Context: an optimization exercise on an open-source flow, tuned for small area. The choices shown serve that exercise and are no tape-out recipe.
RTL that was checked went through simulation tests only; none was proved equivalent to the original.
Not every run is shown, and edits may drop behaviour that the tests do not exercise.
Only the layout flow was run in run 11; the RTL was not checked for function there.
Power and IR drop assume default switching activity.

--- config.mk ---
export PLATFORM = sky130hd
export DESIGN_NAME = ALUUnit
export DESIGN_NICKNAME = ALUUnit
export VERILOG_FILES = /design/flow/design.v
export SDC_FILE = /design/flow/constraint.sdc
export NUM_CORES = 4
export LEC_CHECK = 0
export CAP_MARGIN = 20
export CORE_MARGIN = 2
export CORE_UTILIZATION = 40
export SLEW_MARGIN = 20
--- constraint.sdc ---
create_clock -name core_clock -period 5.0 [get_ports {clock}]
set_input_delay 1.0000 -clock core_clock [delete_from_list [all_inputs] [get_ports {clock}]]
set_output_delay 1.0000 -clock core_clock [all_outputs]
set_load 0.01 [all_outputs]
--- design.v ---
module ALUControl(operation, ALUOp, ff);
	input [1:0] ALUOp;
	input [5:0] ff;
	output [2:0] operation;
	assign operation[0] = ALUOp[1] & (ff[0] | ff[3]);
	assign operation[1] = ~ALUOp[1] | ~ff[2];
	assign operation[2] = (ALUOp[1] & ff[1]) | ALUOp[0];
endmodule
module ALU32Bit(zero, carryOut, result, a, b, op);
	input [31:0] a, b;
	input [2:0] op;
	output [31:0] result;
	output zero, carryOut;
	wire sub = op[2];
	wire [31:0] bx = b ^ {32{sub}};
	wire [31:0] g = a & bx;
	wire [31:0] p = a ^ bx;
	wire G0_0 = g[0] | (p[0] & sub);
	wire G1_1 = g[1] | (p[1] & G0_0);
	wire G1_3 = g[3] | (p[3] & g[2]);
	wire P1_3 = p[3] & p[2];
	wire G1_5 = g[5] | (p[5] & g[4]);
	wire P1_5 = p[5] & p[4];
	wire G1_7 = g[7] | (p[7] & g[6]);
	wire P1_7 = p[7] & p[6];
	wire G1_9 = g[9] | (p[9] & g[8]);
	wire P1_9 = p[9] & p[8];
	wire G1_11 = g[11] | (p[11] & g[10]);
	wire P1_11 = p[11] & p[10];
	wire G1_13 = g[13] | (p[13] & g[12]);
	wire P1_13 = p[13] & p[12];
	wire G1_15 = g[15] | (p[15] & g[14]);
	wire P1_15 = p[15] & p[14];
	wire G1_17 = g[17] | (p[17] & g[16]);
	wire P1_17 = p[17] & p[16];
	wire G1_19 = g[19] | (p[19] & g[18]);
	wire P1_19 = p[19] & p[18];
	wire G1_21 = g[21] | (p[21] & g[20]);
	wire P1_21 = p[21] & p[20];
	wire G1_23 = g[23] | (p[23] & g[22]);
	wire P1_23 = p[23] & p[22];
	wire G1_25 = g[25] | (p[25] & g[24]);
	wire P1_25 = p[25] & p[24];
	wire G1_27 = g[27] | (p[27] & g[26]);
	wire P1_27 = p[27] & p[26];
	wire G1_29 = g[29] | (p[29] & g[28]);
	wire P1_29 = p[29] & p[28];
	wire G1_31 = g[31] | (p[31] & g[30]);
	wire P1_31 = p[31] & p[30];
	wire G2_3 = G1_3 | (P1_3 & G1_1);
	wire G2_7 = G1_7 | (P1_7 & G1_5);
	wire P2_7 = P1_7 & P1_5;
	wire G2_11 = G1_11 | (P1_11 & G1_9);
	wire P2_11 = P1_11 & P1_9;
	wire G2_15 = G1_15 | (P1_15 & G1_13);
	wire P2_15 = P1_15 & P1_13;
	wire G2_19 = G1_19 | (P1_19 & G1_17);
	wire P2_19 = P1_19 & P1_17;
	wire G2_23 = G1_23 | (P1_23 & G1_21);
	wire P2_23 = P1_23 & P1_21;
	wire G2_27 = G1_27 | (P1_27 & G1_25);
	wire P2_27 = P1_27 & P1_25;
	wire G2_31 = G1_31 | (P1_31 & G1_29);
	wire P2_31 = P1_31 & P1_29;
	wire G3_7 = G2_7 | (P2_7 & G2_3);
	wire G3_15 = G2_15 | (P2_15 & G2_11);
	wire P3_15 = P2_15 & P2_11;
	wire G3_23 = G2_23 | (P2_23 & G2_19);
	wire P3_23 = P2_23 & P2_19;
	wire G3_31 = G2_31 | (P2_31 & G2_27);
	wire P3_31 = P2_31 & P2_27;
	wire G4_15 = G3_15 | (P3_15 & G3_7);
	wire G4_31 = G3_31 | (P3_31 & G3_23);
	wire P4_31 = P3_31 & P3_23;
	wire G5_31 = G4_31 | (P4_31 & G4_15);
	wire G6_23 = G3_23 | (P3_23 & G4_15);
	wire G7_11 = G2_11 | (P2_11 & G3_7);
	wire G7_19 = G2_19 | (P2_19 & G4_15);
	wire G7_27 = G2_27 | (P2_27 & G6_23);
	wire G8_5 = G1_5 | (P1_5 & G2_3);
	wire G8_9 = G1_9 | (P1_9 & G3_7);
	wire G8_13 = G1_13 | (P1_13 & G7_11);
	wire G8_17 = G1_17 | (P1_17 & G4_15);
	wire G8_21 = G1_21 | (P1_21 & G7_19);
	wire G8_25 = G1_25 | (P1_25 & G6_23);
	wire G8_29 = G1_29 | (P1_29 & G7_27);
	wire G9_2 = g[2] | (p[2] & G1_1);
	wire G9_4 = g[4] | (p[4] & G2_3);
	wire G9_6 = g[6] | (p[6] & G8_5);
	wire G9_8 = g[8] | (p[8] & G3_7);
	wire G9_10 = g[10] | (p[10] & G8_9);
	wire G9_12 = g[12] | (p[12] & G7_11);
	wire G9_14 = g[14] | (p[14] & G8_13);
	wire G9_16 = g[16] | (p[16] & G4_15);
	wire G9_18 = g[18] | (p[18] & G8_17);
	wire G9_20 = g[20] | (p[20] & G7_19);
	wire G9_22 = g[22] | (p[22] & G8_21);
	wire G9_24 = g[24] | (p[24] & G6_23);
	wire G9_26 = g[26] | (p[26] & G8_25);
	wire G9_28 = g[28] | (p[28] & G7_27);
	wire G9_30 = g[30] | (p[30] & G8_29);
	wire [32:0] c;
	assign c[0] = sub;
	assign c[1] = G0_0;
	assign c[2] = G1_1;
	assign c[3] = G9_2;
	assign c[4] = G2_3;
	assign c[5] = G9_4;
	assign c[6] = G8_5;
	assign c[7] = G9_6;
	assign c[8] = G3_7;
	assign c[9] = G9_8;
	assign c[10] = G8_9;
	assign c[11] = G9_10;
	assign c[12] = G7_11;
	assign c[13] = G9_12;
	assign c[14] = G8_13;
	assign c[15] = G9_14;
	assign c[16] = G4_15;
	assign c[17] = G9_16;
	assign c[18] = G8_17;
	assign c[19] = G9_18;
	assign c[20] = G7_19;
	assign c[21] = G9_20;
	assign c[22] = G8_21;
	assign c[23] = G9_22;
	assign c[24] = G6_23;
	assign c[25] = G9_24;
	assign c[26] = G8_25;
	assign c[27] = G9_26;
	assign c[28] = G7_27;
	assign c[29] = G9_28;
	assign c[30] = G8_29;
	assign c[31] = G9_30;
	assign c[32] = G5_31;
	wire [31:0] s = p ^ c[31:0];
	wire cout = c[32];
	wire logic_op = ~op[1] & ~op[2];
	wire arith = op[1] & ~op[0];
	wire slt = op[2] & op[1] & op[0];
	assign result = ({32{logic_op}} & (g | ({32{op[0]}} & p)))
		| ({32{arith}} & s)
		| {31'b0, slt & ~cout};
	assign carryOut = arith & (cout ^ sub);
	assign zero = ~|result;
endmodule
module ALUUnit(clock, ALUOp, funct, a, b, result, zero, carryOut);
	input clock;
	input [1:0] ALUOp;
	input [5:0] funct;
	input [31:0] a, b;
	output reg [31:0] result;
	output zero;
	output reg carryOut;
	wire [2:0] operation;
	wire [31:0] aluResult;
	wire aluZero, aluCarry;
	reg [31:0] resultQ;
	reg carryQ;
	ALUControl ctl(operation, ALUOp, funct);
	ALU32Bit alu(aluZero, aluCarry, aluResult, a, b, operation);
	always @(posedge clock)
	begin
		resultQ <= aluResult;
		if (operation == 3'd2 || operation == 3'd6)
			carryQ <= aluCarry;
		result <= resultQ;
		carryOut <= carryQ;
	end
	assign zero = ~|result;
endmodule
--- flow/run.sh ---
#!/bin/bash
# Standard ORFS layout, with the port buffers made from the smallest buffer
# instead of the default delay buffer.
set -euo pipefail
export BUFFER_PORTS_ARGS="-buffer_cell sky130_fd_sc_hd__buf_1"
bash standard.sh finish > standard_flow.log 2>&1
--- standard.sh ---
#!/bin/bash
# synth_recipe.tcl (not shown) runs the flow's synth.tcl, then flattens the netlist and writes it again
# the make line also repeats each setting of config.mk as NAME=value (left out here)
make -C /OpenROAD-flow-scripts/flow DESIGN_CONFIG=/design/flow/config.mk WORK_HOME=/design/flow/orfs CLKGATE_MAP_FILE= SYNTH_SCRIPT=/design/flow/synth_recipe.tcl "${@:-finish}"
==> summary.md, run 1 <==
| Metric | Value |
|---|---|
| Outcome | `complete, no violations` |
| Endpoint of the worst register-to-register path | `carryOut$_DFF_P_` |
| Final min period | `4135 ps` |
| Vias | `3,072` |
| Dpl cells | `571` |
| Synth top area cells | `dfxtp_1, ha_1, fa_1` |
| Worst slew pin tran | `793.8 ps` |
| Peak supply drop | `0.0001235 V` |
| CP arrival | `4350 ps` |
| Net Switching | `0.5349 mW` |
| EDFF count, synth | `1` |
| Area Growth Syn to Fin | `19.82%` |
| Die Ht | `99.18 µm` |
| Synth Area in XOR/XNOR | `7.977%` |
| Non-Filler Instances | `587` |
| Tapcells | `108` |
| IO Pins | `107` |
| Skew-Pair Late Insertion Delay | `340 ps` |
| Final core occ | `49.54%` |
| DRT Wirelength | `8947 µm` |
| Net Sw Frac | `32.84%` |
| P_leak | `1.741 nW` |
| Setup TNS | `0 ps` |
| Crit-path max cell delay | `480 ps` |
| Port Buffers | `104` |
| DR WL met3 | `430 µm` |
| # resized after CTS | `0` |
| Core area | `8763 µm²` |
| Clk tree area frac | `4.669%` |
| Gate power share | `30.5%` |
| Fmax | `241.8 MHz` |
| Clk pwr share | `27.5%` |
| CP startpoint | `ALUOp[1]` |
| Inverters | `21` |
| Nets@finish | `595` |
| Dominant combinational cell family by area after synthesis | `compound AO/OA/AOI/OAI gates` |
| CP max stage cell | `a21oi_4` |
| Area-dominant cell class after layout | `multi-input gates` |
| TritonCTS Buffers | `9` |
| Drt pass-1 iters | `4` |
| Total congestion overflow | `0` |
| Reg2reg setup slack | `4470 ps` |
| Largest net degree at the start of global routing | `34` |
| Clock buf count | `10` |
| Net Count, Synth | `489` |
| Power per Cell Area | `375.2 nW/µm²` |
| DRC | `0` |
| Drt via density | `5.233` |
| Crit path max fanout | `13` |
| Reg2reg path depth | `0` |
| Unrepaired setup endpoints after global routing | `false` |
| Top sig layer | `met4` |
| Endpoint type of the worst setup path | `flop` |
| Max_slew headroom | `46.93%` |
| Post-CTS setup buffers | `0` |
| Initial antenna violation count | `0` |
| Yosys warning count | `1` |
| Pwr Total | `1.629 mW` |
| Most frequent cells in the layout | `buf_1, dfxtp_1, nand2_1, xnor2_1, ha_1` |
| Multi-input gate share of total cell area | `49.88%` |
| Hold Path Stages | `0` |
| Top cell type by total area after synthesis | `dfxtp_1` |
| Top Usage Layer GRT | `met2` |
| Mapped Area | `3623 µm²` |
| Non-clk bufs | `109` |
| Seq. pwr | `0.684 mW` |
| Final setup violation count | `0` |
| Distinct cells, synth | `45` |
| Antenna Nets Post-Route | `0` |
| Number of cells on the critical path | `14` |
| Asr flop ratio synth | `0%` |
| Hold path start | `resultQ[28]$_DFF_P_` |
| WP buf/inv | `2` |
| Commonest non-fill, non-tap cell in the layout | `buf_1` |
| CTS tree | `done` |
| Mean Syn Cell Area | `9.846 µm²` |
| Multi-input comb cells | `267` |
| Reg2reg start | `carryQ$_DFFE_PP_` |
| M1 GR Usage | `25.21%` |
| Wire per inst | `15.24 µm` |
| Crit path cell chain | `buf_1 -> a21oi_4 -> buf_4 -> xnor2_1 -> ha_1 -> a21oi_1 -> o21ai_0 -> a21oi_1 -> nand2_1 -> a21o_1 -> a21o_1 -> fa_1 -> nor3b_1 -> a221o_1` |
| Seq. cell area | `1331 µm²` |
| Max_cap viols | `0` |
| Pre-CTS WS | `509.7 ps` |
| Layout cells sized above 1 | `6.681%` |
| Crit Path Class | `in -> reg` |
| Total track usage | `18.90%` |
| Multi-input gate area | `2166 µm²` |
| P_int | `1.094 mW` |
| Buffering overhead | `9.856%` |
| Ys flop type | `dfxtp_1` |
| Placed cell areas | `4139 µm²` |
| DIE AREA | `9836 µm²` |
| Mux share of post-synthesis cell area | `0.2762%` |
| Initial Utilization | `41.35%` |
| Area share of the largest cell type after synthesis | `35.91%` |
| Max Transition Viols Final | `0` |
| Std-Cell Rows | `34` |
| Hold Crit Endpoint | `result[28]$_DFF_P_` |
| Initial DRC count | `121` |
| Seq/Total Area, Yosys | `36.74%` |
| Sequential portion of the cell area | `30.66%` |
| Post-Syn Instances | `368` |
| Post-synthesis adder-cell area fraction | `19.89%` |
| Hold Crit Class | `reg -> reg` |
| # diodes | `0` |
| Placer Congestion | `0.8402` |
| Grt met3 use | `3.233%` |
| Worst clock skew | `11.23 ps` |
| Vias in the first global route | `3,071` |
| M1 WL | `4192 µm` |
| Yosys reg bits | `66` |
| Biggest regs | `resultQ x32, result x32` |
| Post-synthesis compound-gate area fraction | `20.79%` |
| H-tree depth | `3` |
| Most frequent cells after synthesis | `dfxtp_1, nand2_1, xnor2_1` |
| Hold Buf Count CTS | `0` |
| Post-route cell area | `4342 µm²` |
| CP Capture Point | `resultQ[19]$_DFF_P_` |
| Worst-case clock buffer depth | `2` |
| Routed length on met2 | `4196 µm` |
| Seq pwr share | `42.0%` |
| Die W | `99.18 µm` |
| Clk pwr | `0.447 mW` |
| Startpoint Class | `input pin` |
| Hold_ws | `314.2 ps` |
| Met2 Track Usage GR | `31.19%` |
| Comb pwr | `0.497 mW` |
| DP Wirelength | `6859 µm` |
| Fin crit share | `82.71%` |
| Crit path required time | `5210 ps` |
| Cell family with most CP delay | `compound AO/OA/AOI/OAI gates` |
| CTS clk-pin slew, worst paths | `80 ps` |
| Synth Area in Simple Gates | `10.53%` |
| First-pass GRT wire length | `14,700 µm` |
| Fillers | `846` |
| Main power group | `sequential cells` |
| Final hold viol count | `0` |
| Count leader, synth | `dfxtp_1` |
| Final WS setup | `864.7 ps` |
Run 1, clock tree after CTS:
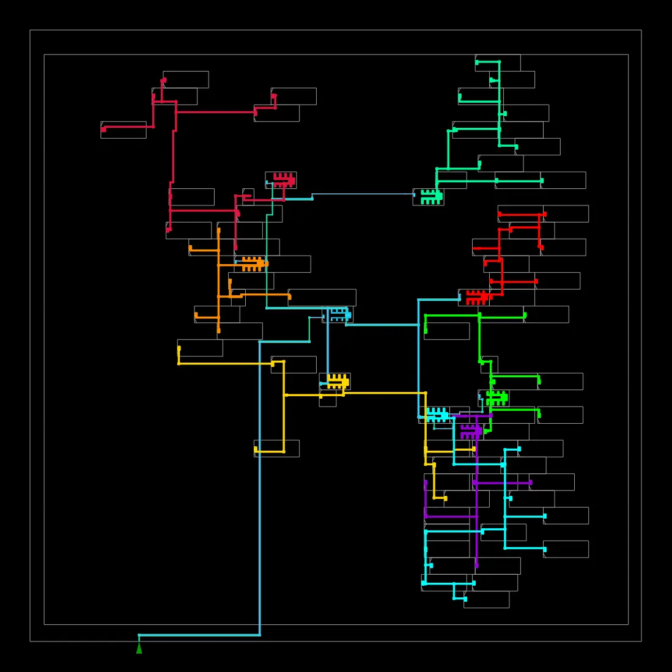
seq_cells: 66
CTS Root Cell: clkbuf_8
clk sink count: 66

Run 1, signal wires by layer:
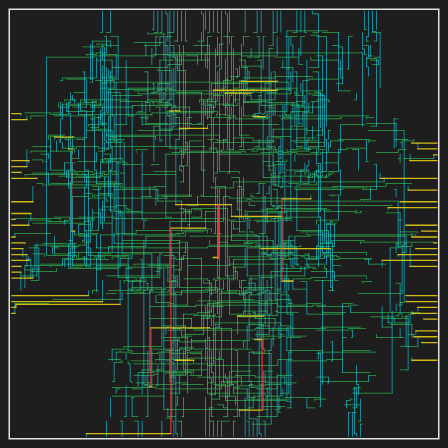
met3 -> yellow  # wire length 431 µm
met2 -> cyan  # wire length 4,200 µm
met4 -> red  # wire length 128 µm
met1 -> green  # wire length 4,190 µm

Run 1, metal 1:
Supply wires on this layer in grey. Cells faint in the background.
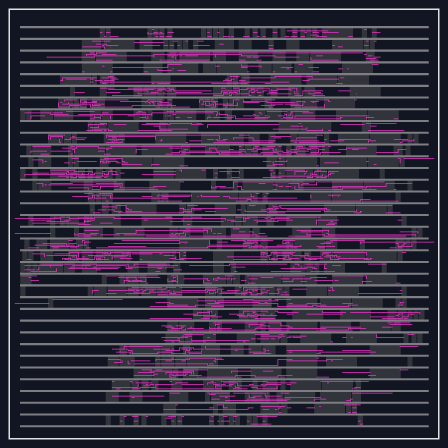
share of all routed wire = 47%
wire length on this layer = 4,190 µm

--- run 2 (diff from run 1) ---
==> run.sh (new file) <==
#!/bin/bash
# synth_recipe.tcl (not shown) runs the flow's synth.tcl, then flattens the netlist and writes it again
# the make line also repeats each setting of config.mk as NAME=value (left out here)
make -C /OpenROAD-flow-scripts/flow DESIGN_CONFIG=/design/flow/config.mk WORK_HOME=/design/flow/orfs CLKGATE_MAP_FILE= SYNTH_SCRIPT=/design/flow/synth_recipe.tcl finish
removed: flow/run.sh
removed: standard.sh
Run 2, clock tree after CTS:
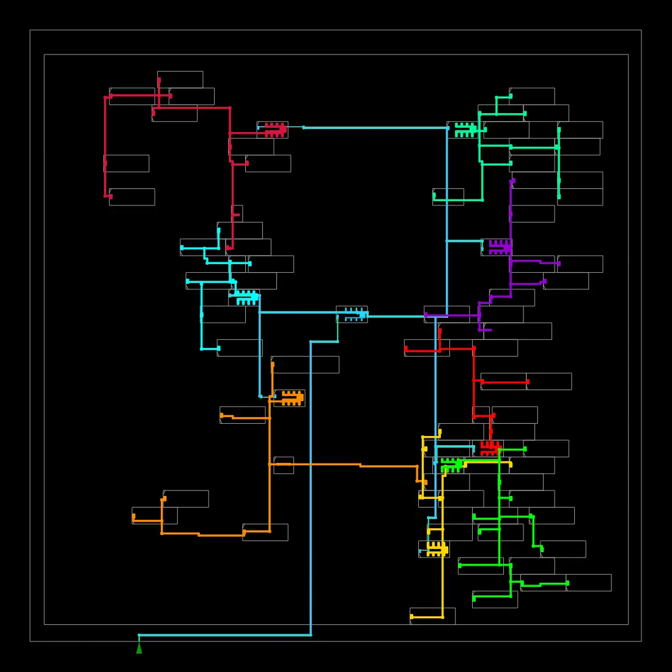
TritonCTS Buffers: 9
H-tree depth: 3

==> summary.md, run 2 <==
| Metric | Value |
|---|---|
| CTS clk-pin slew, worst paths | `70 ps` |
| Post-CTS setup buffers | `0` |
| Buffering overhead | `22.14%` |
| Clk pwr share | `25.8%` |
| Commonest non-fill, non-tap cell in the layout | `clkdlybuf4s50_1` |
| Tapcells | `108` |
| Worst-case clock buffer depth | `2` |
| Seq_cells | `66` |
| Total track usage | `19.55%` |
| EDFF count, synth | `1` |
| Area-dominant cell class after layout | `multi-input gates` |
| Crit path max fanout | `12` |
| Endpoint of the worst register-to-register path | `carryOut$_DFF_P_` |
| Seq. cell area | `1331 µm²` |
| Max_slew headroom | `53.09%` |
| P_leak | `2.030 nW` |
| Biggest regs | `resultQ x32, result x32` |
| Drt via density | `5.236` |
| Clk tree area frac | `4.056%` |
| P_int | `1.201 mW` |
| Synth Area in Simple Gates | `10.53%` |
| Final hold viol count | `0` |
| Layout cells sized above 1 | `7.261%` |
| First-pass GRT wire length | `14,970 µm` |
| Net Count, Synth | `489` |
| Final setup violation count | `0` |
| Skew-Pair Late Insertion Delay | `340 ps` |
| Nets@finish | `598` |
| Hold Path Stages | `0` |
| Clk sink count | `66` |
| Cell family with most CP delay | `compound AO/OA/AOI/OAI gates` |
| Final min period | `4535 ps` |
| Post-route cell area | `5029 µm²` |
| Gate power share | `34.9%` |
| Top sig layer | `met4` |
| Ys flop type | `dfxtp_1` |
| Net Switching | `0.5391 mW` |
| Distinct cells, synth | `45` |
| Synth Area in XOR/XNOR | `7.977%` |
| Met2 Track Usage GR | `31.19%` |
| Inverters | `21` |
| Multi-input comb cells | `267` |
| Initial DRC count | `100` |
| Final core occ | `57.38%` |
| # diodes | `0` |
| Non-Filler Instances | `590` |
| Post-synthesis adder-cell area fraction | `19.89%` |
| Setup TNS | `0 ps` |
| Endpoint type of the worst setup path | `flop` |
| Worst clock skew | `8.941 ps` |
| Unrepaired setup endpoints after global routing | `false` |
| Reg2reg path depth | `0` |
| Port Buffers | `104` |
| Yosys warning count | `1` |
| Pre-CTS WS | `80.02 ps` |
| Dominant combinational cell family by area after synthesis | `compound AO/OA/AOI/OAI gates` |
| Clk pwr | `0.448 mW` |
| Grt met3 use | `3.654%` |
| M1 WL | `4355 µm` |
| Area Growth Syn to Fin | `38.78%` |
| Non-clk bufs | `112` |
| CP arrival | `4760 ps` |
| Most frequent cells after synthesis | `dfxtp_1, nand2_1, xnor2_1` |
| CP max stage cell | `clkdlybuf4s50_1` |
| Mux share of post-synthesis cell area | `0.2762%` |
| Hold_ws | `318.4 ps` |
| Pwr Total | `1.740 mW` |
| Outcome | `complete, no violations` |
| Core area | `8763 µm²` |
| Most frequent cells in the layout | `clkdlybuf4s50_1, dfxtp_1, nand2_1, xnor2_1, ha_1` |
| Count leader, synth | `dfxtp_1` |
| Reg2reg start | `carryQ$_DFFE_PP_` |
| Fmax | `220.5 MHz` |
| Multi-input gate area | `2166 µm²` |
| Largest net degree at the start of global routing | `33` |
| Wire per inst | `15.54 µm` |
| Crit path required time | `5230 ps` |
| DRT Wirelength | `9171 µm` |
| Hold Crit Endpoint | `result[28]$_DFF_P_` |
| Hold Buf Count CTS | `0` |
| DIE AREA | `9836 µm²` |
| Dpl cells | `574` |
| Vias in the first global route | `3,030` |
| Crit Path Class | `in -> reg` |
| Sequential portion of the cell area | `26.47%` |
| Worst slew pin tran | `697.2 ps` |
| Total congestion overflow | `0` |
| Yosys reg bits | `66` |
| Vias | `3,089` |
| Routed length on met2 | `4298 µm` |
| Post-synthesis compound-gate area fraction | `20.79%` |
| Die W | `99.18 µm` |
| Fillers | `785` |
| Asr flop ratio synth | `0%` |
| CP startpoint | `ALUOp[1]` |
| Placer Congestion | `0.8144` |
| Synth top area cells | `dfxtp_1, ha_1, fa_1` |
| Hold path start | `resultQ[28]$_DFF_P_` |
| Hold Crit Class | `reg -> reg` |
| CTS tree | `done` |
| Power per Cell Area | `346.0 nW/µm²` |
| Post-Syn Instances | `368` |
| Initial antenna violation count | `0` |
| Max Transition Viols Final | `0` |
| Crit-path max cell delay | `520 ps` |
| Antenna Nets Post-Route | `0` |
| Net Sw Frac | `30.98%` |
| Max_cap viols | `0` |
| Main power group | `sequential cells` |
| # resized after CTS | `0` |
| M1 GR Usage | `26.87%` |
| IO Pins | `107` |
| Seq/Total Area, Yosys | `36.74%` |
| DP Wirelength | `7131 µm` |
| Number of cells on the critical path | `13` |
| Initial Utilization | `41.35%` |
| CP Capture Point | `resultQ[19]$_DFF_P_` |
Run 2, cell density map:
The die is cut into 10 by 10 equal tiles; dark blue is low, red is high, 0 to 100% covered.
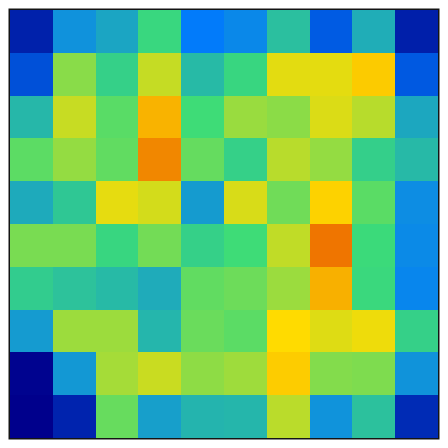
fullest tile = 87%
emptiest ninth of the die = bottom left
mean over tiles = 50%
nearly empty tiles = 2.0%

--- run 3 (diff from run 2) ---
--- a/config.mk
+++ b/config.mk
@@ -5,6 +5,7 @@
 export SDC_FILE = /design/flow/constraint.sdc
 export NUM_CORES = 4
 export LEC_CHECK = 0
+export ABC_AREA = 1
 export CAP_MARGIN = 20
 export CORE_MARGIN = 2
 export CORE_UTILIZATION = 40
Run 3, routing congestion:
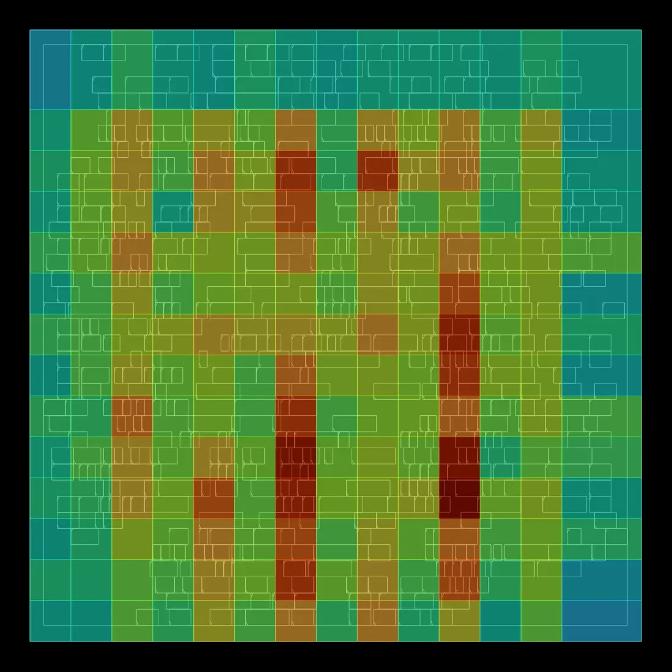
total track usage: 17.54%
met2 Track Usage GR: 30.52%

==> summary.md, run 3 <==
| Metric | Value |
|---|---|
| Outcome | `complete, no violations` |
| Crit path required time | `5260 ps` |
| Layout cells sized above 1 | `8.688%` |
| CP startpoint | `ALUOp[1]` |
| Final hold viol count | `0` |
| CP max stage cell | `clkdlybuf4s50_1` |
| Worst clock skew | `12.16 ps` |
| Pre-CTS WS | `614.3 ps` |
| Fmax | `250.9 MHz` |
| Pwr Total | `1.817 mW` |
| Nets@finish | `680` |
| Sequential portion of the cell area | `24.95%` |
| Clock buf count | `13` |
| Final core occ | `55.36%` |
| Die Ht | `103.1 µm` |
| Skew-Pair Late Insertion Delay | `340 ps` |
| Wire per inst | `12.70 µm` |
| Setup TNS | `0 ps` |
| Max_slew headroom | `60.48%` |
| CP Capture Point | `resultQ[31]$_DFF_P_` |
| Unrepaired setup endpoints after global routing | `false` |
| Non-clk bufs | `110` |
| # diodes | `0` |
| Most frequent cells after synthesis | `inv_1, dfxtp_1, nand2_1` |
| Dominant combinational cell family by area after synthesis | `adder cells` |
| Max_cap viols | `0` |
| Synth Area in XOR/XNOR | `10.03%` |
| CTS Root Cell | `clkbuf_8` |
| Fillers | `945` |
| Routed length on met2 | `4313 µm` |
| Worst slew pin tran | `592.2 ps` |
| Non-Filler Instances | `697` |
| Endpoint type of the worst setup path | `flop` |
| # resized after CTS | `0` |
| Asr flop ratio synth | `0%` |
| IO Pins | `107` |
| WP buf/inv | `3` |
| Reg2reg setup slack | `4540 ps` |
| CTS clk-pin slew, worst paths | `70 ps` |
| Synth top area cells | `dfxtp_1, ha_1, xnor2_1` |
| Inverters | `85` |
| Cell family with most CP delay | `simple AND/OR/NAND/NOR gates` |
| Reg2reg path depth | `0` |
| Synth Area in Simple Gates | `13.92%` |
| DRT Wirelength | `8852 µm` |
| Startpoint Class | `input pin` |
| Vias | `3,236` |
| Top sig layer | `met4` |
| Most frequent cells in the layout | `clkdlybuf4s50_1, inv_1, dfxtp_1, nand2_1, xnor2_1` |
| Hold_ws | `315.2 ps` |
| Comb pwr | `0.639 mW` |
| Number of cells on the critical path | `21` |
| Seq/Total Area, Yosys | `33.89%` |
| Gate power share | `35.2%` |
| Seq pwr share | `38.0%` |
| DP Wirelength | `6950 µm` |
| DR WL met3 | `372 µm` |
| Hold Buf Count CTS | `0` |
| Initial DRC count | `75` |
| Clk pwr | `0.487 mW` |
| Final setup violation count | `0` |
Run 3, gate-type map:
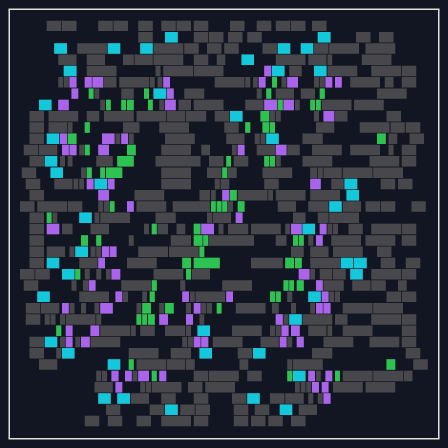
XOR/XNOR gates -> cyan  # cells 45, most used xnor2_1, where all over the die
inverting AOI/OAI gates -> purple  # cells 75, most used o21ai_0
NAND gates -> green  # cells 70, most used nand2_1

--- run 4 (diff from run 3) ---
==> flow/run.sh (new file) <==
#!/bin/bash
set -euo pipefail
export BUFFER_PORTS_ARGS="-buffer_cell sky130_fd_sc_hd__buf_1"
export CTS_ARGS="-sink_clustering_enable -repair_clock_nets -dont_use_dummy_load"
bash standard.sh finish > standard_flow.log 2>&1
==> standard.sh (new file) <==
#!/bin/bash
# synth_recipe.tcl (not shown) runs the flow's synth.tcl, then flattens the netlist and writes it again
# the make line also repeats each setting of config.mk as NAME=value (left out here)
make -C /OpenROAD-flow-scripts/flow DESIGN_CONFIG=/design/flow/config.mk WORK_HOME=/design/flow/orfs CLKGATE_MAP_FILE= SYNTH_SCRIPT=/design/flow/synth_recipe.tcl "${@:-finish}"
--- a/config.mk
+++ b/config.mk
@@ -5,7 +5,6 @@
 export SDC_FILE = /design/flow/constraint.sdc
 export NUM_CORES = 4
 export LEC_CHECK = 0
-export ABC_AREA = 1
 export CAP_MARGIN = 20
 export CORE_MARGIN = 2
 export CORE_UTILIZATION = 40
removed: run.sh
Run 4, clock tree after CTS:
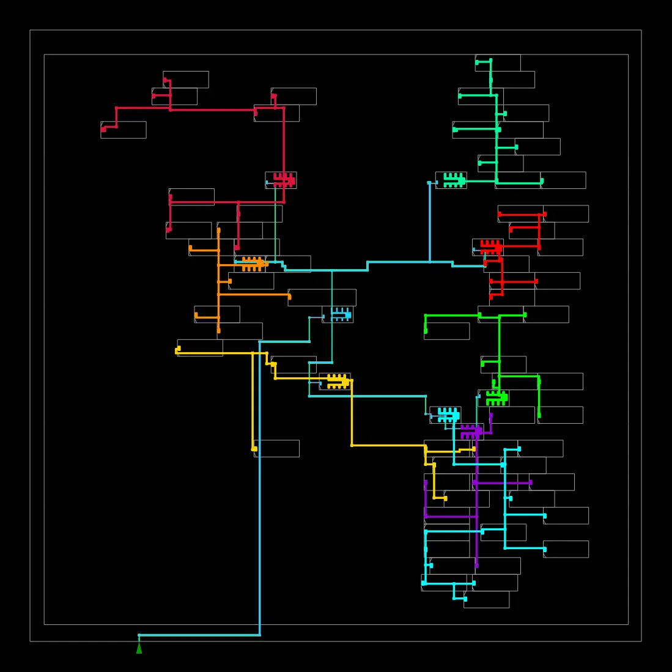

==> summary.md, run 4 <==
| Metric | Value |
|---|---|
| Outcome | `complete, no violations` |
| Skew-Pair Late Insertion Delay | `330 ps` |
| Main power group | `sequential cells` |
| Non-Filler Instances | `580` |
| Pwr Total | `1.503 mW` |
| Pre-CTS WS | `509.7 ps` |
| Post-synthesis adder-cell area fraction | `19.89%` |
| # resized after CTS | `0` |
| Crit path required time | `5220 ps` |
| CTS Root Cell | `clkbuf_8` |
| Final setup violation count | `0` |
| Ys flop type | `dfxtp_1` |
| P_leak | `1.707 nW` |
| Power per Cell Area | `352.5 nW/µm²` |
| Reg2reg start | `carryQ$_DFFE_PP_` |
| Multi-input gate share of total cell area | `50.81%` |
| Worst-case clock buffer depth | `2` |
| Mux share of post-synthesis cell area | `0.2762%` |
| Worst slew pin tran | `787.5 ps` |
| H-tree depth | `3` |
| Yosys reg bits | `66` |
| Endpoint of the worst register-to-register path | `carryOut$_DFF_P_` |
| Initial Utilization | `41.35%` |
| Reg2reg setup slack | `4470 ps` |
| Unrepaired setup endpoints after global routing | `false` |
| Final core occ | `48.64%` |
| Dpl cells | `571` |
| Most frequent cells in the layout | `buf_1, dfxtp_1, nand2_1, xnor2_1, ha_1` |
| Post-synthesis compound-gate area fraction | `20.79%` |
| Port Buffers | `104` |
| Largest net degree at the start of global routing | `34` |
| Total track usage | `18.74%` |
| Antenna Nets Post-Route | `0` |
| Initial DRC count | `134` |
| Total congestion overflow | `0` |
| Core area | `8763 µm²` |
| Seq pwr share | `45.5%` |
| CTS tree | `done` |
| Drt via density | `5.241` |
| Area share of the largest cell type after synthesis | `35.91%` |
| Fillers | `857` |
| Drt pass-1 iters | `6` |
| Reg2reg path depth | `0` |
| CP arrival | `4360 ps` |
| Synth top area cells | `dfxtp_1, ha_1, fa_1` |
| Clock buf count | `9` |
| P_int | `1.010 mW` |
| Count leader, synth | `dfxtp_1` |
| Cell family with most CP delay | `compound AO/OA/AOI/OAI gates` |
| Clk pwr | `0.323 mW` |
| Number of cells on the critical path | `15` |
| Initial antenna violation count | `0` |
| Vias | `3,040` |
| Endpoint type of the worst setup path | `flop` |
| Biggest regs | `resultQ x32, result x32` |
| Startpoint Class | `input pin` |
| Inverters | `21` |
| Max Transition Viols Final | `0` |
| Non-clk bufs | `109` |
| Hold Path Stages | `0` |
| Die Ht | `99.18 µm` |
| Final min period | `4142 ps` |
| Max_slew headroom | `47.35%` |
| Comb pwr | `0.496 mW` |
| Tapcells | `108` |
| DP Wirelength | `6859 µm` |
| Post-Syn Instances | `368` |
| Wire per inst | `15.27 µm` |
| Nets@finish | `595` |
| Hold Buf Count CTS | `0` |
| Hold_ws | `300.7 ps` |
| Clk pwr share | `21.5%` |
| CP max stage cell | `a21oi_4` |
| CP Capture Point | `resultQ[29]$_DFF_P_` |
| Fin crit share | `82.84%` |
| Multi-input gate area | `2166 µm²` |
| Net Switching | `0.4923 mW` |
| Crit path cell chain | `buf_1 -> a21oi_4 -> buf_4 -> xnor2_1 -> ha_1 -> nand4_1 -> nor2_1 -> o2111ai_2 -> nand2_1 -> a21o_1 -> a41oi_1 -> fa_1 -> nand2_1 -> nand2_1 -> a221o_1` |
| DRT Wirelength | `8855 µm` |
| Placed cell areas | `4139 µm²` |
| Gate power share | `33.0%` |
| Seq/Total Area, Yosys | `36.74%` |
| Crit Path Class | `in -> reg` |
| Buffering overhead | `10.04%` |
| CTS clk-pin slew, worst paths | `70 ps` |
| Mapped Area | `3623 µm²` |
| DRC | `0` |
| Crit path max fanout | `13` |
| Clk sink count | `66` |
| Net Count, Synth | `489` |
| Yosys warning count | `1` |
| Post-route cell area | `4263 µm²` |
| Clk tree area frac | `2.906%` |
| Distinct cells, synth | `45` |
| DR WL met3 | `496 µm` |
| Area-dominant cell class after layout | `multi-input gates` |
| Commonest non-fill, non-tap cell in the layout | `buf_1` |
| Post-CTS setup buffers | `0` |
| Asr flop ratio synth | `0%` |
| Die W | `99.18 µm` |
| Seq. pwr | `0.684 mW` |
| Final hold viol count | `0` |
| TritonCTS Buffers | `9` |
| Peak supply drop | `0.0001136 V` |
| WP buf/inv | `2` |
| Crit-path max cell delay | `470 ps` |
| EDFF count, synth | `1` |
| Top sig layer | `met4` |
| First-pass GRT wire length | `14,530 µm` |
| Worst clock skew | `20.78 ps` |
| M1 WL | `4106 µm` |
| Sequential portion of the cell area | `31.23%` |
| Dominant combinational cell family by area after synthesis | `compound AO/OA/AOI/OAI gates` |
| Synth Area in Simple Gates | `10.53%` |
| CP startpoint | `ALUOp[1]` |
| Net Sw Frac | `32.76%` |
| Hold Crit Endpoint | `result[9]$_DFF_P_` |
| Placer Congestion | `0.8402` |
| Final WS setup | `858.0 ps` |
| Vias in the first global route | `3,056` |
| Setup TNS | `0 ps` |
| Most frequent cells after synthesis | `dfxtp_1, nand2_1, xnor2_1` |
| Max_cap viols | `0` |
| Seq. cell area | `1331 µm²` |
| Synth Area in XOR/XNOR | `7.977%` |
| Mean Syn Cell Area | `9.846 µm²` |
| Seq_cells | `66` |
| Top cell type by total area after synthesis | `dfxtp_1` |
| Std-Cell Rows | `34` |
| Routed length on met2 | `4155 µm` |
| Multi-input comb cells | `267` |
| Hold Crit Class | `reg -> reg` |
| Top Usage Layer GRT | `met2` |
| Fmax | `241.4 MHz` |
| Area Growth Syn to Fin | `17.65%` |
| IO Pins | `107` |
Run 4, routing congestion:
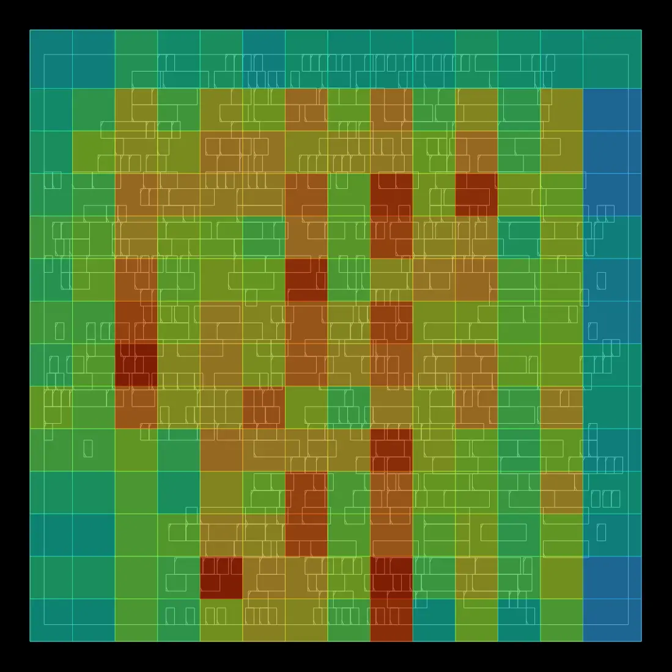
grt met3 use: 3.514%
met2 Track Usage GR: 30.87%
M1 GR Usage: 24.78%

--- run 5 (diff from run 4) ---
==> flow/run.sh (replaced) <==
#!/bin/bash
set -euo pipefail
export BUFFER_PORTS_ARGS="-buffer_cell sky130_fd_sc_hd__buf_1"
export CTS_ARGS="-repair_clock_nets -dont_use_dummy_load -buf_list sky130_fd_sc_hd__clkbuf_8"
bash standard.sh finish > standard_flow.log 2>&1
Run 5, cell density map:
The die is cut into 10 by 10 equal tiles; dark blue is low, red is high, 0 to 100% covered.
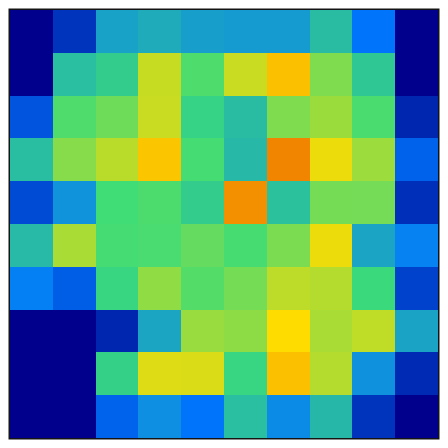
nearly empty tiles = 11%
emptiest ninth of the die = bottom left
mean over tiles = 42%
densest ninth of the die = middle

==> summary.md, run 5 <==
| Metric | Value |
|---|---|
| Outcome | `complete, no violations` |
| Post-synthesis adder-cell area fraction | `19.89%` |
| Setup TNS | `0 ps` |
| Multi-input gate share of total cell area | `50.81%` |
| Biggest regs | `resultQ x32, result x32` |
| WP buf/inv | `2` |
| Clock buf count | `9` |
| Reg2reg path depth | `0` |
| Vias | `3,040` |
| Worst clock skew | `20.78 ps` |
| Endpoint type of the worst setup path | `flop` |
| Sequential portion of the cell area | `31.23%` |
| CTS tree | `done` |
| Die W | `99.18 µm` |
| Gate power share | `33.0%` |
| Worst-case clock buffer depth | `2` |
| TritonCTS Buffers | `9` |
| Post-CTS setup buffers | `0` |
| Met2 Track Usage GR | `30.87%` |
| Area-dominant cell class after layout | `multi-input gates` |
| Non-clk bufs | `109` |
| Tapcells | `108` |
| Synth top area cells | `dfxtp_1, ha_1, fa_1` |
| Hold_ws | `300.7 ps` |
| Asr flop ratio synth | `0%` |
| Port Buffers | `104` |
| Dominant combinational cell family by area after synthesis | `compound AO/OA/AOI/OAI gates` |
| Seq. pwr | `0.684 mW` |
| Clk pwr | `0.323 mW` |
| H-tree depth | `3` |
| Post-route cell area | `4263 µm²` |
| Commonest non-fill, non-tap cell in the layout | `buf_1` |
| DIE AREA | `9836 µm²` |
| Max_cap viols | `0` |
| DR WL met3 | `496 µm` |
| Seq pwr share | `45.5%` |
| Peak supply drop | `0.0001136 V` |
| Distinct cells, synth | `45` |
| Largest net degree at the start of global routing | `34` |
| # resized after CTS | `0` |
| Crit path cell chain | `buf_1 -> a21oi_4 -> buf_4 -> xnor2_1 -> ha_1 -> nand4_1 -> nor2_1 -> o2111ai_2 -> nand2_1 -> a21o_1 -> a41oi_1 -> fa_1 -> nand2_1 -> nand2_1 -> a221o_1` |
| Final WS setup | `858.0 ps` |
| Vias in the first global route | `3,056` |
| Yosys warning count | `1` |
| Net Count, Synth | `489` |
| Synth Area in XOR/XNOR | `7.977%` |
| Top Usage Layer GRT | `met2` |
| Ys flop type | `dfxtp_1` |
| Core area | `8763 µm²` |
| CP arrival | `4360 ps` |
| Placed cell areas | `4139 µm²` |
| Most frequent cells in the layout | `buf_1, dfxtp_1, nand2_1, xnor2_1, ha_1` |
| Max Transition Viols Final | `0` |
| DP Wirelength | `6859 µm` |
| Inverters | `21` |
| Hold Crit Class | `reg -> reg` |
| Crit path max fanout | `13` |
| Clk tree area frac | `2.906%` |
| Seq/Total Area, Yosys | `36.74%` |
| Mux share of post-synthesis cell area | `0.2762%` |
| Skew-Pair Late Insertion Delay | `330 ps` |
| Non-Filler Instances | `580` |
| Seq_cells | `66` |
| CP startpoint | `ALUOp[1]` |
| Fmax | `241.4 MHz` |
| Top cell type by total area after synthesis | `dfxtp_1` |
| Final core occ | `48.64%` |
| Max_slew headroom | `47.35%` |
| Worst slew pin tran | `787.5 ps` |
| Unrepaired setup endpoints after global routing | `false` |
| CTS Root Cell | `clkbuf_8` |
| First-pass GRT wire length | `14,530 µm` |
| DRC | `0` |
| Endpoint of the worst register-to-register path | `carryOut$_DFF_P_` |
| Area share of the largest cell type after synthesis | `35.91%` |
| Layout cells sized above 1 | `5.297%` |
| Multi-input comb cells | `267` |
| Dpl cells | `571` |
| CP max stage cell | `a21oi_4` |
| Hold Buf Count CTS | `0` |
| Yosys reg bits | `66` |
| Final hold viol count | `0` |
| Post-synthesis compound-gate area fraction | `20.79%` |
| Top sig layer | `met4` |
| Placer Congestion | `0.8402` |
| Reg2reg start | `carryQ$_DFFE_PP_` |
| Initial antenna violation count | `0` |
| Drt pass-1 iters | `6` |
| Power per Cell Area | `352.5 nW/µm²` |
| Grt met3 use | `3.514%` |
| Fin crit share | `82.84%` |
| Startpoint Class | `input pin` |
| Die Ht | `99.18 µm` |
| Mapped Area | `3623 µm²` |
| Clk sink count | `66` |
| Crit Path Class | `in -> reg` |
| Post-Syn Instances | `368` |
| Final setup violation count | `0` |
| M1 WL | `4106 µm` |
| Std-Cell Rows | `34` |
| Total congestion overflow | `0` |
| P_int | `1.010 mW` |
| # diodes | `0` |
| Main power group | `sequential cells` |
| Wire per inst | `15.27 µm` |
| Pwr Total | `1.503 mW` |
| Final min period | `4142 ps` |
| Crit path required time | `5220 ps` |
| Cell family with most CP delay | `compound AO/OA/AOI/OAI gates` |
| IO Pins | `107` |
| CP most frequent cell | `nand2_1` |
| Net Sw Frac | `32.76%` |
| P_leak | `1.707 nW` |
| Total track usage | `18.74%` |
| CP Capture Point | `resultQ[29]$_DFF_P_` |
| Fillers | `857` |
| Multi-input gate area | `2166 µm²` |
| Buffering overhead | `10.04%` |
| Reg2reg setup slack | `4470 ps` |
| Antenna Nets Post-Route | `0` |
| M1 GR Usage | `24.78%` |
| Crit-path max cell delay | `470 ps` |
| Synth Area in Simple Gates | `10.53%` |
| Comb pwr | `0.496 mW` |
| Initial Utilization | `41.35%` |
| Pre-CTS WS | `509.7 ps` |
| CTS clk-pin slew, worst paths | `70 ps` |
| Initial DRC count | `134` |
| Seq. cell area | `1331 µm²` |
| Routed length on met2 | `4155 µm` |
| Count leader, synth | `dfxtp_1` |
| Net Switching | `0.4923 mW` |
| DRT Wirelength | `8855 µm` |
| EDFF count, synth | `1` |
| Number of cells on the critical path | `15` |
| Hold Path Stages | `0` |
| Hold path start | `resultQ[9]$_DFF_P_` |
| Mean Syn Cell Area | `9.846 µm²` |
| Clk pwr share | `21.5%` |
| Nets@finish | `595` |
| Area Growth Syn to Fin | `17.65%` |
| Most frequent cells after synthesis | `dfxtp_1, nand2_1, xnor2_1` |
| Drt via density | `5.241` |
| Hold Crit Endpoint | `result[9]$_DFF_P_` |
Run 5, signal wires by layer:
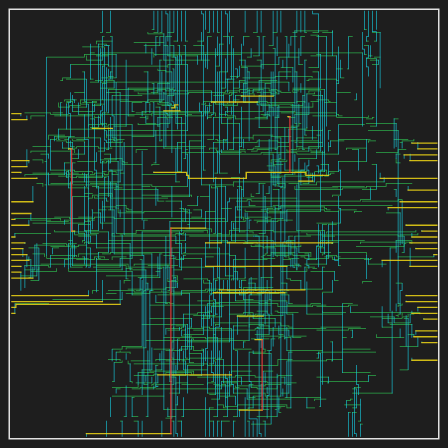
met2 -> cyan  # wire length 4,160 µm
met1 -> green  # wire length 4,110 µm
met3 -> yellow  # wire length 497 µm
met4 -> red  # wire length 95.9 µm

--- run 6 (diff from run 5) ---
==> flow/run.sh (replaced) <==
#!/bin/bash
set -euo pipefail
export BUFFER_PORTS_ARGS="-buffer_cell sky130_fd_sc_hd__buf_1"
export CTS_ARGS="-sink_clustering_enable -repair_clock_nets -dont_use_dummy_load -buf_list sky130_fd_sc_hd__clkbuf_4 -sink_clustering_size 35 -sink_clustering_max_diameter 200"
bash standard.sh finish > standard_flow.log 2>&1
Run 6, clock tree after CTS:
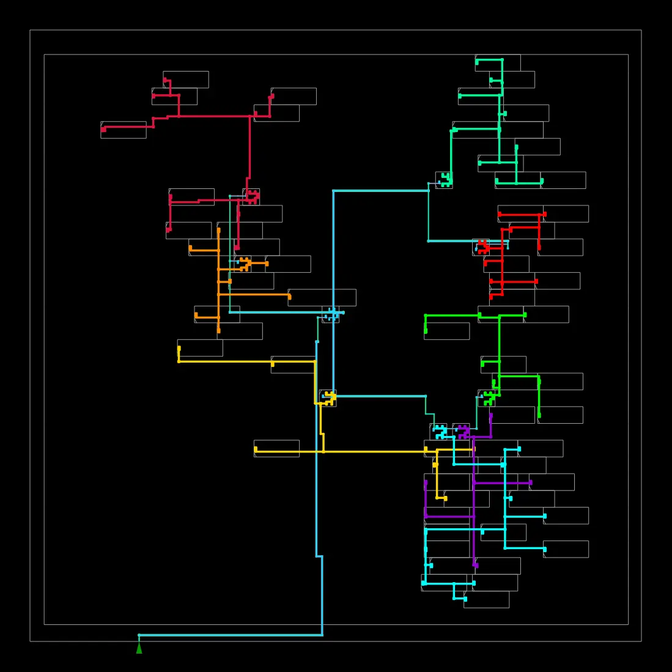
CTS Root Cell: clkbuf_4

==> summary.md, run 6 <==
| Metric | Value |
|---|---|
| Initial DRC count | `115` |
| Tapcells | `108` |
| Non-Filler Instances | `580` |
| Nets@finish | `595` |
| Max_slew headroom | `47.04%` |
| DP Wirelength | `6859 µm` |
| Multi-input comb cells | `267` |
| Setup TNS | `0 ps` |
| Synth Area in Simple Gates | `10.53%` |
| Clock buf count | `9` |
| Die W | `99.18 µm` |
| Synth top area cells | `dfxtp_1, ha_1, fa_1` |
| TritonCTS Buffers | `9` |
| Clk pwr | `0.239 mW` |
| Post-Syn Instances | `368` |
| Initial Utilization | `41.35%` |
| Hold Buf Count CTS | `0` |
| Multi-input gate area | `2166 µm²` |
| Port Buffers | `104` |
| Mux share of post-synthesis cell area | `0.2762%` |
| Seq_cells | `66` |
| Endpoint of the worst register-to-register path | `carryOut$_DFF_P_` |
| P_int | `0.9330 mW` |
| CTS clk-pin slew, worst paths | `110 ps` |
| Main power group | `sequential cells` |
| Largest net degree at the start of global routing | `34` |
| Ys flop type | `dfxtp_1` |
| Net Switching | `0.4841 mW` |
| Gate power share | `34.9%` |
| Wire per inst | `15.23 µm` |
| Routed length on met2 | `4105 µm` |
| Grt met3 use | `4.076%` |
| CTS tree | `done` |
| CP arrival | `4330 ps` |
| Startpoint Class | `input pin` |
| Hold_ws | `290.5 ps` |
| Drt via density | `5.209` |
| Most frequent cells after synthesis | `dfxtp_1, nand2_1, xnor2_1` |
| Crit path cell chain | `buf_1 -> a21oi_4 -> mux2i_1 -> fa_1 -> a211oi_2 -> o21ai_2 -> o2111ai_2 -> nand2_1 -> a21o_1 -> a21o_1 -> fa_1 -> nor3b_1 -> a221o_1` |
| Top sig layer | `met4` |
| Vias | `3,021` |
| Dominant combinational cell family by area after synthesis | `compound AO/OA/AOI/OAI gates` |
| Seq. pwr | `0.684 mW` |
| Sequential portion of the cell area | `31.65%` |
| First-pass GRT wire length | `14,550 µm` |
| Yosys reg bits | `66` |
| Unrepaired setup endpoints after global routing | `false` |
| Post-synthesis compound-gate area fraction | `20.79%` |
| Max Transition Viols Final | `0` |
| DR WL met3 | `572 µm` |
| Hold path start | `resultQ[9]$_DFF_P_` |
| Inverters | `21` |
| Comb pwr | `0.495 mW` |
| Crit-path max cell delay | `490 ps` |
| DIE AREA | `9836 µm²` |
| Yosys warning count | `1` |
| Outcome | `complete, no violations` |
| CP startpoint | `ALUOp[1]` |
| Final core occ | `48.00%` |
| Die Ht | `99.18 µm` |
| CP Capture Point | `resultQ[19]$_DFF_P_` |
| Most frequent cells in the layout | `buf_1, dfxtp_1, nand2_1, xnor2_1, ha_1` |
| Reg2reg path depth | `0` |
| Top cell type by total area after synthesis | `dfxtp_1` |
| Net Sw Frac | `34.16%` |
| Max_cap viols | `0` |
| Worst clock skew | `33.40 ps` |
| Number of cells on the critical path | `13` |
| Fin crit share | `81.23%` |
| Hold Path Stages | `0` |
| P_leak | `1.684 nW` |
| Skew-Pair Late Insertion Delay | `400 ps` |
| Post-CTS setup buffers | `0` |
| M1 WL | `4023 µm` |
| Final setup violation count | `0` |
| Vias in the first global route | `3,047` |
| Mean Syn Cell Area | `9.846 µm²` |
| Area share of the largest cell type after synthesis | `35.91%` |
| Pre-CTS WS | `509.7 ps` |
| Net Count, Synth | `489` |
| Worst-case clock buffer depth | `2` |
| DRC | `0` |
| Placer Congestion | `0.8402` |
| Final hold viol count | `0` |
| Placed cell areas | `4139 µm²` |
| Layout cells sized above 1 | `5.297%` |
| Initial antenna violation count | `0` |
| Area-dominant cell class after layout | `multi-input gates` |
| Std-Cell Rows | `34` |
| Commonest non-fill, non-tap cell in the layout | `buf_1` |
| Final min period | `4062 ps` |
| Seq/Total Area, Yosys | `36.74%` |
| Fillers | `863` |
| Reg2reg start | `carryQ$_DFFE_PP_` |
| Endpoint type of the worst setup path | `flop` |
| Area Growth Syn to Fin | `16.09%` |
| Seq. cell area | `1331 µm²` |
| DRT Wirelength | `8831 µm` |
| Synth Area in XOR/XNOR | `7.977%` |
| Clk pwr share | `16.8%` |
| WP buf/inv | `1` |
| Count leader, synth | `dfxtp_1` |
| Met2 Track Usage GR | `30.61%` |
| H-tree depth | `3` |
| Post-synthesis adder-cell area fraction | `19.89%` |
| Multi-input gate share of total cell area | `51.49%` |
| Reg2reg setup slack | `4470 ps` |
| Crit path max fanout | `13` |
| Power per Cell Area | `336.9 nW/µm²` |
| Crit path required time | `5260 ps` |
| Mapped Area | `3623 µm²` |
| Clk sink count | `66` |
| CP max stage cell | `fa_1` |
| Drt pass-1 iters | `4` |
| Antenna Nets Post-Route | `0` |
| M1 GR Usage | `25.06%` |
| Non-clk bufs | `109` |
| EDFF count, synth | `1` |
| # diodes | `0` |
| Seq pwr share | `48.2%` |
| Total track usage | `18.77%` |
Run 6, signal wires by layer:
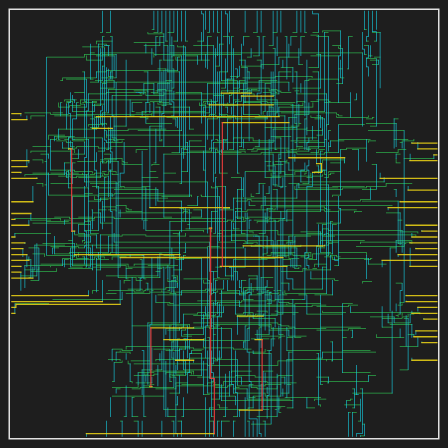
met3 -> yellow  # wire length 572 µm
met4 -> red  # wire length 131 µm
met2 -> cyan  # wire length 4,110 µm
met1 -> green  # wire length 4,020 µm

--- run 7 (diff from run 6) ---
==> flow/run.sh (replaced) <==
#!/bin/bash
set -euo pipefail
export BUFFER_PORTS_ARGS="-buffer_cell sky130_fd_sc_hd__buf_1"
export CTS_ARGS="-sink_clustering_enable -repair_clock_nets -dont_use_dummy_load -buf_list sky130_fd_sc_hd__clkbuf_4 -sink_clustering_size 64 -sink_clustering_max_diameter 500 -sink_clustering_levels 1"
bash standard.sh finish > standard_flow.log 2>&1
Run 7, gate-type map:
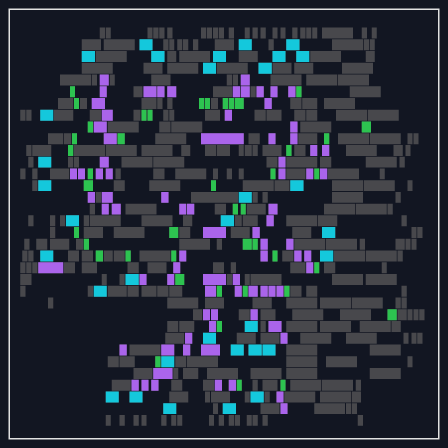
NAND gates -> green  # cells 43, most used nand2_1
inverting AOI/OAI gates -> purple  # cells 81, most used a21oi_1
XOR/XNOR gates -> cyan  # cells 33, most used xnor2_1

==> summary.md, run 7 <==
| Metric | Value |
|---|---|
| Outcome | `complete, no violations` |
| Fin crit share | `81.23%` |
| Net Switching | `0.4841 mW` |
| Drt via density | `5.209` |
| Seq. cell area | `1331 µm²` |
| TritonCTS Buffers | `9` |
| Pre-CTS WS | `509.7 ps` |
| Vias | `3,021` |
| Pwr Total | `1.417 mW` |
| Distinct cells, synth | `45` |
| Seq_cells | `66` |
| Routed length on met2 | `4105 µm` |
| Skew-Pair Late Insertion Delay | `400 ps` |
| Setup TNS | `0 ps` |
| Vias in the first global route | `3,047` |
| Net Count, Synth | `489` |
| Fillers | `863` |
| Hold_ws | `290.5 ps` |
| CP max stage cell | `fa_1` |
| Seq. pwr | `0.684 mW` |
| Reg2reg setup slack | `4470 ps` |
| Hold Buf Count CTS | `0` |
| Main power group | `sequential cells` |
| Inverters | `21` |
| Final hold viol count | `0` |
| Endpoint of the worst register-to-register path | `carryOut$_DFF_P_` |
| First-pass GRT wire length | `14,550 µm` |
| Number of cells on the critical path | `13` |
| Max_cap viols | `0` |
| Dominant combinational cell family by area after synthesis | `compound AO/OA/AOI/OAI gates` |
| Layout cells sized above 1 | `5.297%` |
| Top sig layer | `met4` |
| M1 GR Usage | `25.06%` |
| Hold path start | `resultQ[9]$_DFF_P_` |
| Clk pwr | `0.239 mW` |
| Seq pwr share | `48.2%` |
| P_leak | `1.684 nW` |
| Crit path cell chain | `buf_1 -> a21oi_4 -> mux2i_1 -> fa_1 -> a211oi_2 -> o21ai_2 -> o2111ai_2 -> nand2_1 -> a21o_1 -> a21o_1 -> fa_1 -> nor3b_1 -> a221o_1` |
| CTS clk-pin slew, worst paths | `110 ps` |
| Antenna Nets Post-Route | `0` |
| Seq/Total Area, Yosys | `36.74%` |
| Yosys warning count | `1` |
| Nets@finish | `595` |
| Count leader, synth | `dfxtp_1` |
| DRC | `0` |
| Non-Filler Instances | `580` |
| Met2 Track Usage GR | `30.61%` |
| Sequential portion of the cell area | `31.65%` |
| Multi-input gate area | `2166 µm²` |
| Mux share of post-synthesis cell area | `0.2762%` |
| DRT Wirelength | `8831 µm` |
| Grt met3 use | `4.076%` |
| Hold Path Stages | `0` |
| Gate power share | `34.9%` |
| DR WL met3 | `572 µm` |
| Clk sink count | `66` |
| Ys flop type | `dfxtp_1` |
| EDFF count, synth | `1` |
| Area Growth Syn to Fin | `16.09%` |
| Hold Crit Endpoint | `result[9]$_DFF_P_` |
| Final min period | `4062 ps` |
| P_int | `0.9330 mW` |
| Multi-input gate share of total cell area | `51.49%` |
| Power per Cell Area | `336.9 nW/µm²` |
| Unrepaired setup endpoints after global routing | `false` |
| Tapcells | `108` |
| Area-dominant cell class after layout | `multi-input gates` |
| Multi-input comb cells | `267` |
| Post-CTS setup buffers | `0` |
| Total congestion overflow | `0` |
| Max Transition Viols Final | `0` |
| Clk pwr share | `16.8%` |
| Buffering overhead | `10.17%` |
| Placer Congestion | `0.8402` |
| Crit Path Class | `in -> reg` |
| Core area | `8763 µm²` |
| # diodes | `0` |
| Port Buffers | `104` |
| Worst slew pin tran | `792.1 ps` |
| CTS Root Cell | `clkbuf_4` |
| Synth Area in Simple Gates | `10.53%` |
| Reg2reg start | `carryQ$_DFFE_PP_` |
| Synth Area in XOR/XNOR | `7.977%` |
| CTS tree | `done` |
| Dpl cells | `571` |
| Post-synthesis adder-cell area fraction | `19.89%` |
| Final WS setup | `938.4 ps` |
| CP Capture Point | `resultQ[19]$_DFF_P_` |
| Fmax | `246.2 MHz` |
| Top Usage Layer GRT | `met2` |
| Most frequent cells in the layout | `buf_1, dfxtp_1, nand2_1, xnor2_1, ha_1` |
| Startpoint Class | `input pin` |
| Cell family with most CP delay | `compound AO/OA/AOI/OAI gates` |
| WP buf/inv | `1` |
| Most frequent cells after synthesis | `dfxtp_1, nand2_1, xnor2_1` |
| Mean Syn Cell Area | `9.846 µm²` |
| Comb pwr | `0.495 mW` |
| Placed cell areas | `4139 µm²` |
| CP startpoint | `ALUOp[1]` |
| Commonest non-fill, non-tap cell in the layout | `buf_1` |
| Crit-path max cell delay | `490 ps` |
| Synth top area cells | `dfxtp_1, ha_1, fa_1` |
| # resized after CTS | `0` |
| Final setup violation count | `0` |
| Post-Syn Instances | `368` |
| DP Wirelength | `6859 µm` |
| Top cell type by total area after synthesis | `dfxtp_1` |
| Clock buf count | `9` |
| H-tree depth | `3` |
| Hold Crit Class | `reg -> reg` |
| Yosys reg bits | `66` |
| M1 WL | `4023 µm` |
| Peak supply drop | `0.0001138 V` |
| Largest net degree at the start of global routing | `34` |
| Initial Utilization | `41.35%` |
| Crit path required time | `5260 ps` |
| Total track usage | `18.77%` |
| Non-clk bufs | `109` |
| Biggest regs | `resultQ x32, result x32` |
| Worst-case clock buffer depth | `2` |
| Post-synthesis compound-gate area fraction | `20.79%` |
| Area share of the largest cell type after synthesis | `35.91%` |
| DIE AREA | `9836 µm²` |
| CP arrival | `4330 ps` |
| Wire per inst | `15.23 µm` |
| Net Sw Frac | `34.16%` |
| Std-Cell Rows | `34` |
| Asr flop ratio synth | `0%` |
| Initial antenna violation count | `0` |
| Endpoint type of the worst setup path | `flop` |
| Reg2reg path depth | `0` |
| IO Pins | `107` |
| Worst clock skew | `33.40 ps` |
| Post-route cell area | `4207 µm²` |
| Max_slew headroom | `47.04%` |
| Clk tree area frac | `1.606%` |
| Die W | `99.18 µm` |
| Die Ht | `99.18 µm` |
| Initial DRC count | `115` |
| Final core occ | `48.00%` |
| Crit path max fanout | `13` |
| Mapped Area | `3623 µm²` |
| Drt pass-1 iters | `4` |
Run 7, cell density map:
The die is cut into 10 by 10 equal tiles; dark blue is low, red is high, 0 to 100% covered.
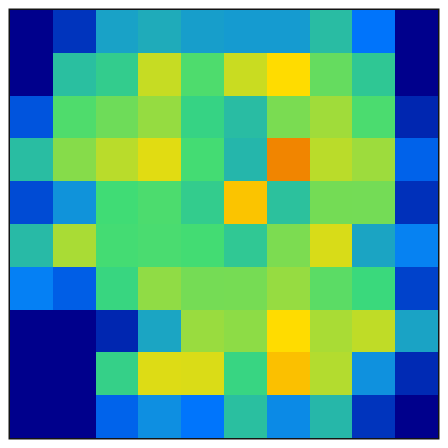
tiles over 75% full = 4.0%
nearly empty tiles = 11%
emptiest ninth of the die = bottom left

--- run 8 (diff from run 7) ---
==> flow/run.sh (replaced) <==
#!/bin/bash
# Standard ORFS layout with three changes: the combinational logic of the
# standard synthesis is re-mapped by ABC for area (registers untouched),
# the port buffers use the smallest buffer, and CTS builds its tree from
# clkbuf_4 without dummy loads.
set -euo pipefail
export BUFFER_PORTS_ARGS="-buffer_cell sky130_fd_sc_hd__buf_1"
export CTS_ARGS="-sink_clustering_enable -repair_clock_nets -dont_use_dummy_load -buf_list sky130_fd_sc_hd__clkbuf_4"
R=orfs/results/${FLOW_PLATFORM}/ALUUnit/base
bash standard.sh synth > standard_synth.log 2>&1
cp $R/1_2_yosys.v $R/1_2_yosys_std.v
LIB=$FLOW_HOME/platforms/sky130hd/lib/sky130_fd_sc_hd__tt_025C_1v80.lib
DU=""
for c in $(grep -oE "cell *\( *\"?sky130_fd_sc_hd__(lpflow|probe)[a-z0-9_]*" $LIB | grep -oE "sky130_fd_sc_hd__\w+"); do DU="$DU -dont_use $c"; done
YOSYS=${YOSYS_EXE:-yosys}
$YOSYS -p "read_liberty -ignore_miss_func $LIB; \
  setattr -mod -set blackbox 1 sky130_fd_sc_hd__dfxtp_1 sky130_fd_sc_hd__edfxtp_1 sky130_fd_sc_hd__ha_1 sky130_fd_sc_hd__fa_1 sky130_fd_sc_hd__conb_1; \
  read_verilog $R/1_2_yosys_std.v; hierarchy -top $FLOW_TOP; flatten; opt -purge; \
  abc -liberty $LIB -script $PWD/flow/remap.abc $DU; \
  opt_clean -purge; rename -hide w:*.*; stat -liberty $LIB; \
  write_verilog -noattr -nohex -nodec $R/1_2_yosys.v" > remap.log 2>&1
rm -f $R/1_synth.odb $R/1_synth.sdc
bash standard.sh finish > standard_finish.log 2>&1
==> flow/remap.abc (new file) <==
&get -n
&st
&dch
&nf -R 100
&put
Run 8, signal wires by layer:
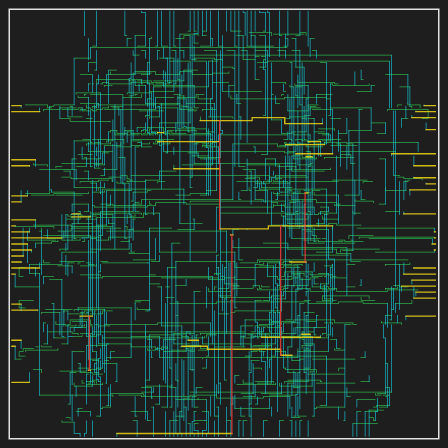
met1 -> green  # wire length 3,610 µm
met2 -> cyan  # wire length 4,040 µm
met3 -> yellow  # wire length 355 µm
met4 -> red  # wire length 127 µm

==> summary.md, run 8 <==
| Metric | Value |
|---|---|
| Outcome | `complete, no violations` |
| Max Transition Viols Final | `0` |
| Peak supply drop | `0.00009786 V` |
| Total congestion overflow | `0` |
| Hold Crit Endpoint | `result[25]$_DFF_P_` |
| Commonest non-fill, non-tap cell in the layout | `buf_1` |
| Seq. cell area | `1331 µm²` |
| Placer Congestion | `0.8223` |
| Worst clock skew | `11.07 ps` |
| Final min period | `4510 ps` |
| Non-Filler Instances | `571` |
| Pre-CTS WS | `55.07 ps` |
| Mean Syn Cell Area | `10.03 µm²` |
| Die W | `96.75 µm` |
| Non-clk bufs | `114` |
| Vias in the first global route | `2,868` |
| Placed cell areas | `4075 µm²` |
| DRT Wirelength | `8133 µm` |
| P_int | `0.9511 mW` |
| Worst slew pin tran | `795.3 ps` |
| Crit Path Class | `in -> reg` |
| Total track usage | `18.02%` |
| First-pass GRT wire length | `13,360 µm` |
| Final hold viol count | `0` |
| Power per Cell Area | `346.1 nW/µm²` |
| Reg2reg setup slack | `4530 ps` |
| DIE AREA | `9360 µm²` |
| Tapcells | `105` |
| Net Sw Frac | `33.66%` |
| Net Switching | `0.4827 mW` |
| Endpoint type of the worst setup path | `flop` |
| Post-Syn Instances | `343` |
| Drt pass-1 iters | `4` |
| Crit path max fanout | `8` |
| Cell family with most CP delay | `simple AND/OR/NAND/NOR gates` |
| Clk tree area frac | `1.631%` |
| CTS clk-pin slew, worst paths | `90 ps` |
| CTS tree | `done` |
| TritonCTS Buffers | `9` |
| Seq_cells | `66` |
| Max_slew headroom | `46.98%` |
| Routed length on met2 | `4037 µm` |
| Clk pwr share | `16.6%` |
| Initial Utilization | `41.67%` |
| Setup TNS | `0 ps` |
| Layout cells sized above 1 | `5.579%` |
| Crit-path max cell delay | `380 ps` |
| CP Capture Point | `resultQ[31]$_DFF_P_` |
| Fin crit share | `90.21%` |
| Post-CTS setup buffers | `0` |
| Reg2reg start | `carryQ$_DFFE_PP_` |
| Worst-case clock buffer depth | `2` |
| Clk sink count | `66` |
| Net Count, Synth | `464` |
| Max_cap viols | `0` |
| CP arrival | `4800 ps` |
| DRC | `0` |
| Final setup violation count | `0` |
| Largest net degree at the start of global routing | `22` |
| Dpl cells | `562` |
| Port Buffers | `104` |
| Seq pwr share | `48.2%` |
| Std-Cell Rows | `33` |
| Hold Buf Count CTS | `0` |
| DR WL met3 | `355 µm` |
| Final WS setup | `489.6 ps` |
| Clk pwr | `0.238 mW` |
| Seq. pwr | `0.692 mW` |
| Main power group | `sequential cells` |
| Hold Crit Class | `reg -> reg` |
| Buffering overhead | `11.24%` |
| Met2 Track Usage GR | `31.57%` |
| CP most frequent cell | `nor2_1` |
| M1 WL | `3614 µm` |
| Multi-input comb cells | `262` |
| WP buf/inv | `4` |
| Top Usage Layer GRT | `met2` |
| Area-dominant cell class after layout | `multi-input gates` |
| DP Wirelength | `6303 µm` |
| Startpoint Class | `input pin` |
| Pwr Total | `1.434 mW` |
| IO Pins | `107` |
| Drt via density | `5.079` |
| Initial DRC count | `77` |
| Die Ht | `96.75 µm` |
| Endpoint of the worst register-to-register path | `carryOut$_DFF_P_` |
| Inverters | `15` |
| Nets@finish | `589` |
| Mapped Area | `3441 µm²` |
| Wire per inst | `14.24 µm` |
| Fmax | `221.7 MHz` |
| Multi-input gate share of total cell area | `50.44%` |
| Crit path required time | `5290 ps` |
| P_leak | `1.625 nW` |
| Yosys warning count | `1` |
| Skew-Pair Late Insertion Delay | `400 ps` |
| Reg2reg path depth | `0` |
| Multi-input gate area | `2090 µm²` |
| Unrepaired setup endpoints after global routing | `false` |
| Sequential portion of the cell area | `32.14%` |
| Biggest regs | `resultQ x32, result x32` |
| Number of cells on the critical path | `21` |
| Final core occ | `50.17%` |
| Post-route cell area | `4143 µm²` |
| Crit path cell chain | `buf_1 -> a21oi_4 -> buf_4 -> xor2_1 -> clkinv_1 -> ha_1 -> nand2_1 -> nor2_1 -> and4_1 -> nand4_1 -> and2_4 -> or3_1 -> nand2_1 -> clkinv_2 -> nor2_1 -> nor2_1 -> o21a_1 -> fa_2 -> xor2_1 -> nor2_1 -> a221o_1` |
| Most frequent cells in the layout | `buf_1, dfxtp_1, xnor2_1, ha_1` |
| Core area | `8258 µm²` |
| Initial antenna violation count | `0` |
| Hold_ws | `321.7 ps` |
| # resized after CTS | `0` |
| Fillers | `824` |
| Hold Path Stages | `0` |
| Vias | `2,900` |
| CP startpoint | `ALUOp[1]` |
| # diodes | `0` |
| Clock buf count | `9` |
| Gate power share | `35.2%` |
| Comb pwr | `0.504 mW` |
| Hold path start | `resultQ[25]$_DFF_P_` |
| Antenna Nets Post-Route | `0` |
| CTS Root Cell | `clkbuf_4` |
| CP max stage cell | `fa_2` |
| M1 GR Usage | `21.99%` |
| H-tree depth | `3` |
| Top sig layer | `met4` |
| Area Growth Syn to Fin | `20.40%` |
| Grt met3 use | `4.552%` |
Run 8, metal 1:
Supply wires on this layer in grey. Cells faint in the background.
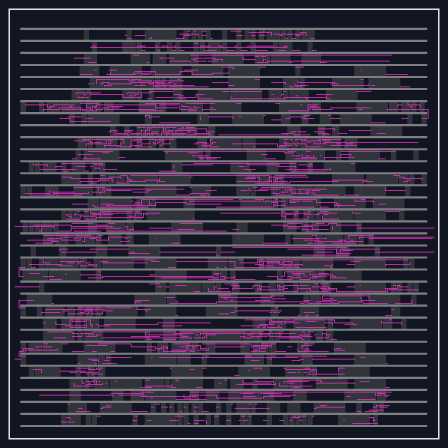
share of all routed wire = 44%
nets with wire on the layer = 509
longest straight run = 45.5 µm
wire length on this layer = 3,610 µm
main direction = horizontal

--- run 9 (diff from run 8) ---
==> flow/remap.abc (replaced) <==
&get -n
&st
&syn2
&dch -f
&nf -R 30 -p
&put
Run 9, gate-type map:
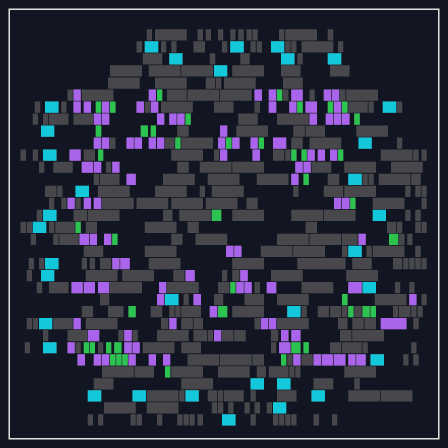
NAND gates -> green  # cells 43, most used nand2_1
XOR/XNOR gates -> cyan  # cells 34, most used xnor2_1, where all over the die
inverting AOI/OAI gates -> purple  # cells 102, most used a21oi_1

==> summary.md, run 9 <==
| Metric | Value |
|---|---|
| Clk pwr share | `17.2%` |
| Clk tree area frac | `1.638%` |
| M1 GR Usage | `25.77%` |
| # resized after CTS | `0` |
| Peak supply drop | `0.0001011 V` |
| Unrepaired setup endpoints after global routing | `false` |
| Post-Syn Instances | `362` |
| Main power group | `sequential cells` |
| Top sig layer | `met4` |
| Net Sw Frac | `34.13%` |
| Hold_ws | `323.4 ps` |
| Placer Congestion | `0.8143` |
| Endpoint type of the worst setup path | `flop` |
| DRC | `0` |
| CTS Root Cell | `clkbuf_4` |
| Core area | `8258 µm²` |
| Top Usage Layer GRT | `met2` |
| IO Pins | `107` |
| Hold Crit Endpoint | `result[29]$_DFF_P_` |
| Multi-input gate share of total cell area | `49.79%` |
| Initial Utilization | `41.67%` |
| Total track usage | `18.63%` |
| Area-dominant cell class after layout | `multi-input gates` |
| Multi-input gate area | `2053 µm²` |
| Max_cap viols | `0` |
| Biggest regs | `resultQ x32, result x32` |
| Crit path required time | `5300 ps` |
| Crit Path Class | `in -> reg` |
| Fin crit share | `87.43%` |
| Setup TNS | `0 ps` |
| Fillers | `812` |
| Worst-case clock buffer depth | `2` |
| DRT Wirelength | `8693 µm` |
| Final min period | `4371 ps` |
| Buffering overhead | `11.47%` |
| Startpoint Class | `input pin` |
| Hold Buf Count CTS | `0` |
| Initial antenna violation count | `0` |
| Seq_cells | `66` |
| Reg2reg start | `carryQ$_DFFE_PP_` |
| TritonCTS Buffers | `9` |
| Fmax | `228.8 MHz` |
| Multi-input comb cells | `278` |
| Non-Filler Instances | `591` |
| Routed length on met2 | `4104 µm` |
| Max Transition Viols Final | `0` |
| Non-clk bufs | `115` |
| Vias | `3,034` |
| Cell family with most CP delay | `compound AO/OA/AOI/OAI gates` |
| Tapcells | `105` |
| Post-route cell area | `4124 µm²` |
| Pre-CTS WS | `193.6 ps` |
| Post-CTS setup buffers | `0` |
| Layout cells sized above 1 | `4.321%` |
| Final WS setup | `628.7 ps` |
| DR WL met3 | `578 µm` |
| Crit path cell chain | `buf_1 -> a21oi_4 -> buf_4 -> xor2_1 -> clkinv_1 -> ha_1 -> nand2_1 -> nor2_1 -> nand3_1 -> o21ai_0 -> nand3_1 -> and2_0 -> o21a_1 -> o21a_1 -> fa_1 -> nor3_1 -> a21oi_1 -> o21ai_0` |
| Yosys warning count | `1` |
| CTS tree | `done` |
| Pwr Total | `1.396 mW` |
| Worst slew pin tran | `869.3 ps` |
| Mean Syn Cell Area | `9.505 µm²` |
| Final setup violation count | `0` |
| Hold Path Stages | `0` |
| Grt met3 use | `2.890%` |
| Met2 Track Usage GR | `30.29%` |
| Seq. pwr | `0.686 mW` |
| Largest net degree at the start of global routing | `27` |
| Sequential portion of the cell area | `32.28%` |
| Net Count, Synth | `483` |
| CP arrival | `4670 ps` |
| Final core occ | `49.94%` |
| DP Wirelength | `6678 µm` |
| CP max stage cell | `a21oi_4` |
| Commonest non-fill, non-tap cell in the layout | `buf_1` |
| CP startpoint | `ALUOp[1]` |
| Hold Crit Class | `reg -> reg` |
| Wire per inst | `14.71 µm` |
| Clock buf count | `9` |
| Seq pwr share | `49.1%` |
| CP Capture Point | `resultQ[31]$_DFF_P_` |
| Inverters | `18` |
| Max_slew headroom | `41.69%` |
| Hold path start | `resultQ[29]$_DFF_P_` |
| Most frequent cells in the layout | `buf_1, dfxtp_1, a21oi_1, nand2_1, ha_1` |
| Area Growth Syn to Fin | `19.85%` |
| WP buf/inv | `3` |
| Antenna Nets Post-Route | `0` |
| Outcome | `complete, no violations` |
| P_leak | `1.596 nW` |
| Dpl cells | `582` |
| Port Buffers | `104` |
| Crit-path max cell delay | `420 ps` |
| Reg2reg path depth | `0` |
| Skew-Pair Late Insertion Delay | `370 ps` |
| First-pass GRT wire length | `13,990 µm` |
| CTS clk-pin slew, worst paths | `100 ps` |
| Std-Cell Rows | `33` |
| H-tree depth | `3` |
| P_int | `0.9196 mW` |
| Initial DRC count | `135` |
| # diodes | `0` |
| Gate power share | `33.7%` |
| Drt via density | `5.134` |
| Endpoint of the worst register-to-register path | `carryOut$_DFF_P_` |
| Seq. cell area | `1331 µm²` |
| Number of cells on the critical path | `18` |
| Drt pass-1 iters | `4` |
| DIE AREA | `9360 µm²` |
| Die W | `96.75 µm` |
| M1 WL | `3968 µm` |
| Clk pwr | `0.240 mW` |
| Reg2reg setup slack | `4490 ps` |
| Total congestion overflow | `0` |
| Worst clock skew | `12.23 ps` |
| Crit path max fanout | `10` |
| Mapped Area | `3441 µm²` |
| Nets@finish | `609` |
| Vias in the first global route | `2,925` |
| Die Ht | `96.75 µm` |
| Placed cell areas | `4056 µm²` |
| Comb pwr | `0.471 mW` |
| Clk sink count | `66` |
| Power per Cell Area | `338.6 nW/µm²` |
| Net Switching | `0.4765 mW` |
| Final hold viol count | `0` |
Run 9, clock tree after CTS:
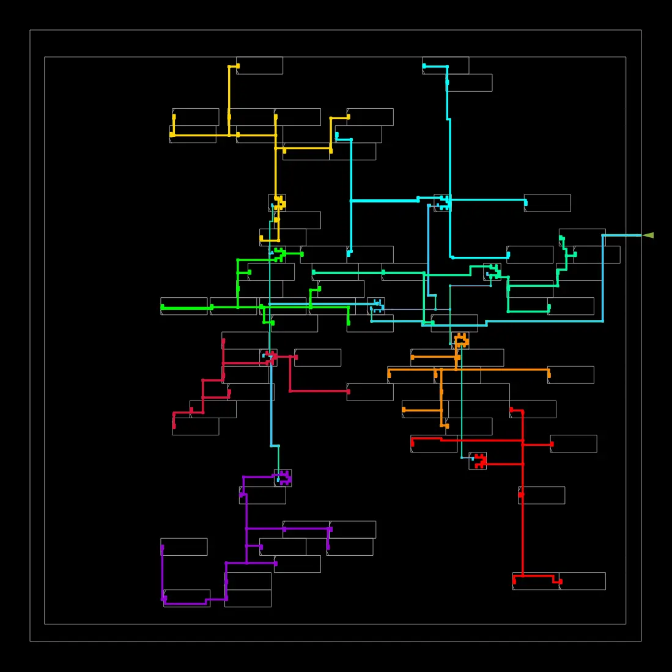

--- run 10 (diff from run 9) ---
==> flow/remap.abc (replaced) <==
&get -n
&st
&deepsyn -T 20
&dch -f
&nf -R 100 -p
&put
Run 10, metal 1:
Supply wires on this layer in grey. Cells faint in the background.
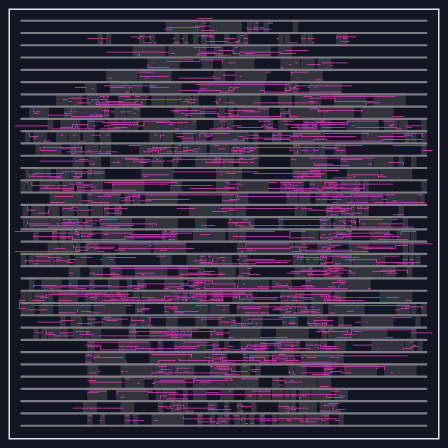
longest straight run = 37.3 µm
nets with wire on the layer = 531
wire length on this layer = 3,770 µm
share of all routed wire = 43%

==> summary.md, run 10 <==
| Metric | Value |
|---|---|
| Outcome | `failed layout checks` |
| Violated checks | `setup timing` |
| Placer Congestion | `0.8522` |
| Biggest regs | `resultQ x32, result x32` |
| Post-route cell area | `4499 µm²` |
| Grt met3 use | `4.469%` |
| Final core occ | `55.60%` |
| Area Growth Syn to Fin | `36.26%` |
| Multi-input gate share of total cell area | `44.66%` |
| Crit path max fanout | `5` |
| CP max stage cell | `fa_2` |
| Final setup violation count | `14` |
| Total track usage | `20.23%` |
| TritonCTS Buffers | `9` |
| Std-Cell Rows | `33` |
| Fmax | `155.3 MHz` |
| M1 WL | `3765 µm` |
| Hold path start | `resultQ[21]$_DFF_P_` |
| Endpoint type of the worst setup path | `flop` |
| CP startpoint | `ALUOp[1]` |
| Max_cap viols | `0` |
| Hold Buf Count CTS | `0` |
| First-pass GRT wire length | `13,610 µm` |
| Max Transition Viols Final | `0` |
| Sequential portion of the cell area | `29.59%` |
| Die Ht | `94.86 µm` |
| Fillers | `775` |
| Seq pwr share | `46.0%` |
| Final WS setup | `-1441 ps` |
| Max_slew headroom | `51.30%` |
| Cell family with most CP delay | `compound AO/OA/AOI/OAI gates` |
| Buffering overhead | `19.83%` |
| Routed length on met2 | `4493 µm` |
| Drt via density | `4.927` |
| Commonest non-fill, non-tap cell in the layout | `buf_1` |
| M1 GR Usage | `23.41%` |
| WP buf/inv | `2` |
| Comb pwr | `0.561 mW` |
| P_int | `1.005 mW` |
| CTS Root Cell | `clkbuf_4` |
| Post-CTS setup buffers | `11` |
| Core area | `8093 µm²` |
| Crit-path max cell delay | `350 ps` |
| Hold Crit Class | `reg -> reg` |
| Fin crit share | `128.8%` |
| P_leak | `1.968 nW` |
| Crit Path Class | `in -> reg` |
| Worst slew pin tran | `725.6 ps` |
| Hold Path Stages | `0` |
| CP most frequent cell | `a21o_1` |
| Reg2reg start | `carryQ$_DFFE_PP_` |
| Seq. pwr | `0.688 mW` |
| Initial DRC count | `64` |
| Clk pwr share | `16.6%` |
| CTS tree | `done` |
| Clk pwr | `0.248 mW` |
| Mean Syn Cell Area | `10.35 µm²` |
| DRC | `0` |
| CTS clk-pin slew, worst paths | `100 ps` |
| Top Usage Layer GRT | `met2` |
| H-tree depth | `3` |
| Main power group | `sequential cells` |
| Post-Syn Instances | `319` |
| Number of cells on the critical path | `38` |
| Pwr Total | `1.497 mW` |
| Initial Utilization | `40.80%` |
| Setup TNS | `-12,890 ps` |
| Clock buf count | `9` |
| Dpl cells | `579` |
| Drt pass-1 iters | `4` |
| Net Sw Frac | `32.85%` |
| Largest net degree at the start of global routing | `27` |
| Initial antenna violation count | `0` |
| Crit path required time | `5140 ps` |
| Yosys warning count | `1` |
| Unrepaired setup endpoints after global routing | `true` |
| Skew-Pair Late Insertion Delay | `410 ps` |
| Clk sink count | `66` |
| Worst clock skew | `24.21 ps` |
| Hold Crit Endpoint | `result[21]$_DFF_P_` |
| # resized after CTS | `17` |
| Reg2reg path depth | `0` |
| Power per Cell Area | `332.7 nW/µm²` |
| Inverters | `18` |
| DP Wirelength | `6698 µm` |
Run 10, gate-type map:
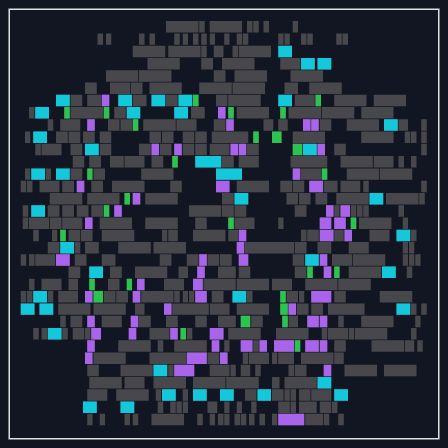
XOR/XNOR gates -> cyan  # cells 42, most used xnor2_1, where all over the die
NAND gates -> green  # cells 29, most used nand2_1
inverting AOI/OAI gates -> purple  # cells 61, most used a21oi_1

--- run 11 (diff from run 10) ---
--- a/design.v
+++ b/design.v
@@ -138,7 +138,8 @@
 	wire logic_op = ~op[1] & ~op[2];
 	wire arith = op[1] & ~op[0];
 	wire slt = op[2] & op[1] & op[0];
-	assign result = ({32{logic_op}} & (g | ({32{op[0]}} & p)))
+	wire [31:0] lg = (a & b) | ({32{op[0]}} & (a | b));
+	assign result = ({32{logic_op}} & lg)
 		| ({32{arith}} & s)
 		| {31'b0, slt & ~cout};
 	assign carryOut = arith & (cout ^ sub);
==> flow/remap.abc (replaced) <==
&get -n
&st
&syn2
&dch -f
&nf -R 30 -p
&put
Run 11, signal wires by layer:
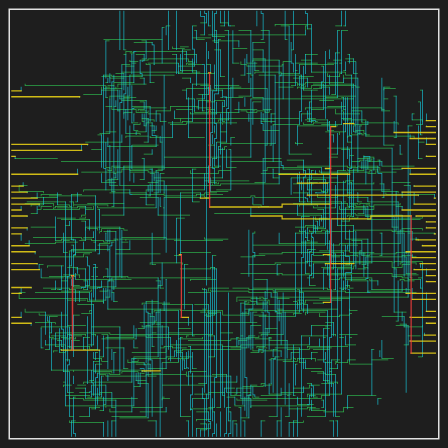
met3 -> yellow  # wire length 413 µm
met4 -> red  # wire length 133 µm
met2 -> cyan  # wire length 4,030 µm
met1 -> green  # wire length 3,940 µm

==> summary.md, run 11 <==
| Metric | Value |
|---|---|
| P_leak | `1.534 nW` |
| Max_cap viols | `0` |
| Crit path required time | `5260 ps` |
| M1 GR Usage | `23.94%` |
| CP Capture Point | `resultQ[31]$_DFF_P_` |
| CP most frequent cell | `o21a_1` |
| Post-route cell area | `4168 µm²` |
| Placed cell areas | `4100 µm²` |
| Pwr Total | `1.407 mW` |
| Routed length on met2 | `4033 µm` |
| Startpoint Class | `input pin` |
| Clk pwr share | `17.4%` |
| CP arrival | `4580 ps` |
| Buffering overhead | `10.63%` |
| Fillers | `869` |
| Peak supply drop | `0.0001067 V` |
| Unrepaired setup endpoints after global routing | `false` |
| CTS clk-pin slew, worst paths | `110 ps` |
| Seq pwr share | `49.4%` |
| Crit Path Class | `in -> reg` |
| Outcome | `complete, no violations` |
| Wire per inst | `14.37 µm` |
| Layout cells sized above 1 | `3.711%` |
| Max Transition Viols Final | `0` |
| Core area | `8593 µm²` |
| Initial antenna violation count | `0` |
| DIE AREA | `9537 µm²` |
| Reg2reg path depth | `0` |
| Worst-case clock buffer depth | `2` |
| Reg2reg start | `carryQ$_DFFE_PP_` |
| Inverters | `14` |
| Net Count, Synth | `486` |
| Mapped Area | `3508 µm²` |
| Top sig layer | `met4` |
| Die W | `97.66 µm` |
| Grt met3 use | `3.237%` |
| Endpoint type of the worst setup path | `flop` |
| Hold_ws | `310.1 ps` |
| Clock buf count | `9` |
| CTS tree | `done` |
| First-pass GRT wire length | `14,030 µm` |
| Crit-path max cell delay | `420 ps` |
| Comb pwr | `0.468 mW` |
| Multi-input comb cells | `285` |
| Port Buffers | `104` |
| DR WL met3 | `413 µm` |
| Drt via density | `5.219` |
| P_int | `0.9267 mW` |
| Drt pass-1 iters | `4` |
| Std-Cell Rows | `34` |
| CP max stage cell | `o311ai_0` |
| Reg2reg setup slack | `4520 ps` |
| Max_slew headroom | `44.47%` |
| Die Ht | `97.66 µm` |
| Worst slew pin tran | `832.9 ps` |
| Seq. cell area | `1331 µm²` |
| Vias | `3,095` |
| Endpoint of the worst register-to-register path | `carryOut$_DFF_P_` |
| WP buf/inv | `1` |
| TritonCTS Buffers | `9` |
| Clk pwr | `0.244 mW` |
| Area-dominant cell class after layout | `multi-input gates` |
| Placer Congestion | `0.8308` |
| Final min period | `4321 ps` |
| Yosys warning count | `1` |
| Nets@finish | `608` |
| Final WS setup | `678.9 ps` |
| H-tree depth | `3` |
| Clk tree area frac | `1.621%` |
| Net Sw Frac | `34.14%` |
| IO Pins | `107` |
| Commonest non-fill, non-tap cell in the layout | `buf_1` |
| Gate power share | `33.2%` |
| Final hold viol count | `0` |
| Net Switching | `0.4803 mW` |
| Hold Crit Endpoint | `result[31]$_DFF_P_` |
| Non-Filler Instances | `593` |
| DRC | `0` |
| # resized after CTS | `0` |
| Hold Path Stages | `0` |
| Initial DRC count | `53` |
| Post-CTS setup buffers | `0` |
| DP Wirelength | `6511 µm` |
| Post-Syn Instances | `365` |
| Multi-input gate area | `2138 µm²` |
| Mean Syn Cell Area | `9.612 µm²` |
Run 11, routing congestion:
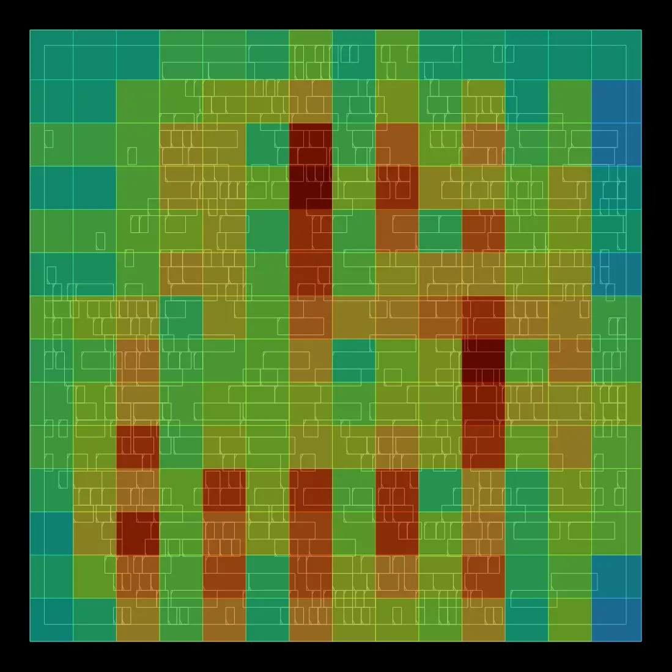
met2 Track Usage GR: 30.50%
Top Usage Layer GRT: met2
final core occ: 48.50%

--- run 12 (diff from run 11) ---
--- a/design.v
+++ b/design.v
@@ -138,8 +138,7 @@
 	wire logic_op = ~op[1] & ~op[2];
 	wire arith = op[1] & ~op[0];
 	wire slt = op[2] & op[1] & op[0];
-	wire [31:0] lg = (a & b) | ({32{op[0]}} & (a | b));
-	assign result = ({32{logic_op}} & lg)
+	assign result = ({32{logic_op}} & (g | ({32{op[0]}} & p)))
 		| ({32{arith}} & s)
 		| {31'b0, slt & ~cout};
 	assign carryOut = arith & (cout ^ sub);
==> flow/run.sh (replaced) <==
#!/bin/bash
# Standard ORFS layout with three changes: synthesis maps the logic with
# an area-oriented ABC script (flow/synth.abc) in place of ORFS's speed
# script (the registers come out as in the standard synthesis), the port
# buffers use the smallest buffer, and CTS builds its tree from clkbuf_4
# without dummy loads.
set -euo pipefail
export BUFFER_PORTS_ARGS="-buffer_cell sky130_fd_sc_hd__buf_1"
export CTS_ARGS="-sink_clustering_enable -repair_clock_nets -dont_use_dummy_load -buf_list sky130_fd_sc_hd__clkbuf_4"
export MY_ABC_SCRIPT=$PWD/flow/synth.abc
# synth_recipe.tcl with ORFS's ABC script swapped for flow/synth.abc
{
  head -n 1 synth_recipe.tcl
  cat flow/abc_override.tcl
  tail -n +2 synth_recipe.tcl
} > my_synth.tcl
sed -e "s#$PWD/synth_recipe.tcl#$PWD/my_synth.tcl#g" standard.sh > my_standard.sh
grep -q my_synth.tcl my_standard.sh
bash my_standard.sh finish > standard_flow.log 2>&1
==> flow/abc_override.tcl (new file) <==
proc abc {args} {
  set i [lsearch -exact $args -script]
  if { $i >= 0 } { lset args [expr {$i + 1}] $::env(MY_ABC_SCRIPT) }
  yosys abc {*}$args
}
==> flow/synth.abc (new file) <==
&get -n
&st
&dch
&nf -R 1000 -p
&put
removed: flow/remap.abc
Run 12, signal wires by layer:
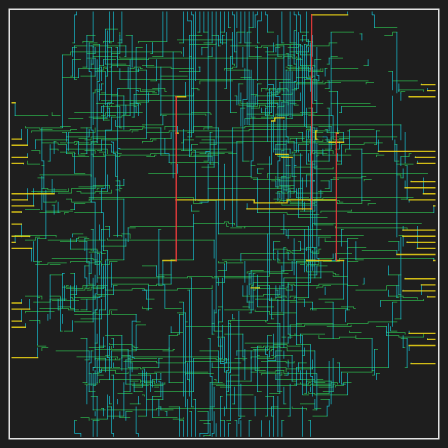
met4 -> red  # wire length 109 µm
met1 -> green  # wire length 3,480 µm
met2 -> cyan  # wire length 3,570 µm
met3 -> yellow  # wire length 270 µm

==> summary.md, run 12 <==
| Metric | Value |
|---|---|
| Crit path max fanout | `13` |
| Mean Syn Cell Area | `10.03 µm²` |
| Buffering overhead | `10.63%` |
| Reg2reg start | `carryQ$_DFFE_PP_` |
| Final setup violation count | `0` |
| Layout cells sized above 1 | `3.516%` |
| Number of cells on the critical path | `16` |
| Routed length on met2 | `3568 µm` |
| Die W | `95.94 µm` |
| Biggest regs | `resultQ x32, result x32` |
| Clk pwr share | `16.3%` |
| Outcome | `complete, no violations` |
| Post-synthesis adder-cell area fraction | `21.32%` |
| Peak supply drop | `0.0001024 V` |
| CP arrival | `4730 ps` |
| Net Switching | `0.4648 mW` |
| Initial Utilization | `41.15%` |
| Gate power share | `34.8%` |
| CTS tree | `done` |
| Mapped Area | `3381 µm²` |
| Dominant combinational cell family by area after synthesis | `adder cells` |
| Clk pwr | `0.229 mW` |
| # diodes | `0` |
| Seq/Total Area, Yosys | `39.38%` |
| Cell family with most CP delay | `compound AO/OA/AOI/OAI gates` |
| Area share of the largest cell type after synthesis | `38.49%` |
| WP buf/inv | `2` |
| Inverters | `15` |
| Final min period | `4485 ps` |
| Comb pwr | `0.489 mW` |
| Yosys warning count | `1` |
| Crit-path max cell delay | `670 ps` |
| Max_cap viols | `0` |
| Top sig layer | `met4` |
| Most frequent cells after synthesis | `dfxtp_1, a21oi_1, xnor2_1` |
| Clock buf count | `9` |
| Antenna Nets Post-Route | `0` |
| Die Ht | `95.94 µm` |
| CP max stage cell | `o31ai_1` |
| Final WS setup | `514.6 ps` |
| Pwr Total | `1.405 mW` |
| CP most frequent cell | `nor2_1` |
| Seq. cell area | `1331 µm²` |
| Pre-CTS WS | `94.72 ps` |
| Mux share of post-synthesis cell area | `0.2961%` |
| Worst-case clock buffer depth | `2` |
| Met2 Track Usage GR | `28.26%` |
| EDFF count, synth | `1` |
| Startpoint Class | `input pin` |
| Max Transition Viols Final | `0` |
| Worst slew pin tran | `776.1 ps` |
| Initial antenna violation count | `0` |
| Final core occ | `48.97%` |
| Placed cell areas | `3956 µm²` |
| M1 GR Usage | `22.43%` |
| Port Buffers | `104` |
| Core area | `8217 µm²` |
| DRC | `0` |
| Non-Filler Instances | `560` |
| Hold path start | `resultQ[13]$_DFF_P_` |
| Seq_cells | `66` |
| Area-dominant cell class after layout | `multi-input gates` |
| Grt met3 use | `2.271%` |
| Synth Area in XOR/XNOR | `12.69%` |
Run 12, clock tree after CTS:
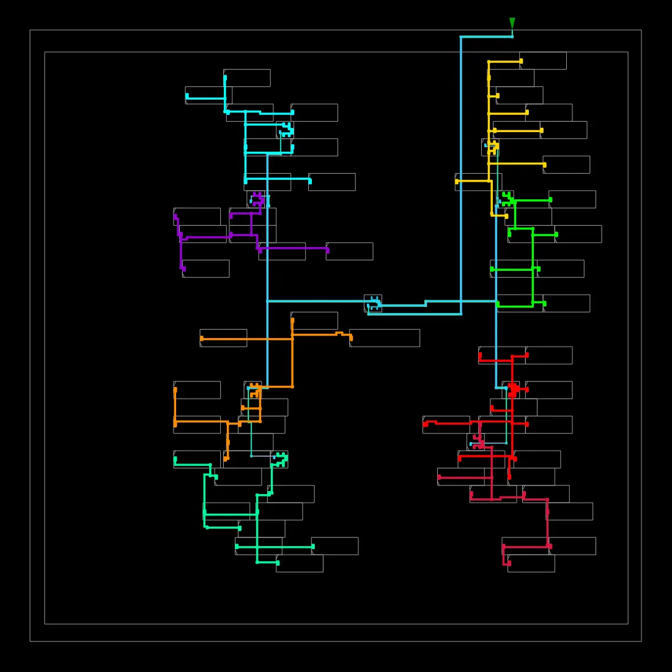

--- run 13 (diff from run 12) ---
--- a/design.v
+++ b/design.v
@@ -138,8 +138,8 @@
 	wire logic_op = ~op[1] & ~op[2];
 	wire arith = op[1] & ~op[0];
 	wire slt = op[2] & op[1] & op[0];
-	assign result = ({32{logic_op}} & (g | ({32{op[0]}} & p)))
-		| ({32{arith}} & s)
+	wire ep = arith | (logic_op & op[0]);
+	assign result = (({32{ep}} & p) ^ (({32{arith}} & c[31:0]) | ({32{logic_op}} & g)))
 		| {31'b0, slt & ~cout};
 	assign carryOut = arith & (cout ^ sub);
 	assign zero = ~|result;
Run 13, signal wires by layer:
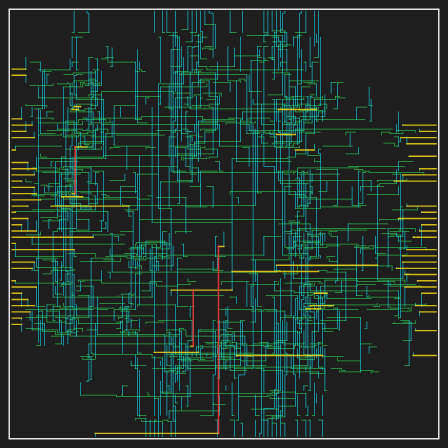
met4 -> red  # wire length 63.2 µm
met3 -> yellow  # wire length 448 µm
met1 -> green  # wire length 3,340 µm
met2 -> cyan  # wire length 3,540 µm

==> summary.md, run 13 <==
| Metric | Value |
|---|---|
| Hold Crit Class | `reg -> reg` |
| Crit-path max cell delay | `430 ps` |
| M1 WL | `3340 µm` |
| Synth Area in XOR/XNOR | `17.50%` |
| Yosys reg bits | `66` |
| IO Pins | `107` |
| Unrepaired setup endpoints after global routing | `false` |
| Non-clk bufs | `109` |
| Fmax | `231.5 MHz` |
| Multi-input comb cells | `269` |
| TritonCTS Buffers | `9` |
| Port Buffers | `104` |
| Post-route cell area | `3840 µm²` |
| Comb pwr | `0.451 mW` |
| Ys flop type | `dfxtp_1` |
| Startpoint Class | `input pin` |
| Fin crit share | `86.38%` |
| First-pass GRT wire length | `11,460 µm` |
| Endpoint type of the worst setup path | `flop` |
| Buffering overhead | `11.14%` |
| Clk pwr share | `16.6%` |
| Initial antenna violation count | `0` |
| DP Wirelength | `5517 µm` |
| Synth Area in Simple Gates | `11.48%` |
| Met2 Track Usage GR | `28.48%` |
| P_int | `0.9520 mW` |
| Hold path start | `resultQ[3]$_DFF_P_` |
| Cell family with most CP delay | `compound AO/OA/AOI/OAI gates` |
| Total congestion overflow | `0` |
| Dpl cells | `547` |
| Net Count, Synth | `441` |
| Number of cells on the critical path | `16` |
| Crit path cell chain | `buf_1 -> a21oi_4 -> xnor2_1 -> ha_1 -> a21oi_1 -> o21ai_0 -> a21oi_1 -> nor3_1 -> nor2_1 -> nor3_1 -> nor3_1 -> o31a_1 -> o21ai_0 -> a31oi_1 -> o21ai_0 -> a21oi_1` |
| Worst-case clock buffer depth | `2` |
| Seq/Total Area, Yosys | `41.56%` |
| Dominant combinational cell family by area after synthesis | `XOR/XNOR gates` |
| Antenna Nets Post-Route | `0` |
| Fillers | `800` |
| CTS tree | `done` |
| Main power group | `sequential cells` |
| Die W | `93.49 µm` |
| Initial Utilization | `41.45%` |
| Distinct cells, synth | `26` |
| Std-Cell Rows | `32` |
| Top cell type by total area after synthesis | `dfxtp_1` |
| Outcome | `complete, no violations` |
| CP max stage cell | `a21oi_4` |
| Setup TNS | `0 ps` |
| DR WL met3 | `448 µm` |
| Hold_ws | `321.9 ps` |
| Routed length on met2 | `3541 µm` |
| P_leak | `1.479 nW` |
| Commonest non-fill, non-tap cell in the layout | `buf_1` |
| Power per Cell Area | `371.2 nW/µm²` |
| CTS clk-pin slew, worst paths | `100 ps` |
| Sequential portion of the cell area | `34.67%` |
| Final WS setup | `680.8 ps` |
| WP buf/inv | `1` |
| Biggest regs | `resultQ x32, result x32` |
| Clock buf count | `9` |
| Final setup violation count | `0` |
| Tapcells | `102` |
| Post-synthesis adder-cell area fraction | `12.50%` |
| Hold Buf Count CTS | `0` |
| Synth top area cells | `dfxtp_1, ha_1, xnor2_1` |
| Seq. cell area | `1331 µm²` |
| Top sig layer | `met4` |
| Clk tree area frac | `1.760%` |
| Count leader, synth | `dfxtp_1` |
| Area-dominant cell class after layout | `multi-input gates` |
| Die Ht | `93.49 µm` |
| Final hold viol count | `0` |
| Post-synthesis compound-gate area fraction | `16.48%` |
| Area share of the largest cell type after synthesis | `40.63%` |
| DIE AREA | `8739 µm²` |
| Vias in the first global route | `2,575` |
| Crit path required time | `5140 ps` |
| Most frequent cells after synthesis | `dfxtp_1, nand2_1, xnor2_1` |
| H-tree depth | `3` |
| Hold Crit Endpoint | `result[3]$_DFF_P_` |
| Wire per inst | `13.30 µm` |
| Worst slew pin tran | `656.3 ps` |
| Inverters | `1` |
| Hold Path Stages | `0` |
| Core area | `7727 µm²` |
| Final min period | `4319 ps` |
| Drt pass-1 iters | `4` |
| Final core occ | `49.69%` |
| Crit path max fanout | `10` |
| Most frequent cells in the layout | `buf_1, dfxtp_1, nand2_1, xnor2_1, a21oi_1` |
| CP Capture Point | `carryQ$_DFFE_PP_` |
| Pre-CTS WS | `218.7 ps` |
Run 13, clock tree after CTS:
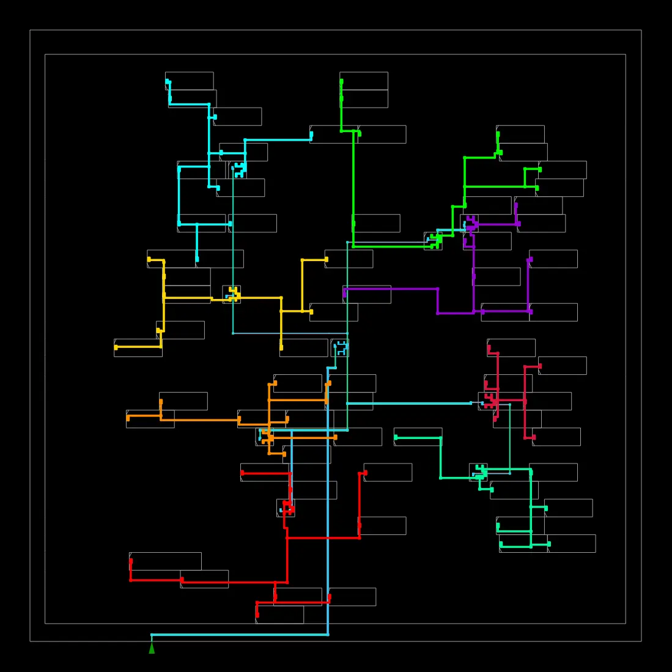

--- run 14 (diff from run 13) ---
==> flow/synth.abc (replaced) <==
&get -n
&st
&dch
&nf -R 0 -p -E 100
&put
Run 14, routing congestion:
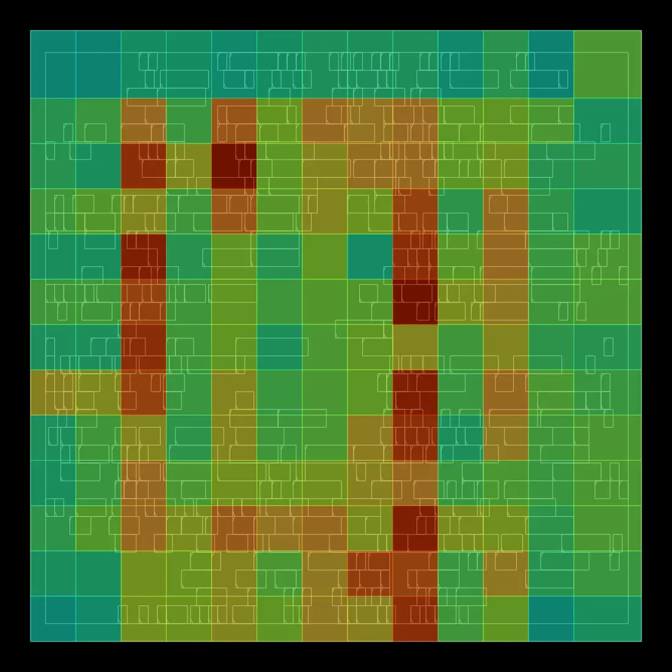
final core occ: 49.14%
wire per inst: 13.13 µm

==> summary.md, run 14 <==
| Metric | Value |
|---|---|
| Post-Syn Instances | `317` |
| Yosys reg bits | `66` |
| Layout cells sized above 1 | `3.233%` |
| Setup TNS | `0 ps` |
| Worst slew pin tran | `754.5 ps` |
| Crit path required time | `5220 ps` |
| Tapcells | `102` |
| Std-Cell Rows | `32` |
| Antenna Nets Post-Route | `0` |
| Initial DRC count | `128` |
| Mux share of post-synthesis cell area | `0%` |
| Outcome | `complete, no violations` |
| Final min period | `4120 ps` |
| Dpl cells | `526` |
| Top sig layer | `met4` |
| Synth Area in Simple Gates | `11.23%` |
| Net Sw Frac | `32.59%` |
| Seq. pwr | `0.739 mW` |
| Routed length on met2 | `3484 µm` |
| Hold path start | `resultQ[29]$_DFF_P_` |
| Post-synthesis compound-gate area fraction | `16.35%` |
| Multi-input comb cells | `249` |
| CP startpoint | `ALUOp[1]` |
| Biggest regs | `resultQ x32, result x32` |
| Largest net degree at the start of global routing | `34` |
| Hold Crit Class | `reg -> reg` |
| Crit path cell chain | `buf_1 -> a21oi_4 -> buf_4 -> xnor2_1 -> ha_1 -> a21o_1 -> a21o_1 -> a221oi_1 -> o31a_1 -> o31a_1 -> o31a_1 -> o31ai_1 -> nor2_1 -> a211oi_1` |
| Commonest non-fill, non-tap cell in the layout | `buf_1` |
| Number of cells on the critical path | `14` |
| DIE AREA | `8668 µm²` |
| Clk pwr | `0.229 mW` |
| Fmax | `242.7 MHz` |
| Unrepaired setup endpoints after global routing | `false` |
| Buffering overhead | `10.87%` |
| Total congestion overflow | `0` |
| Max Transition Viols Final | `0` |
| DRC | `0` |
| Cell family with most CP delay | `compound AO/OA/AOI/OAI gates` |
| Peak supply drop | `0.0001093 V` |
| Hold_ws | `312.4 ps` |
| Area-dominant cell class after layout | `multi-input gates` |
| Crit Path Class | `in -> reg` |
| P_leak | `1.446 nW` |
| Non-clk bufs | `107` |
| Vias in the first global route | `2,587` |
| Count leader, synth | `dfxtp_1` |
| Pre-CTS WS | `491.1 ps` |
| Power per Cell Area | `371.7 nW/µm²` |
| Placed cell areas | `3727 µm²` |
| Worst-case clock buffer depth | `2` |
| Comb pwr | `0.444 mW` |
| Max_cap viols | `0` |
| Yosys warning count | `1` |
| DP Wirelength | `5388 µm` |
| Clock buf count | `9` |
| Mapped Area | `3176 µm²` |
| Initial Utilization | `41.09%` |
| P_int | `0.9514 mW` |
| Total track usage | `17.21%` |
| Clk pwr share | `16.2%` |
| Clk tree area frac | `1.779%` |
| Crit path max fanout | `12` |
| Worst clock skew | `14.35 ps` |
| Inverters | `2` |
| Nets@finish | `540` |
| IO Pins | `107` |
| Post-route cell area | `3797 µm²` |
| Sequential portion of the cell area | `35.06%` |
| Most frequent cells in the layout | `buf_1, dfxtp_1, nand2_1, xnor2_1, ha_1` |
| Area Growth Syn to Fin | `19.58%` |
| Multi-input gate share of total cell area | `48.73%` |
| First-pass GRT wire length | `11,610 µm` |
| Net Count, Synth | `422` |
| Seq. cell area | `1331 µm²` |
| Skew-Pair Late Insertion Delay | `390 ps` |
| Crit-path max cell delay | `410 ps` |
| Die Ht | `93.10 µm` |
| Main power group | `sequential cells` |
| Grt met3 use | `3.384%` |
| CTS clk-pin slew, worst paths | `100 ps` |
| Reg2reg path depth | `0` |
| Core area | `7727 µm²` |
| DR WL met3 | `317 µm` |
| Net Switching | `0.4599 mW` |
| Pwr Total | `1.411 mW` |
| Post-CTS setup buffers | `0` |
| Endpoint of the worst register-to-register path | `carryOut$_DFF_P_` |
| Final setup violation count | `0` |
| Post-synthesis adder-cell area fraction | `12.61%` |
| Initial antenna violation count | `0` |
| # diodes | `0` |
| Hold Path Stages | `0` |
| # resized after CTS | `0` |
| CTS Root Cell | `clkbuf_4` |
| Seq pwr share | `52.3%` |
| Top cell type by total area after synthesis | `dfxtp_1` |
| Startpoint Class | `input pin` |
| WP buf/inv | `2` |
| M1 GR Usage | `20.95%` |
| CP Capture Point | `carryQ$_DFFE_PP_` |
| Vias | `2,726` |
Run 14, signal wires by layer:
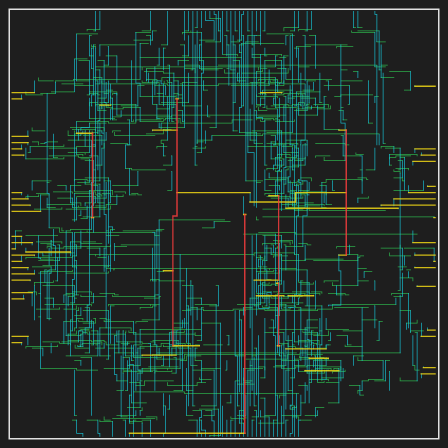
met3 -> yellow  # wire length 318 µm
met1 -> green  # wire length 3,040 µm
met4 -> red  # wire length 180 µm
met2 -> cyan  # wire length 3,480 µm

--- run 15 (diff from run 14) ---
==> flow/synth.abc (replaced) <==
&get -n
&st
&dch
&nf -R 5 -p -E 100
&put
Run 15, gate-type map:
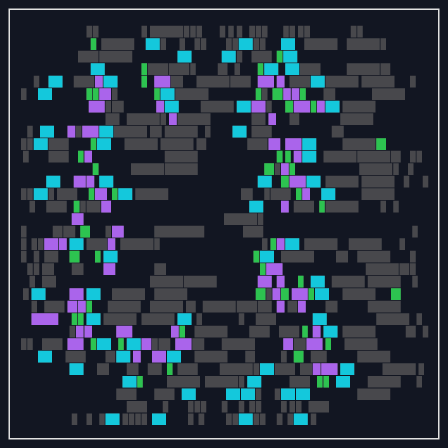
XOR/XNOR gates -> cyan  # cells 64, most used xnor2_1, where all over the die
inverting AOI/OAI gates -> purple  # cells 60, most used a21oi_1
NAND gates -> green  # cells 51, most used nand2_1

==> summary.md, run 15 <==
| Metric | Value |
|---|---|
| Outcome | `complete, no violations` |
| Fin crit share | `82.40%` |
| Met2 Track Usage GR | `28.50%` |
| Crit path required time | `5220 ps` |
| Ys flop type | `dfxtp_1` |
| DRC | `0` |
| Vias | `2,726` |
| Crit path cell chain | `buf_1 -> a21oi_4 -> buf_4 -> xnor2_1 -> ha_1 -> a21o_1 -> a21o_1 -> a221oi_1 -> o31a_1 -> o31a_1 -> o31a_1 -> o31ai_1 -> nor2_1 -> a211oi_1` |
| IO Pins | `107` |
| H-tree depth | `3` |
| Top cell type by total area after synthesis | `dfxtp_1` |
| Total track usage | `17.21%` |
| Final min period | `4120 ps` |
| Final hold viol count | `0` |
| Largest net degree at the start of global routing | `34` |
| M1 WL | `3041 µm` |
| Wire per inst | `13.13 µm` |
| Crit Path Class | `in -> reg` |
| Post-synthesis adder-cell area fraction | `12.61%` |
| Crit path max fanout | `12` |
| Startpoint Class | `input pin` |
| Mapped Area | `3176 µm²` |
| Seq. pwr | `0.739 mW` |
| Grt met3 use | `3.384%` |
| Hold_ws | `312.4 ps` |
| Hold Path Stages | `0` |
| Multi-input comb cells | `249` |
| Vias in the first global route | `2,587` |
| Dpl cells | `526` |
| First-pass GRT wire length | `11,610 µm` |
| Crit-path max cell delay | `410 ps` |
| Cell family with most CP delay | `compound AO/OA/AOI/OAI gates` |
| Count leader, synth | `dfxtp_1` |
| DRT Wirelength | `7023 µm` |
| Antenna Nets Post-Route | `0` |
| P_int | `0.9514 mW` |
| TritonCTS Buffers | `9` |
| Net Switching | `0.4599 mW` |
| Clk pwr | `0.229 mW` |
| DR WL met3 | `317 µm` |
| Distinct cells, synth | `32` |
| Max_cap viols | `0` |
| Post-Syn Instances | `317` |
| Total congestion overflow | `0` |
| Post-CTS setup buffers | `0` |
| Inverters | `2` |
| Hold Crit Class | `reg -> reg` |
| Synth Area in Simple Gates | `11.23%` |
| Pwr Total | `1.411 mW` |
| Drt via density | `5.095` |
| Routed length on met2 | `3484 µm` |
| Main power group | `sequential cells` |
| Gate power share | `31.4%` |
| Final WS setup | `880.0 ps` |
| Number of cells on the critical path | `14` |
| Peak supply drop | `0.0001093 V` |
| Initial DRC count | `128` |
| Fmax | `242.7 MHz` |
| Reg2reg path depth | `0` |
| Top Usage Layer GRT | `met2` |
| Pre-CTS WS | `491.1 ps` |
| Mux share of post-synthesis cell area | `0%` |
| WP buf/inv | `2` |
| Die W | `93.10 µm` |
| Clk sink count | `66` |
| Non-Filler Instances | `535` |
| Final setup violation count | `0` |
| Most frequent cells after synthesis | `dfxtp_1, nand2_1, xnor2_1` |
| Tapcells | `102` |
| CP most frequent cell | `o31a_1` |
| Synth top area cells | `dfxtp_1, ha_1, xnor2_1` |
| Hold path start | `resultQ[29]$_DFF_P_` |
| Asr flop ratio synth | `0%` |
| Layout cells sized above 1 | `3.233%` |
| Die Ht | `93.10 µm` |
| CP max stage cell | `o31a_1` |
| CTS tree | `done` |
| Worst clock skew | `14.35 ps` |
| Net Sw Frac | `32.59%` |
| Comb pwr | `0.444 mW` |
| Worst slew pin tran | `754.5 ps` |
| CTS clk-pin slew, worst paths | `100 ps` |
| CP startpoint | `ALUOp[1]` |
| CTS Root Cell | `clkbuf_4` |
| M1 GR Usage | `20.95%` |
| Worst-case clock buffer depth | `2` |
| CP arrival | `4340 ps` |
| Area Growth Syn to Fin | `19.58%` |
| CP Capture Point | `carryQ$_DFFE_PP_` |
| Max_slew headroom | `49.70%` |
| Dominant combinational cell family by area after synthesis | `XOR/XNOR gates` |
| Placer Congestion | `0.8684` |
Run 15, clock tree after CTS:
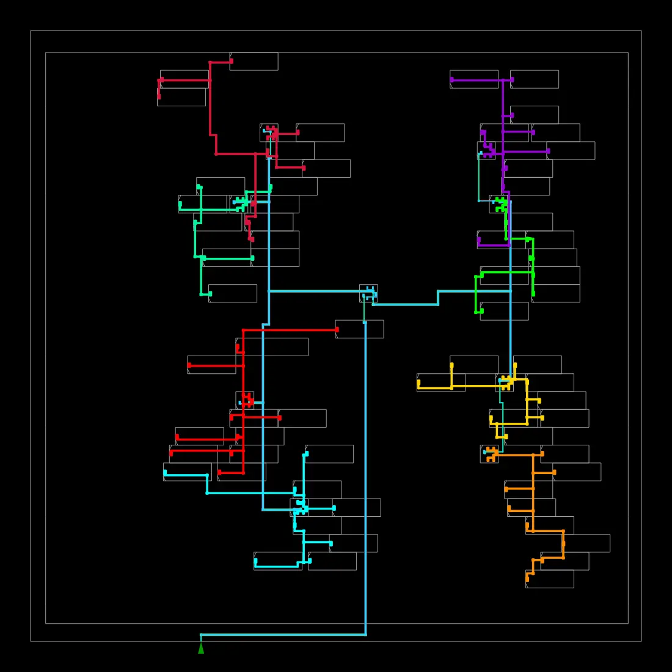

--- run 16 (diff from run 15) ---
==> flow/synth.abc (replaced) <==
&get -n
&st
&dch
&nf -R 50 -p -E 100
&put
Run 16, signal wires by layer:
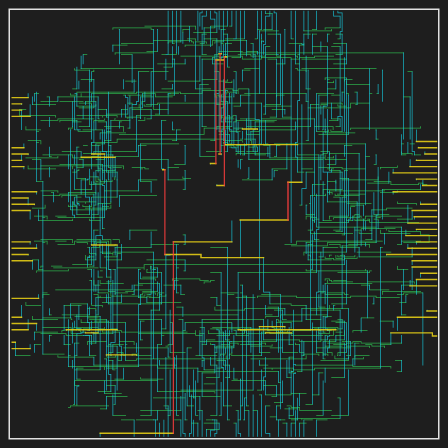
met3 -> yellow  # wire length 379 µm
met2 -> cyan  # wire length 3,390 µm
met4 -> red  # wire length 140 µm
met1 -> green  # wire length 3,240 µm

==> summary.md, run 16 <==
| Metric | Value |
|---|---|
| Initial Utilization | `41.00%` |
| Hold Buf Count CTS | `0` |
| Clock buf count | `9` |
| Clk tree area frac | `1.773%` |
| Total track usage | `16.92%` |
| WP buf/inv | `4` |
| First-pass GRT wire length | `11,650 µm` |
| Crit Path Class | `in -> reg` |
| Top sig layer | `met4` |
| Met2 Track Usage GR | `27.84%` |
| Hold Crit Endpoint | `result[13]$_DFF_P_` |
| Worst-case clock buffer depth | `2` |
| Endpoint of the worst register-to-register path | `carryOut$_DFF_P_` |
| Buffering overhead | `11.82%` |
| Total congestion overflow | `0` |
| Drt via density | `5.182` |
| Mapped Area | `3152 µm²` |
| Net Sw Frac | `32.72%` |
| Clk pwr | `0.235 mW` |
| Worst slew pin tran | `680.8 ps` |
| Largest net degree at the start of global routing | `34` |
| Mean Syn Cell Area | `9.974 µm²` |
| Grt met3 use | `2.929%` |
| CTS clk-pin slew, worst paths | `90 ps` |
| Net Switching | `0.4640 mW` |
| Count leader, synth | `dfxtp_1` |
| Area-dominant cell class after layout | `multi-input gates` |
| DRC | `0` |
| CP max stage cell | `a2111oi_0` |
| Final core occ | `49.58%` |
| Multi-input comb cells | `247` |
| Most frequent cells after synthesis | `dfxtp_1, nand2_1, xnor2_1` |
| Initial DRC count | `224` |
| Reg2reg path depth | `0` |
| DR WL met3 | `378 µm` |
| Post-CTS setup buffers | `0` |
| Synth top area cells | `dfxtp_1, ha_1, xnor2_1` |
| Hold_ws | `311.3 ps` |
| Final min period | `4779 ps` |
| Ys flop type | `dfxtp_1` |
| Synth Area in Simple Gates | `11.63%` |
| Startpoint Class | `input pin` |
| M1 GR Usage | `21.08%` |
| Top Usage Layer GRT | `met2` |
| Post-synthesis adder-cell area fraction | `12.70%` |
| Layout cells sized above 1 | `4.348%` |
| CP arrival | `5070 ps` |
| Peak supply drop | `0.0001165 V` |
| Clk pwr share | `16.5%` |
| Pre-CTS WS | `-104.4 ps` |
| P_int | `0.9542 mW` |
| Top cell type by total area after synthesis | `dfxtp_1` |
| Sequential portion of the cell area | `34.93%` |
| Seq. cell area | `1331 µm²` |
| CTS tree | `done` |
| Inverters | `3` |
| Max_slew headroom | `54.33%` |
| Reg2reg start | `carryQ$_DFFE_PP_` |
| H-tree depth | `3` |
| Final setup violation count | `0` |
| Yosys reg bits | `66` |
| Post-Syn Instances | `316` |
| Post-route cell area | `3811 µm²` |
| Main power group | `sequential cells` |
| Setup TNS | `0 ps` |
| Fillers | `797` |
| Seq. pwr | `0.743 mW` |
| Outcome | `complete, no violations` |
| Multi-input gate area | `1823 µm²` |
| Power per Cell Area | `372.1 nW/µm²` |
| Area share of the largest cell type after synthesis | `41.29%` |
| Number of cells on the critical path | `18` |
| Initial antenna violation count | `0` |
| Cell family with most CP delay | `compound AO/OA/AOI/OAI gates` |
| Biggest regs | `resultQ x32, result x32` |
| Commonest non-fill, non-tap cell in the layout | `buf_1` |
| Distinct cells, synth | `28` |
| P_leak | `1.465 nW` |
| Reg2reg setup slack | `4530 ps` |
| Clk sink count | `66` |
| Synth Area in XOR/XNOR | `17.78%` |
| Antenna Nets Post-Route | `0` |
| Worst clock skew | `16.79 ps` |
| # diodes | `0` |
| Fmax | `209.2 MHz` |
| Die W | `92.77 µm` |
| Mux share of post-synthesis cell area | `0.3573%` |
| Std-Cell Rows | `32` |
| Skew-Pair Late Insertion Delay | `370 ps` |
| Placed cell areas | `3741 µm²` |
| CTS Root Cell | `clkbuf_4` |
| Tapcells | `102` |
| Non-clk bufs | `112` |
| Net Count, Synth | `421` |
| DP Wirelength | `5344 µm` |
| Drt pass-1 iters | `6` |
| Final WS setup | `220.8 ps` |
| Multi-input gate share of total cell area | `47.83%` |
| Non-Filler Instances | `539` |
| CP startpoint | `ALUOp[1]` |
| Routed length on met2 | `3384 µm` |
| Unrepaired setup endpoints after global routing | `false` |
| Crit path cell chain | `buf_1 -> a21oi_4 -> buf_4 -> xnor2_1 -> ha_1 -> and4_1 -> a221oi_1 -> buf_4 -> nor3_1 -> a2111oi_0 -> buf_4 -> nor4_1 -> nor4_1 -> o21ai_0 -> a31oi_1 -> nor2_1 -> a222oi_1 -> xor2_1` |
| Max_cap viols | `0` |
| Dpl cells | `530` |
| Comb pwr | `0.441 mW` |
| Port Buffers | `104` |
| Core area | `7687 µm²` |
| Hold Crit Class | `reg -> reg` |
| Hold path start | `resultQ[13]$_DFF_P_` |
| Die Ht | `92.77 µm` |
| DIE AREA | `8605 µm²` |
| Placer Congestion | `0.8566` |
| CP most frequent cell | `buf_4` |
| Max Transition Viols Final | `0` |
| DRT Wirelength | `7147 µm` |
| Dominant combinational cell family by area after synthesis | `XOR/XNOR gates` |
| EDFF count, synth | `1` |
| Crit path max fanout | `7` |
| Asr flop ratio synth | `0%` |
Run 16, cell density map:
The die is cut into 9 by 9 equal tiles; dark blue is low, red is high, 0 to 100% covered.
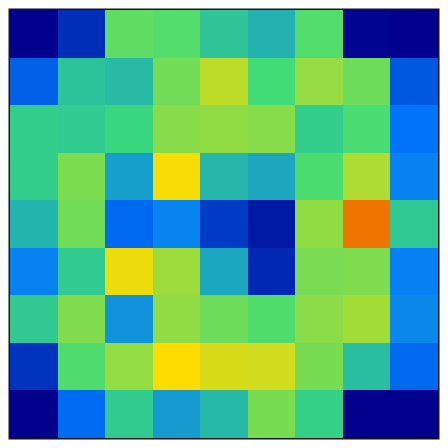
fullest tile = 87%
mean over tiles = 43%
nearly empty tiles = 7.4%
tiles over 75% full = 2.5%


## Gallery

Gate-type map.
(a)
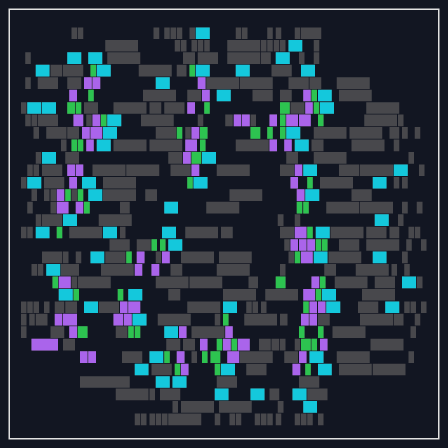
(b)
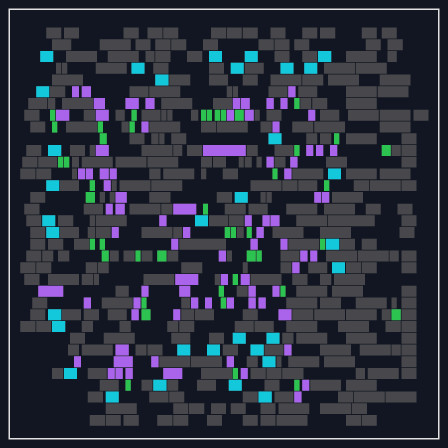
(c)
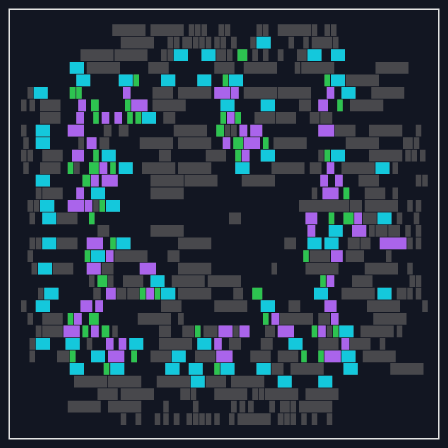
(d)
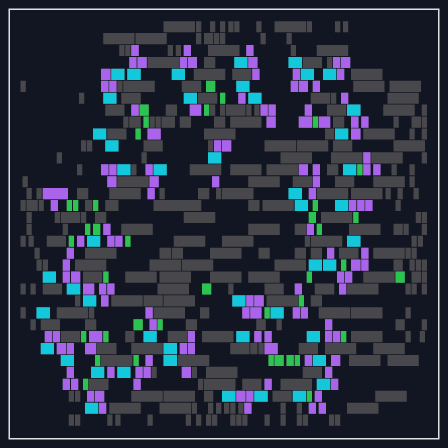
(e)
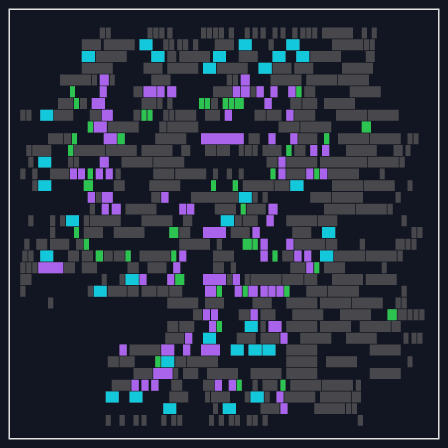
(f)
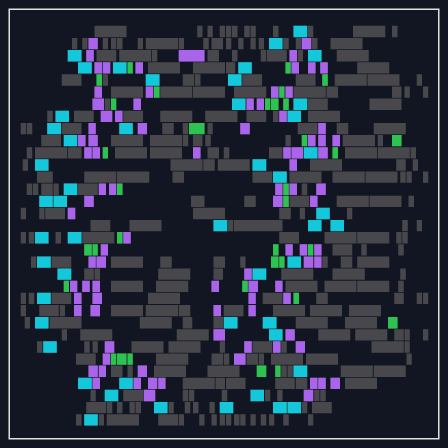
- (c) = run 16
- (e) = run 1
- (f) = run 12
- (d) = run 11
- (b) = run 2
- (a) = run 13

Key to (b):
XOR/XNOR gates -> cyan  # cells 33, most used xnor2_1, where all over the die
inverting AOI/OAI gates -> purple  # cells 81, most used a21oi_1
NAND gates -> green  # cells 43, most used nand2_1

[port drivers added, routing unchanged]
How much do the figures lean on ideal ports? The routed layouts below were timed once more, with nothing changed but the port constraints.
Step 1 sets driving cells, clkbuf_16 on the clock port and buf_2 on the other inputs (assumed; they add their load-dependent delay and slew).
Step 2 moves the port delays by t, midway between the first and last clock arrival at a register: inputs arrive t later, outputs are due t later. That takes back most of the time a late clock gives input paths.
a / b / c = ideal / step 1 / step 2; a / b = the first two.
run | t, ns | slack for setup (ns) | latest minus earliest clock arrival (ns) | worst register clock-pin slew, ns
run 1 | 0.362 | 0.865 / 0.875 / 0.512 | 0.013 / 0.013 | 0.08 / 0.08
run 2 | 0.371 | 0.465 / 0.476 / 0.105 | 0.010 / 0.010 | 0.08 / 0.08
run 3 | 0.360 | 1.014 / 1.019 / 0.659 | 0.015 / 0.015 | 0.08 / 0.08
run 4 | 0.351 | 0.858 / 0.868 / 0.518 | 0.021 / 0.021 | 0.07 / 0.07
run 5 | 0.351 | 0.858 / 0.868 / 0.518 | 0.021 / 0.021 | 0.07 / 0.07
run 6 | 0.412 | 0.938 / 0.946 / 0.534 | 0.033 / 0.033 | 0.11 / 0.11
run 7 | 0.412 | 0.938 / 0.946 / 0.534 | 0.033 / 0.033 | 0.11 / 0.11
run 8 | 0.424 | 0.490 / 0.495 / 0.071 | 0.012 / 0.013 | 0.09 / 0.09
run 9 | 0.392 | 0.629 / 0.633 / 0.241 | 0.019 / 0.019 | 0.10 / 0.10
run 10 | 0.420 | -1.441 / -1.447 / -1.867 | 0.027 / 0.026 | 0.10 / 0.10
run 11 | 0.419 | 0.679 / 0.687 / 0.268 | 0.033 / 0.033 | 0.11 / 0.11
run 12 | 0.398 | 0.515 / 0.521 / 0.123 | 0.017 / 0.017 | 0.09 / 0.09
run 13 | 0.396 | 0.681 / 0.688 / 0.291 | 0.030 / 0.031 | 0.10 / 0.10
run 14 | 0.409 | 0.880 / 0.887 / 0.478 | 0.024 / 0.024 | 0.10 / 0.10
run 15 | 0.409 | 0.880 / 0.887 / 0.478 | 0.024 / 0.024 | 0.10 / 0.10
run 16 | 0.390 | 0.221 / 0.227 / -0.163 | 0.025 / 0.024 | 0.10 / 0.10
Met with ideal ports but missed after step 2: setup timing in run 16. For run 10, which loses most, drivers alone change the setup slack by -0.006 ns; drivers and shift together by -0.426 ns.
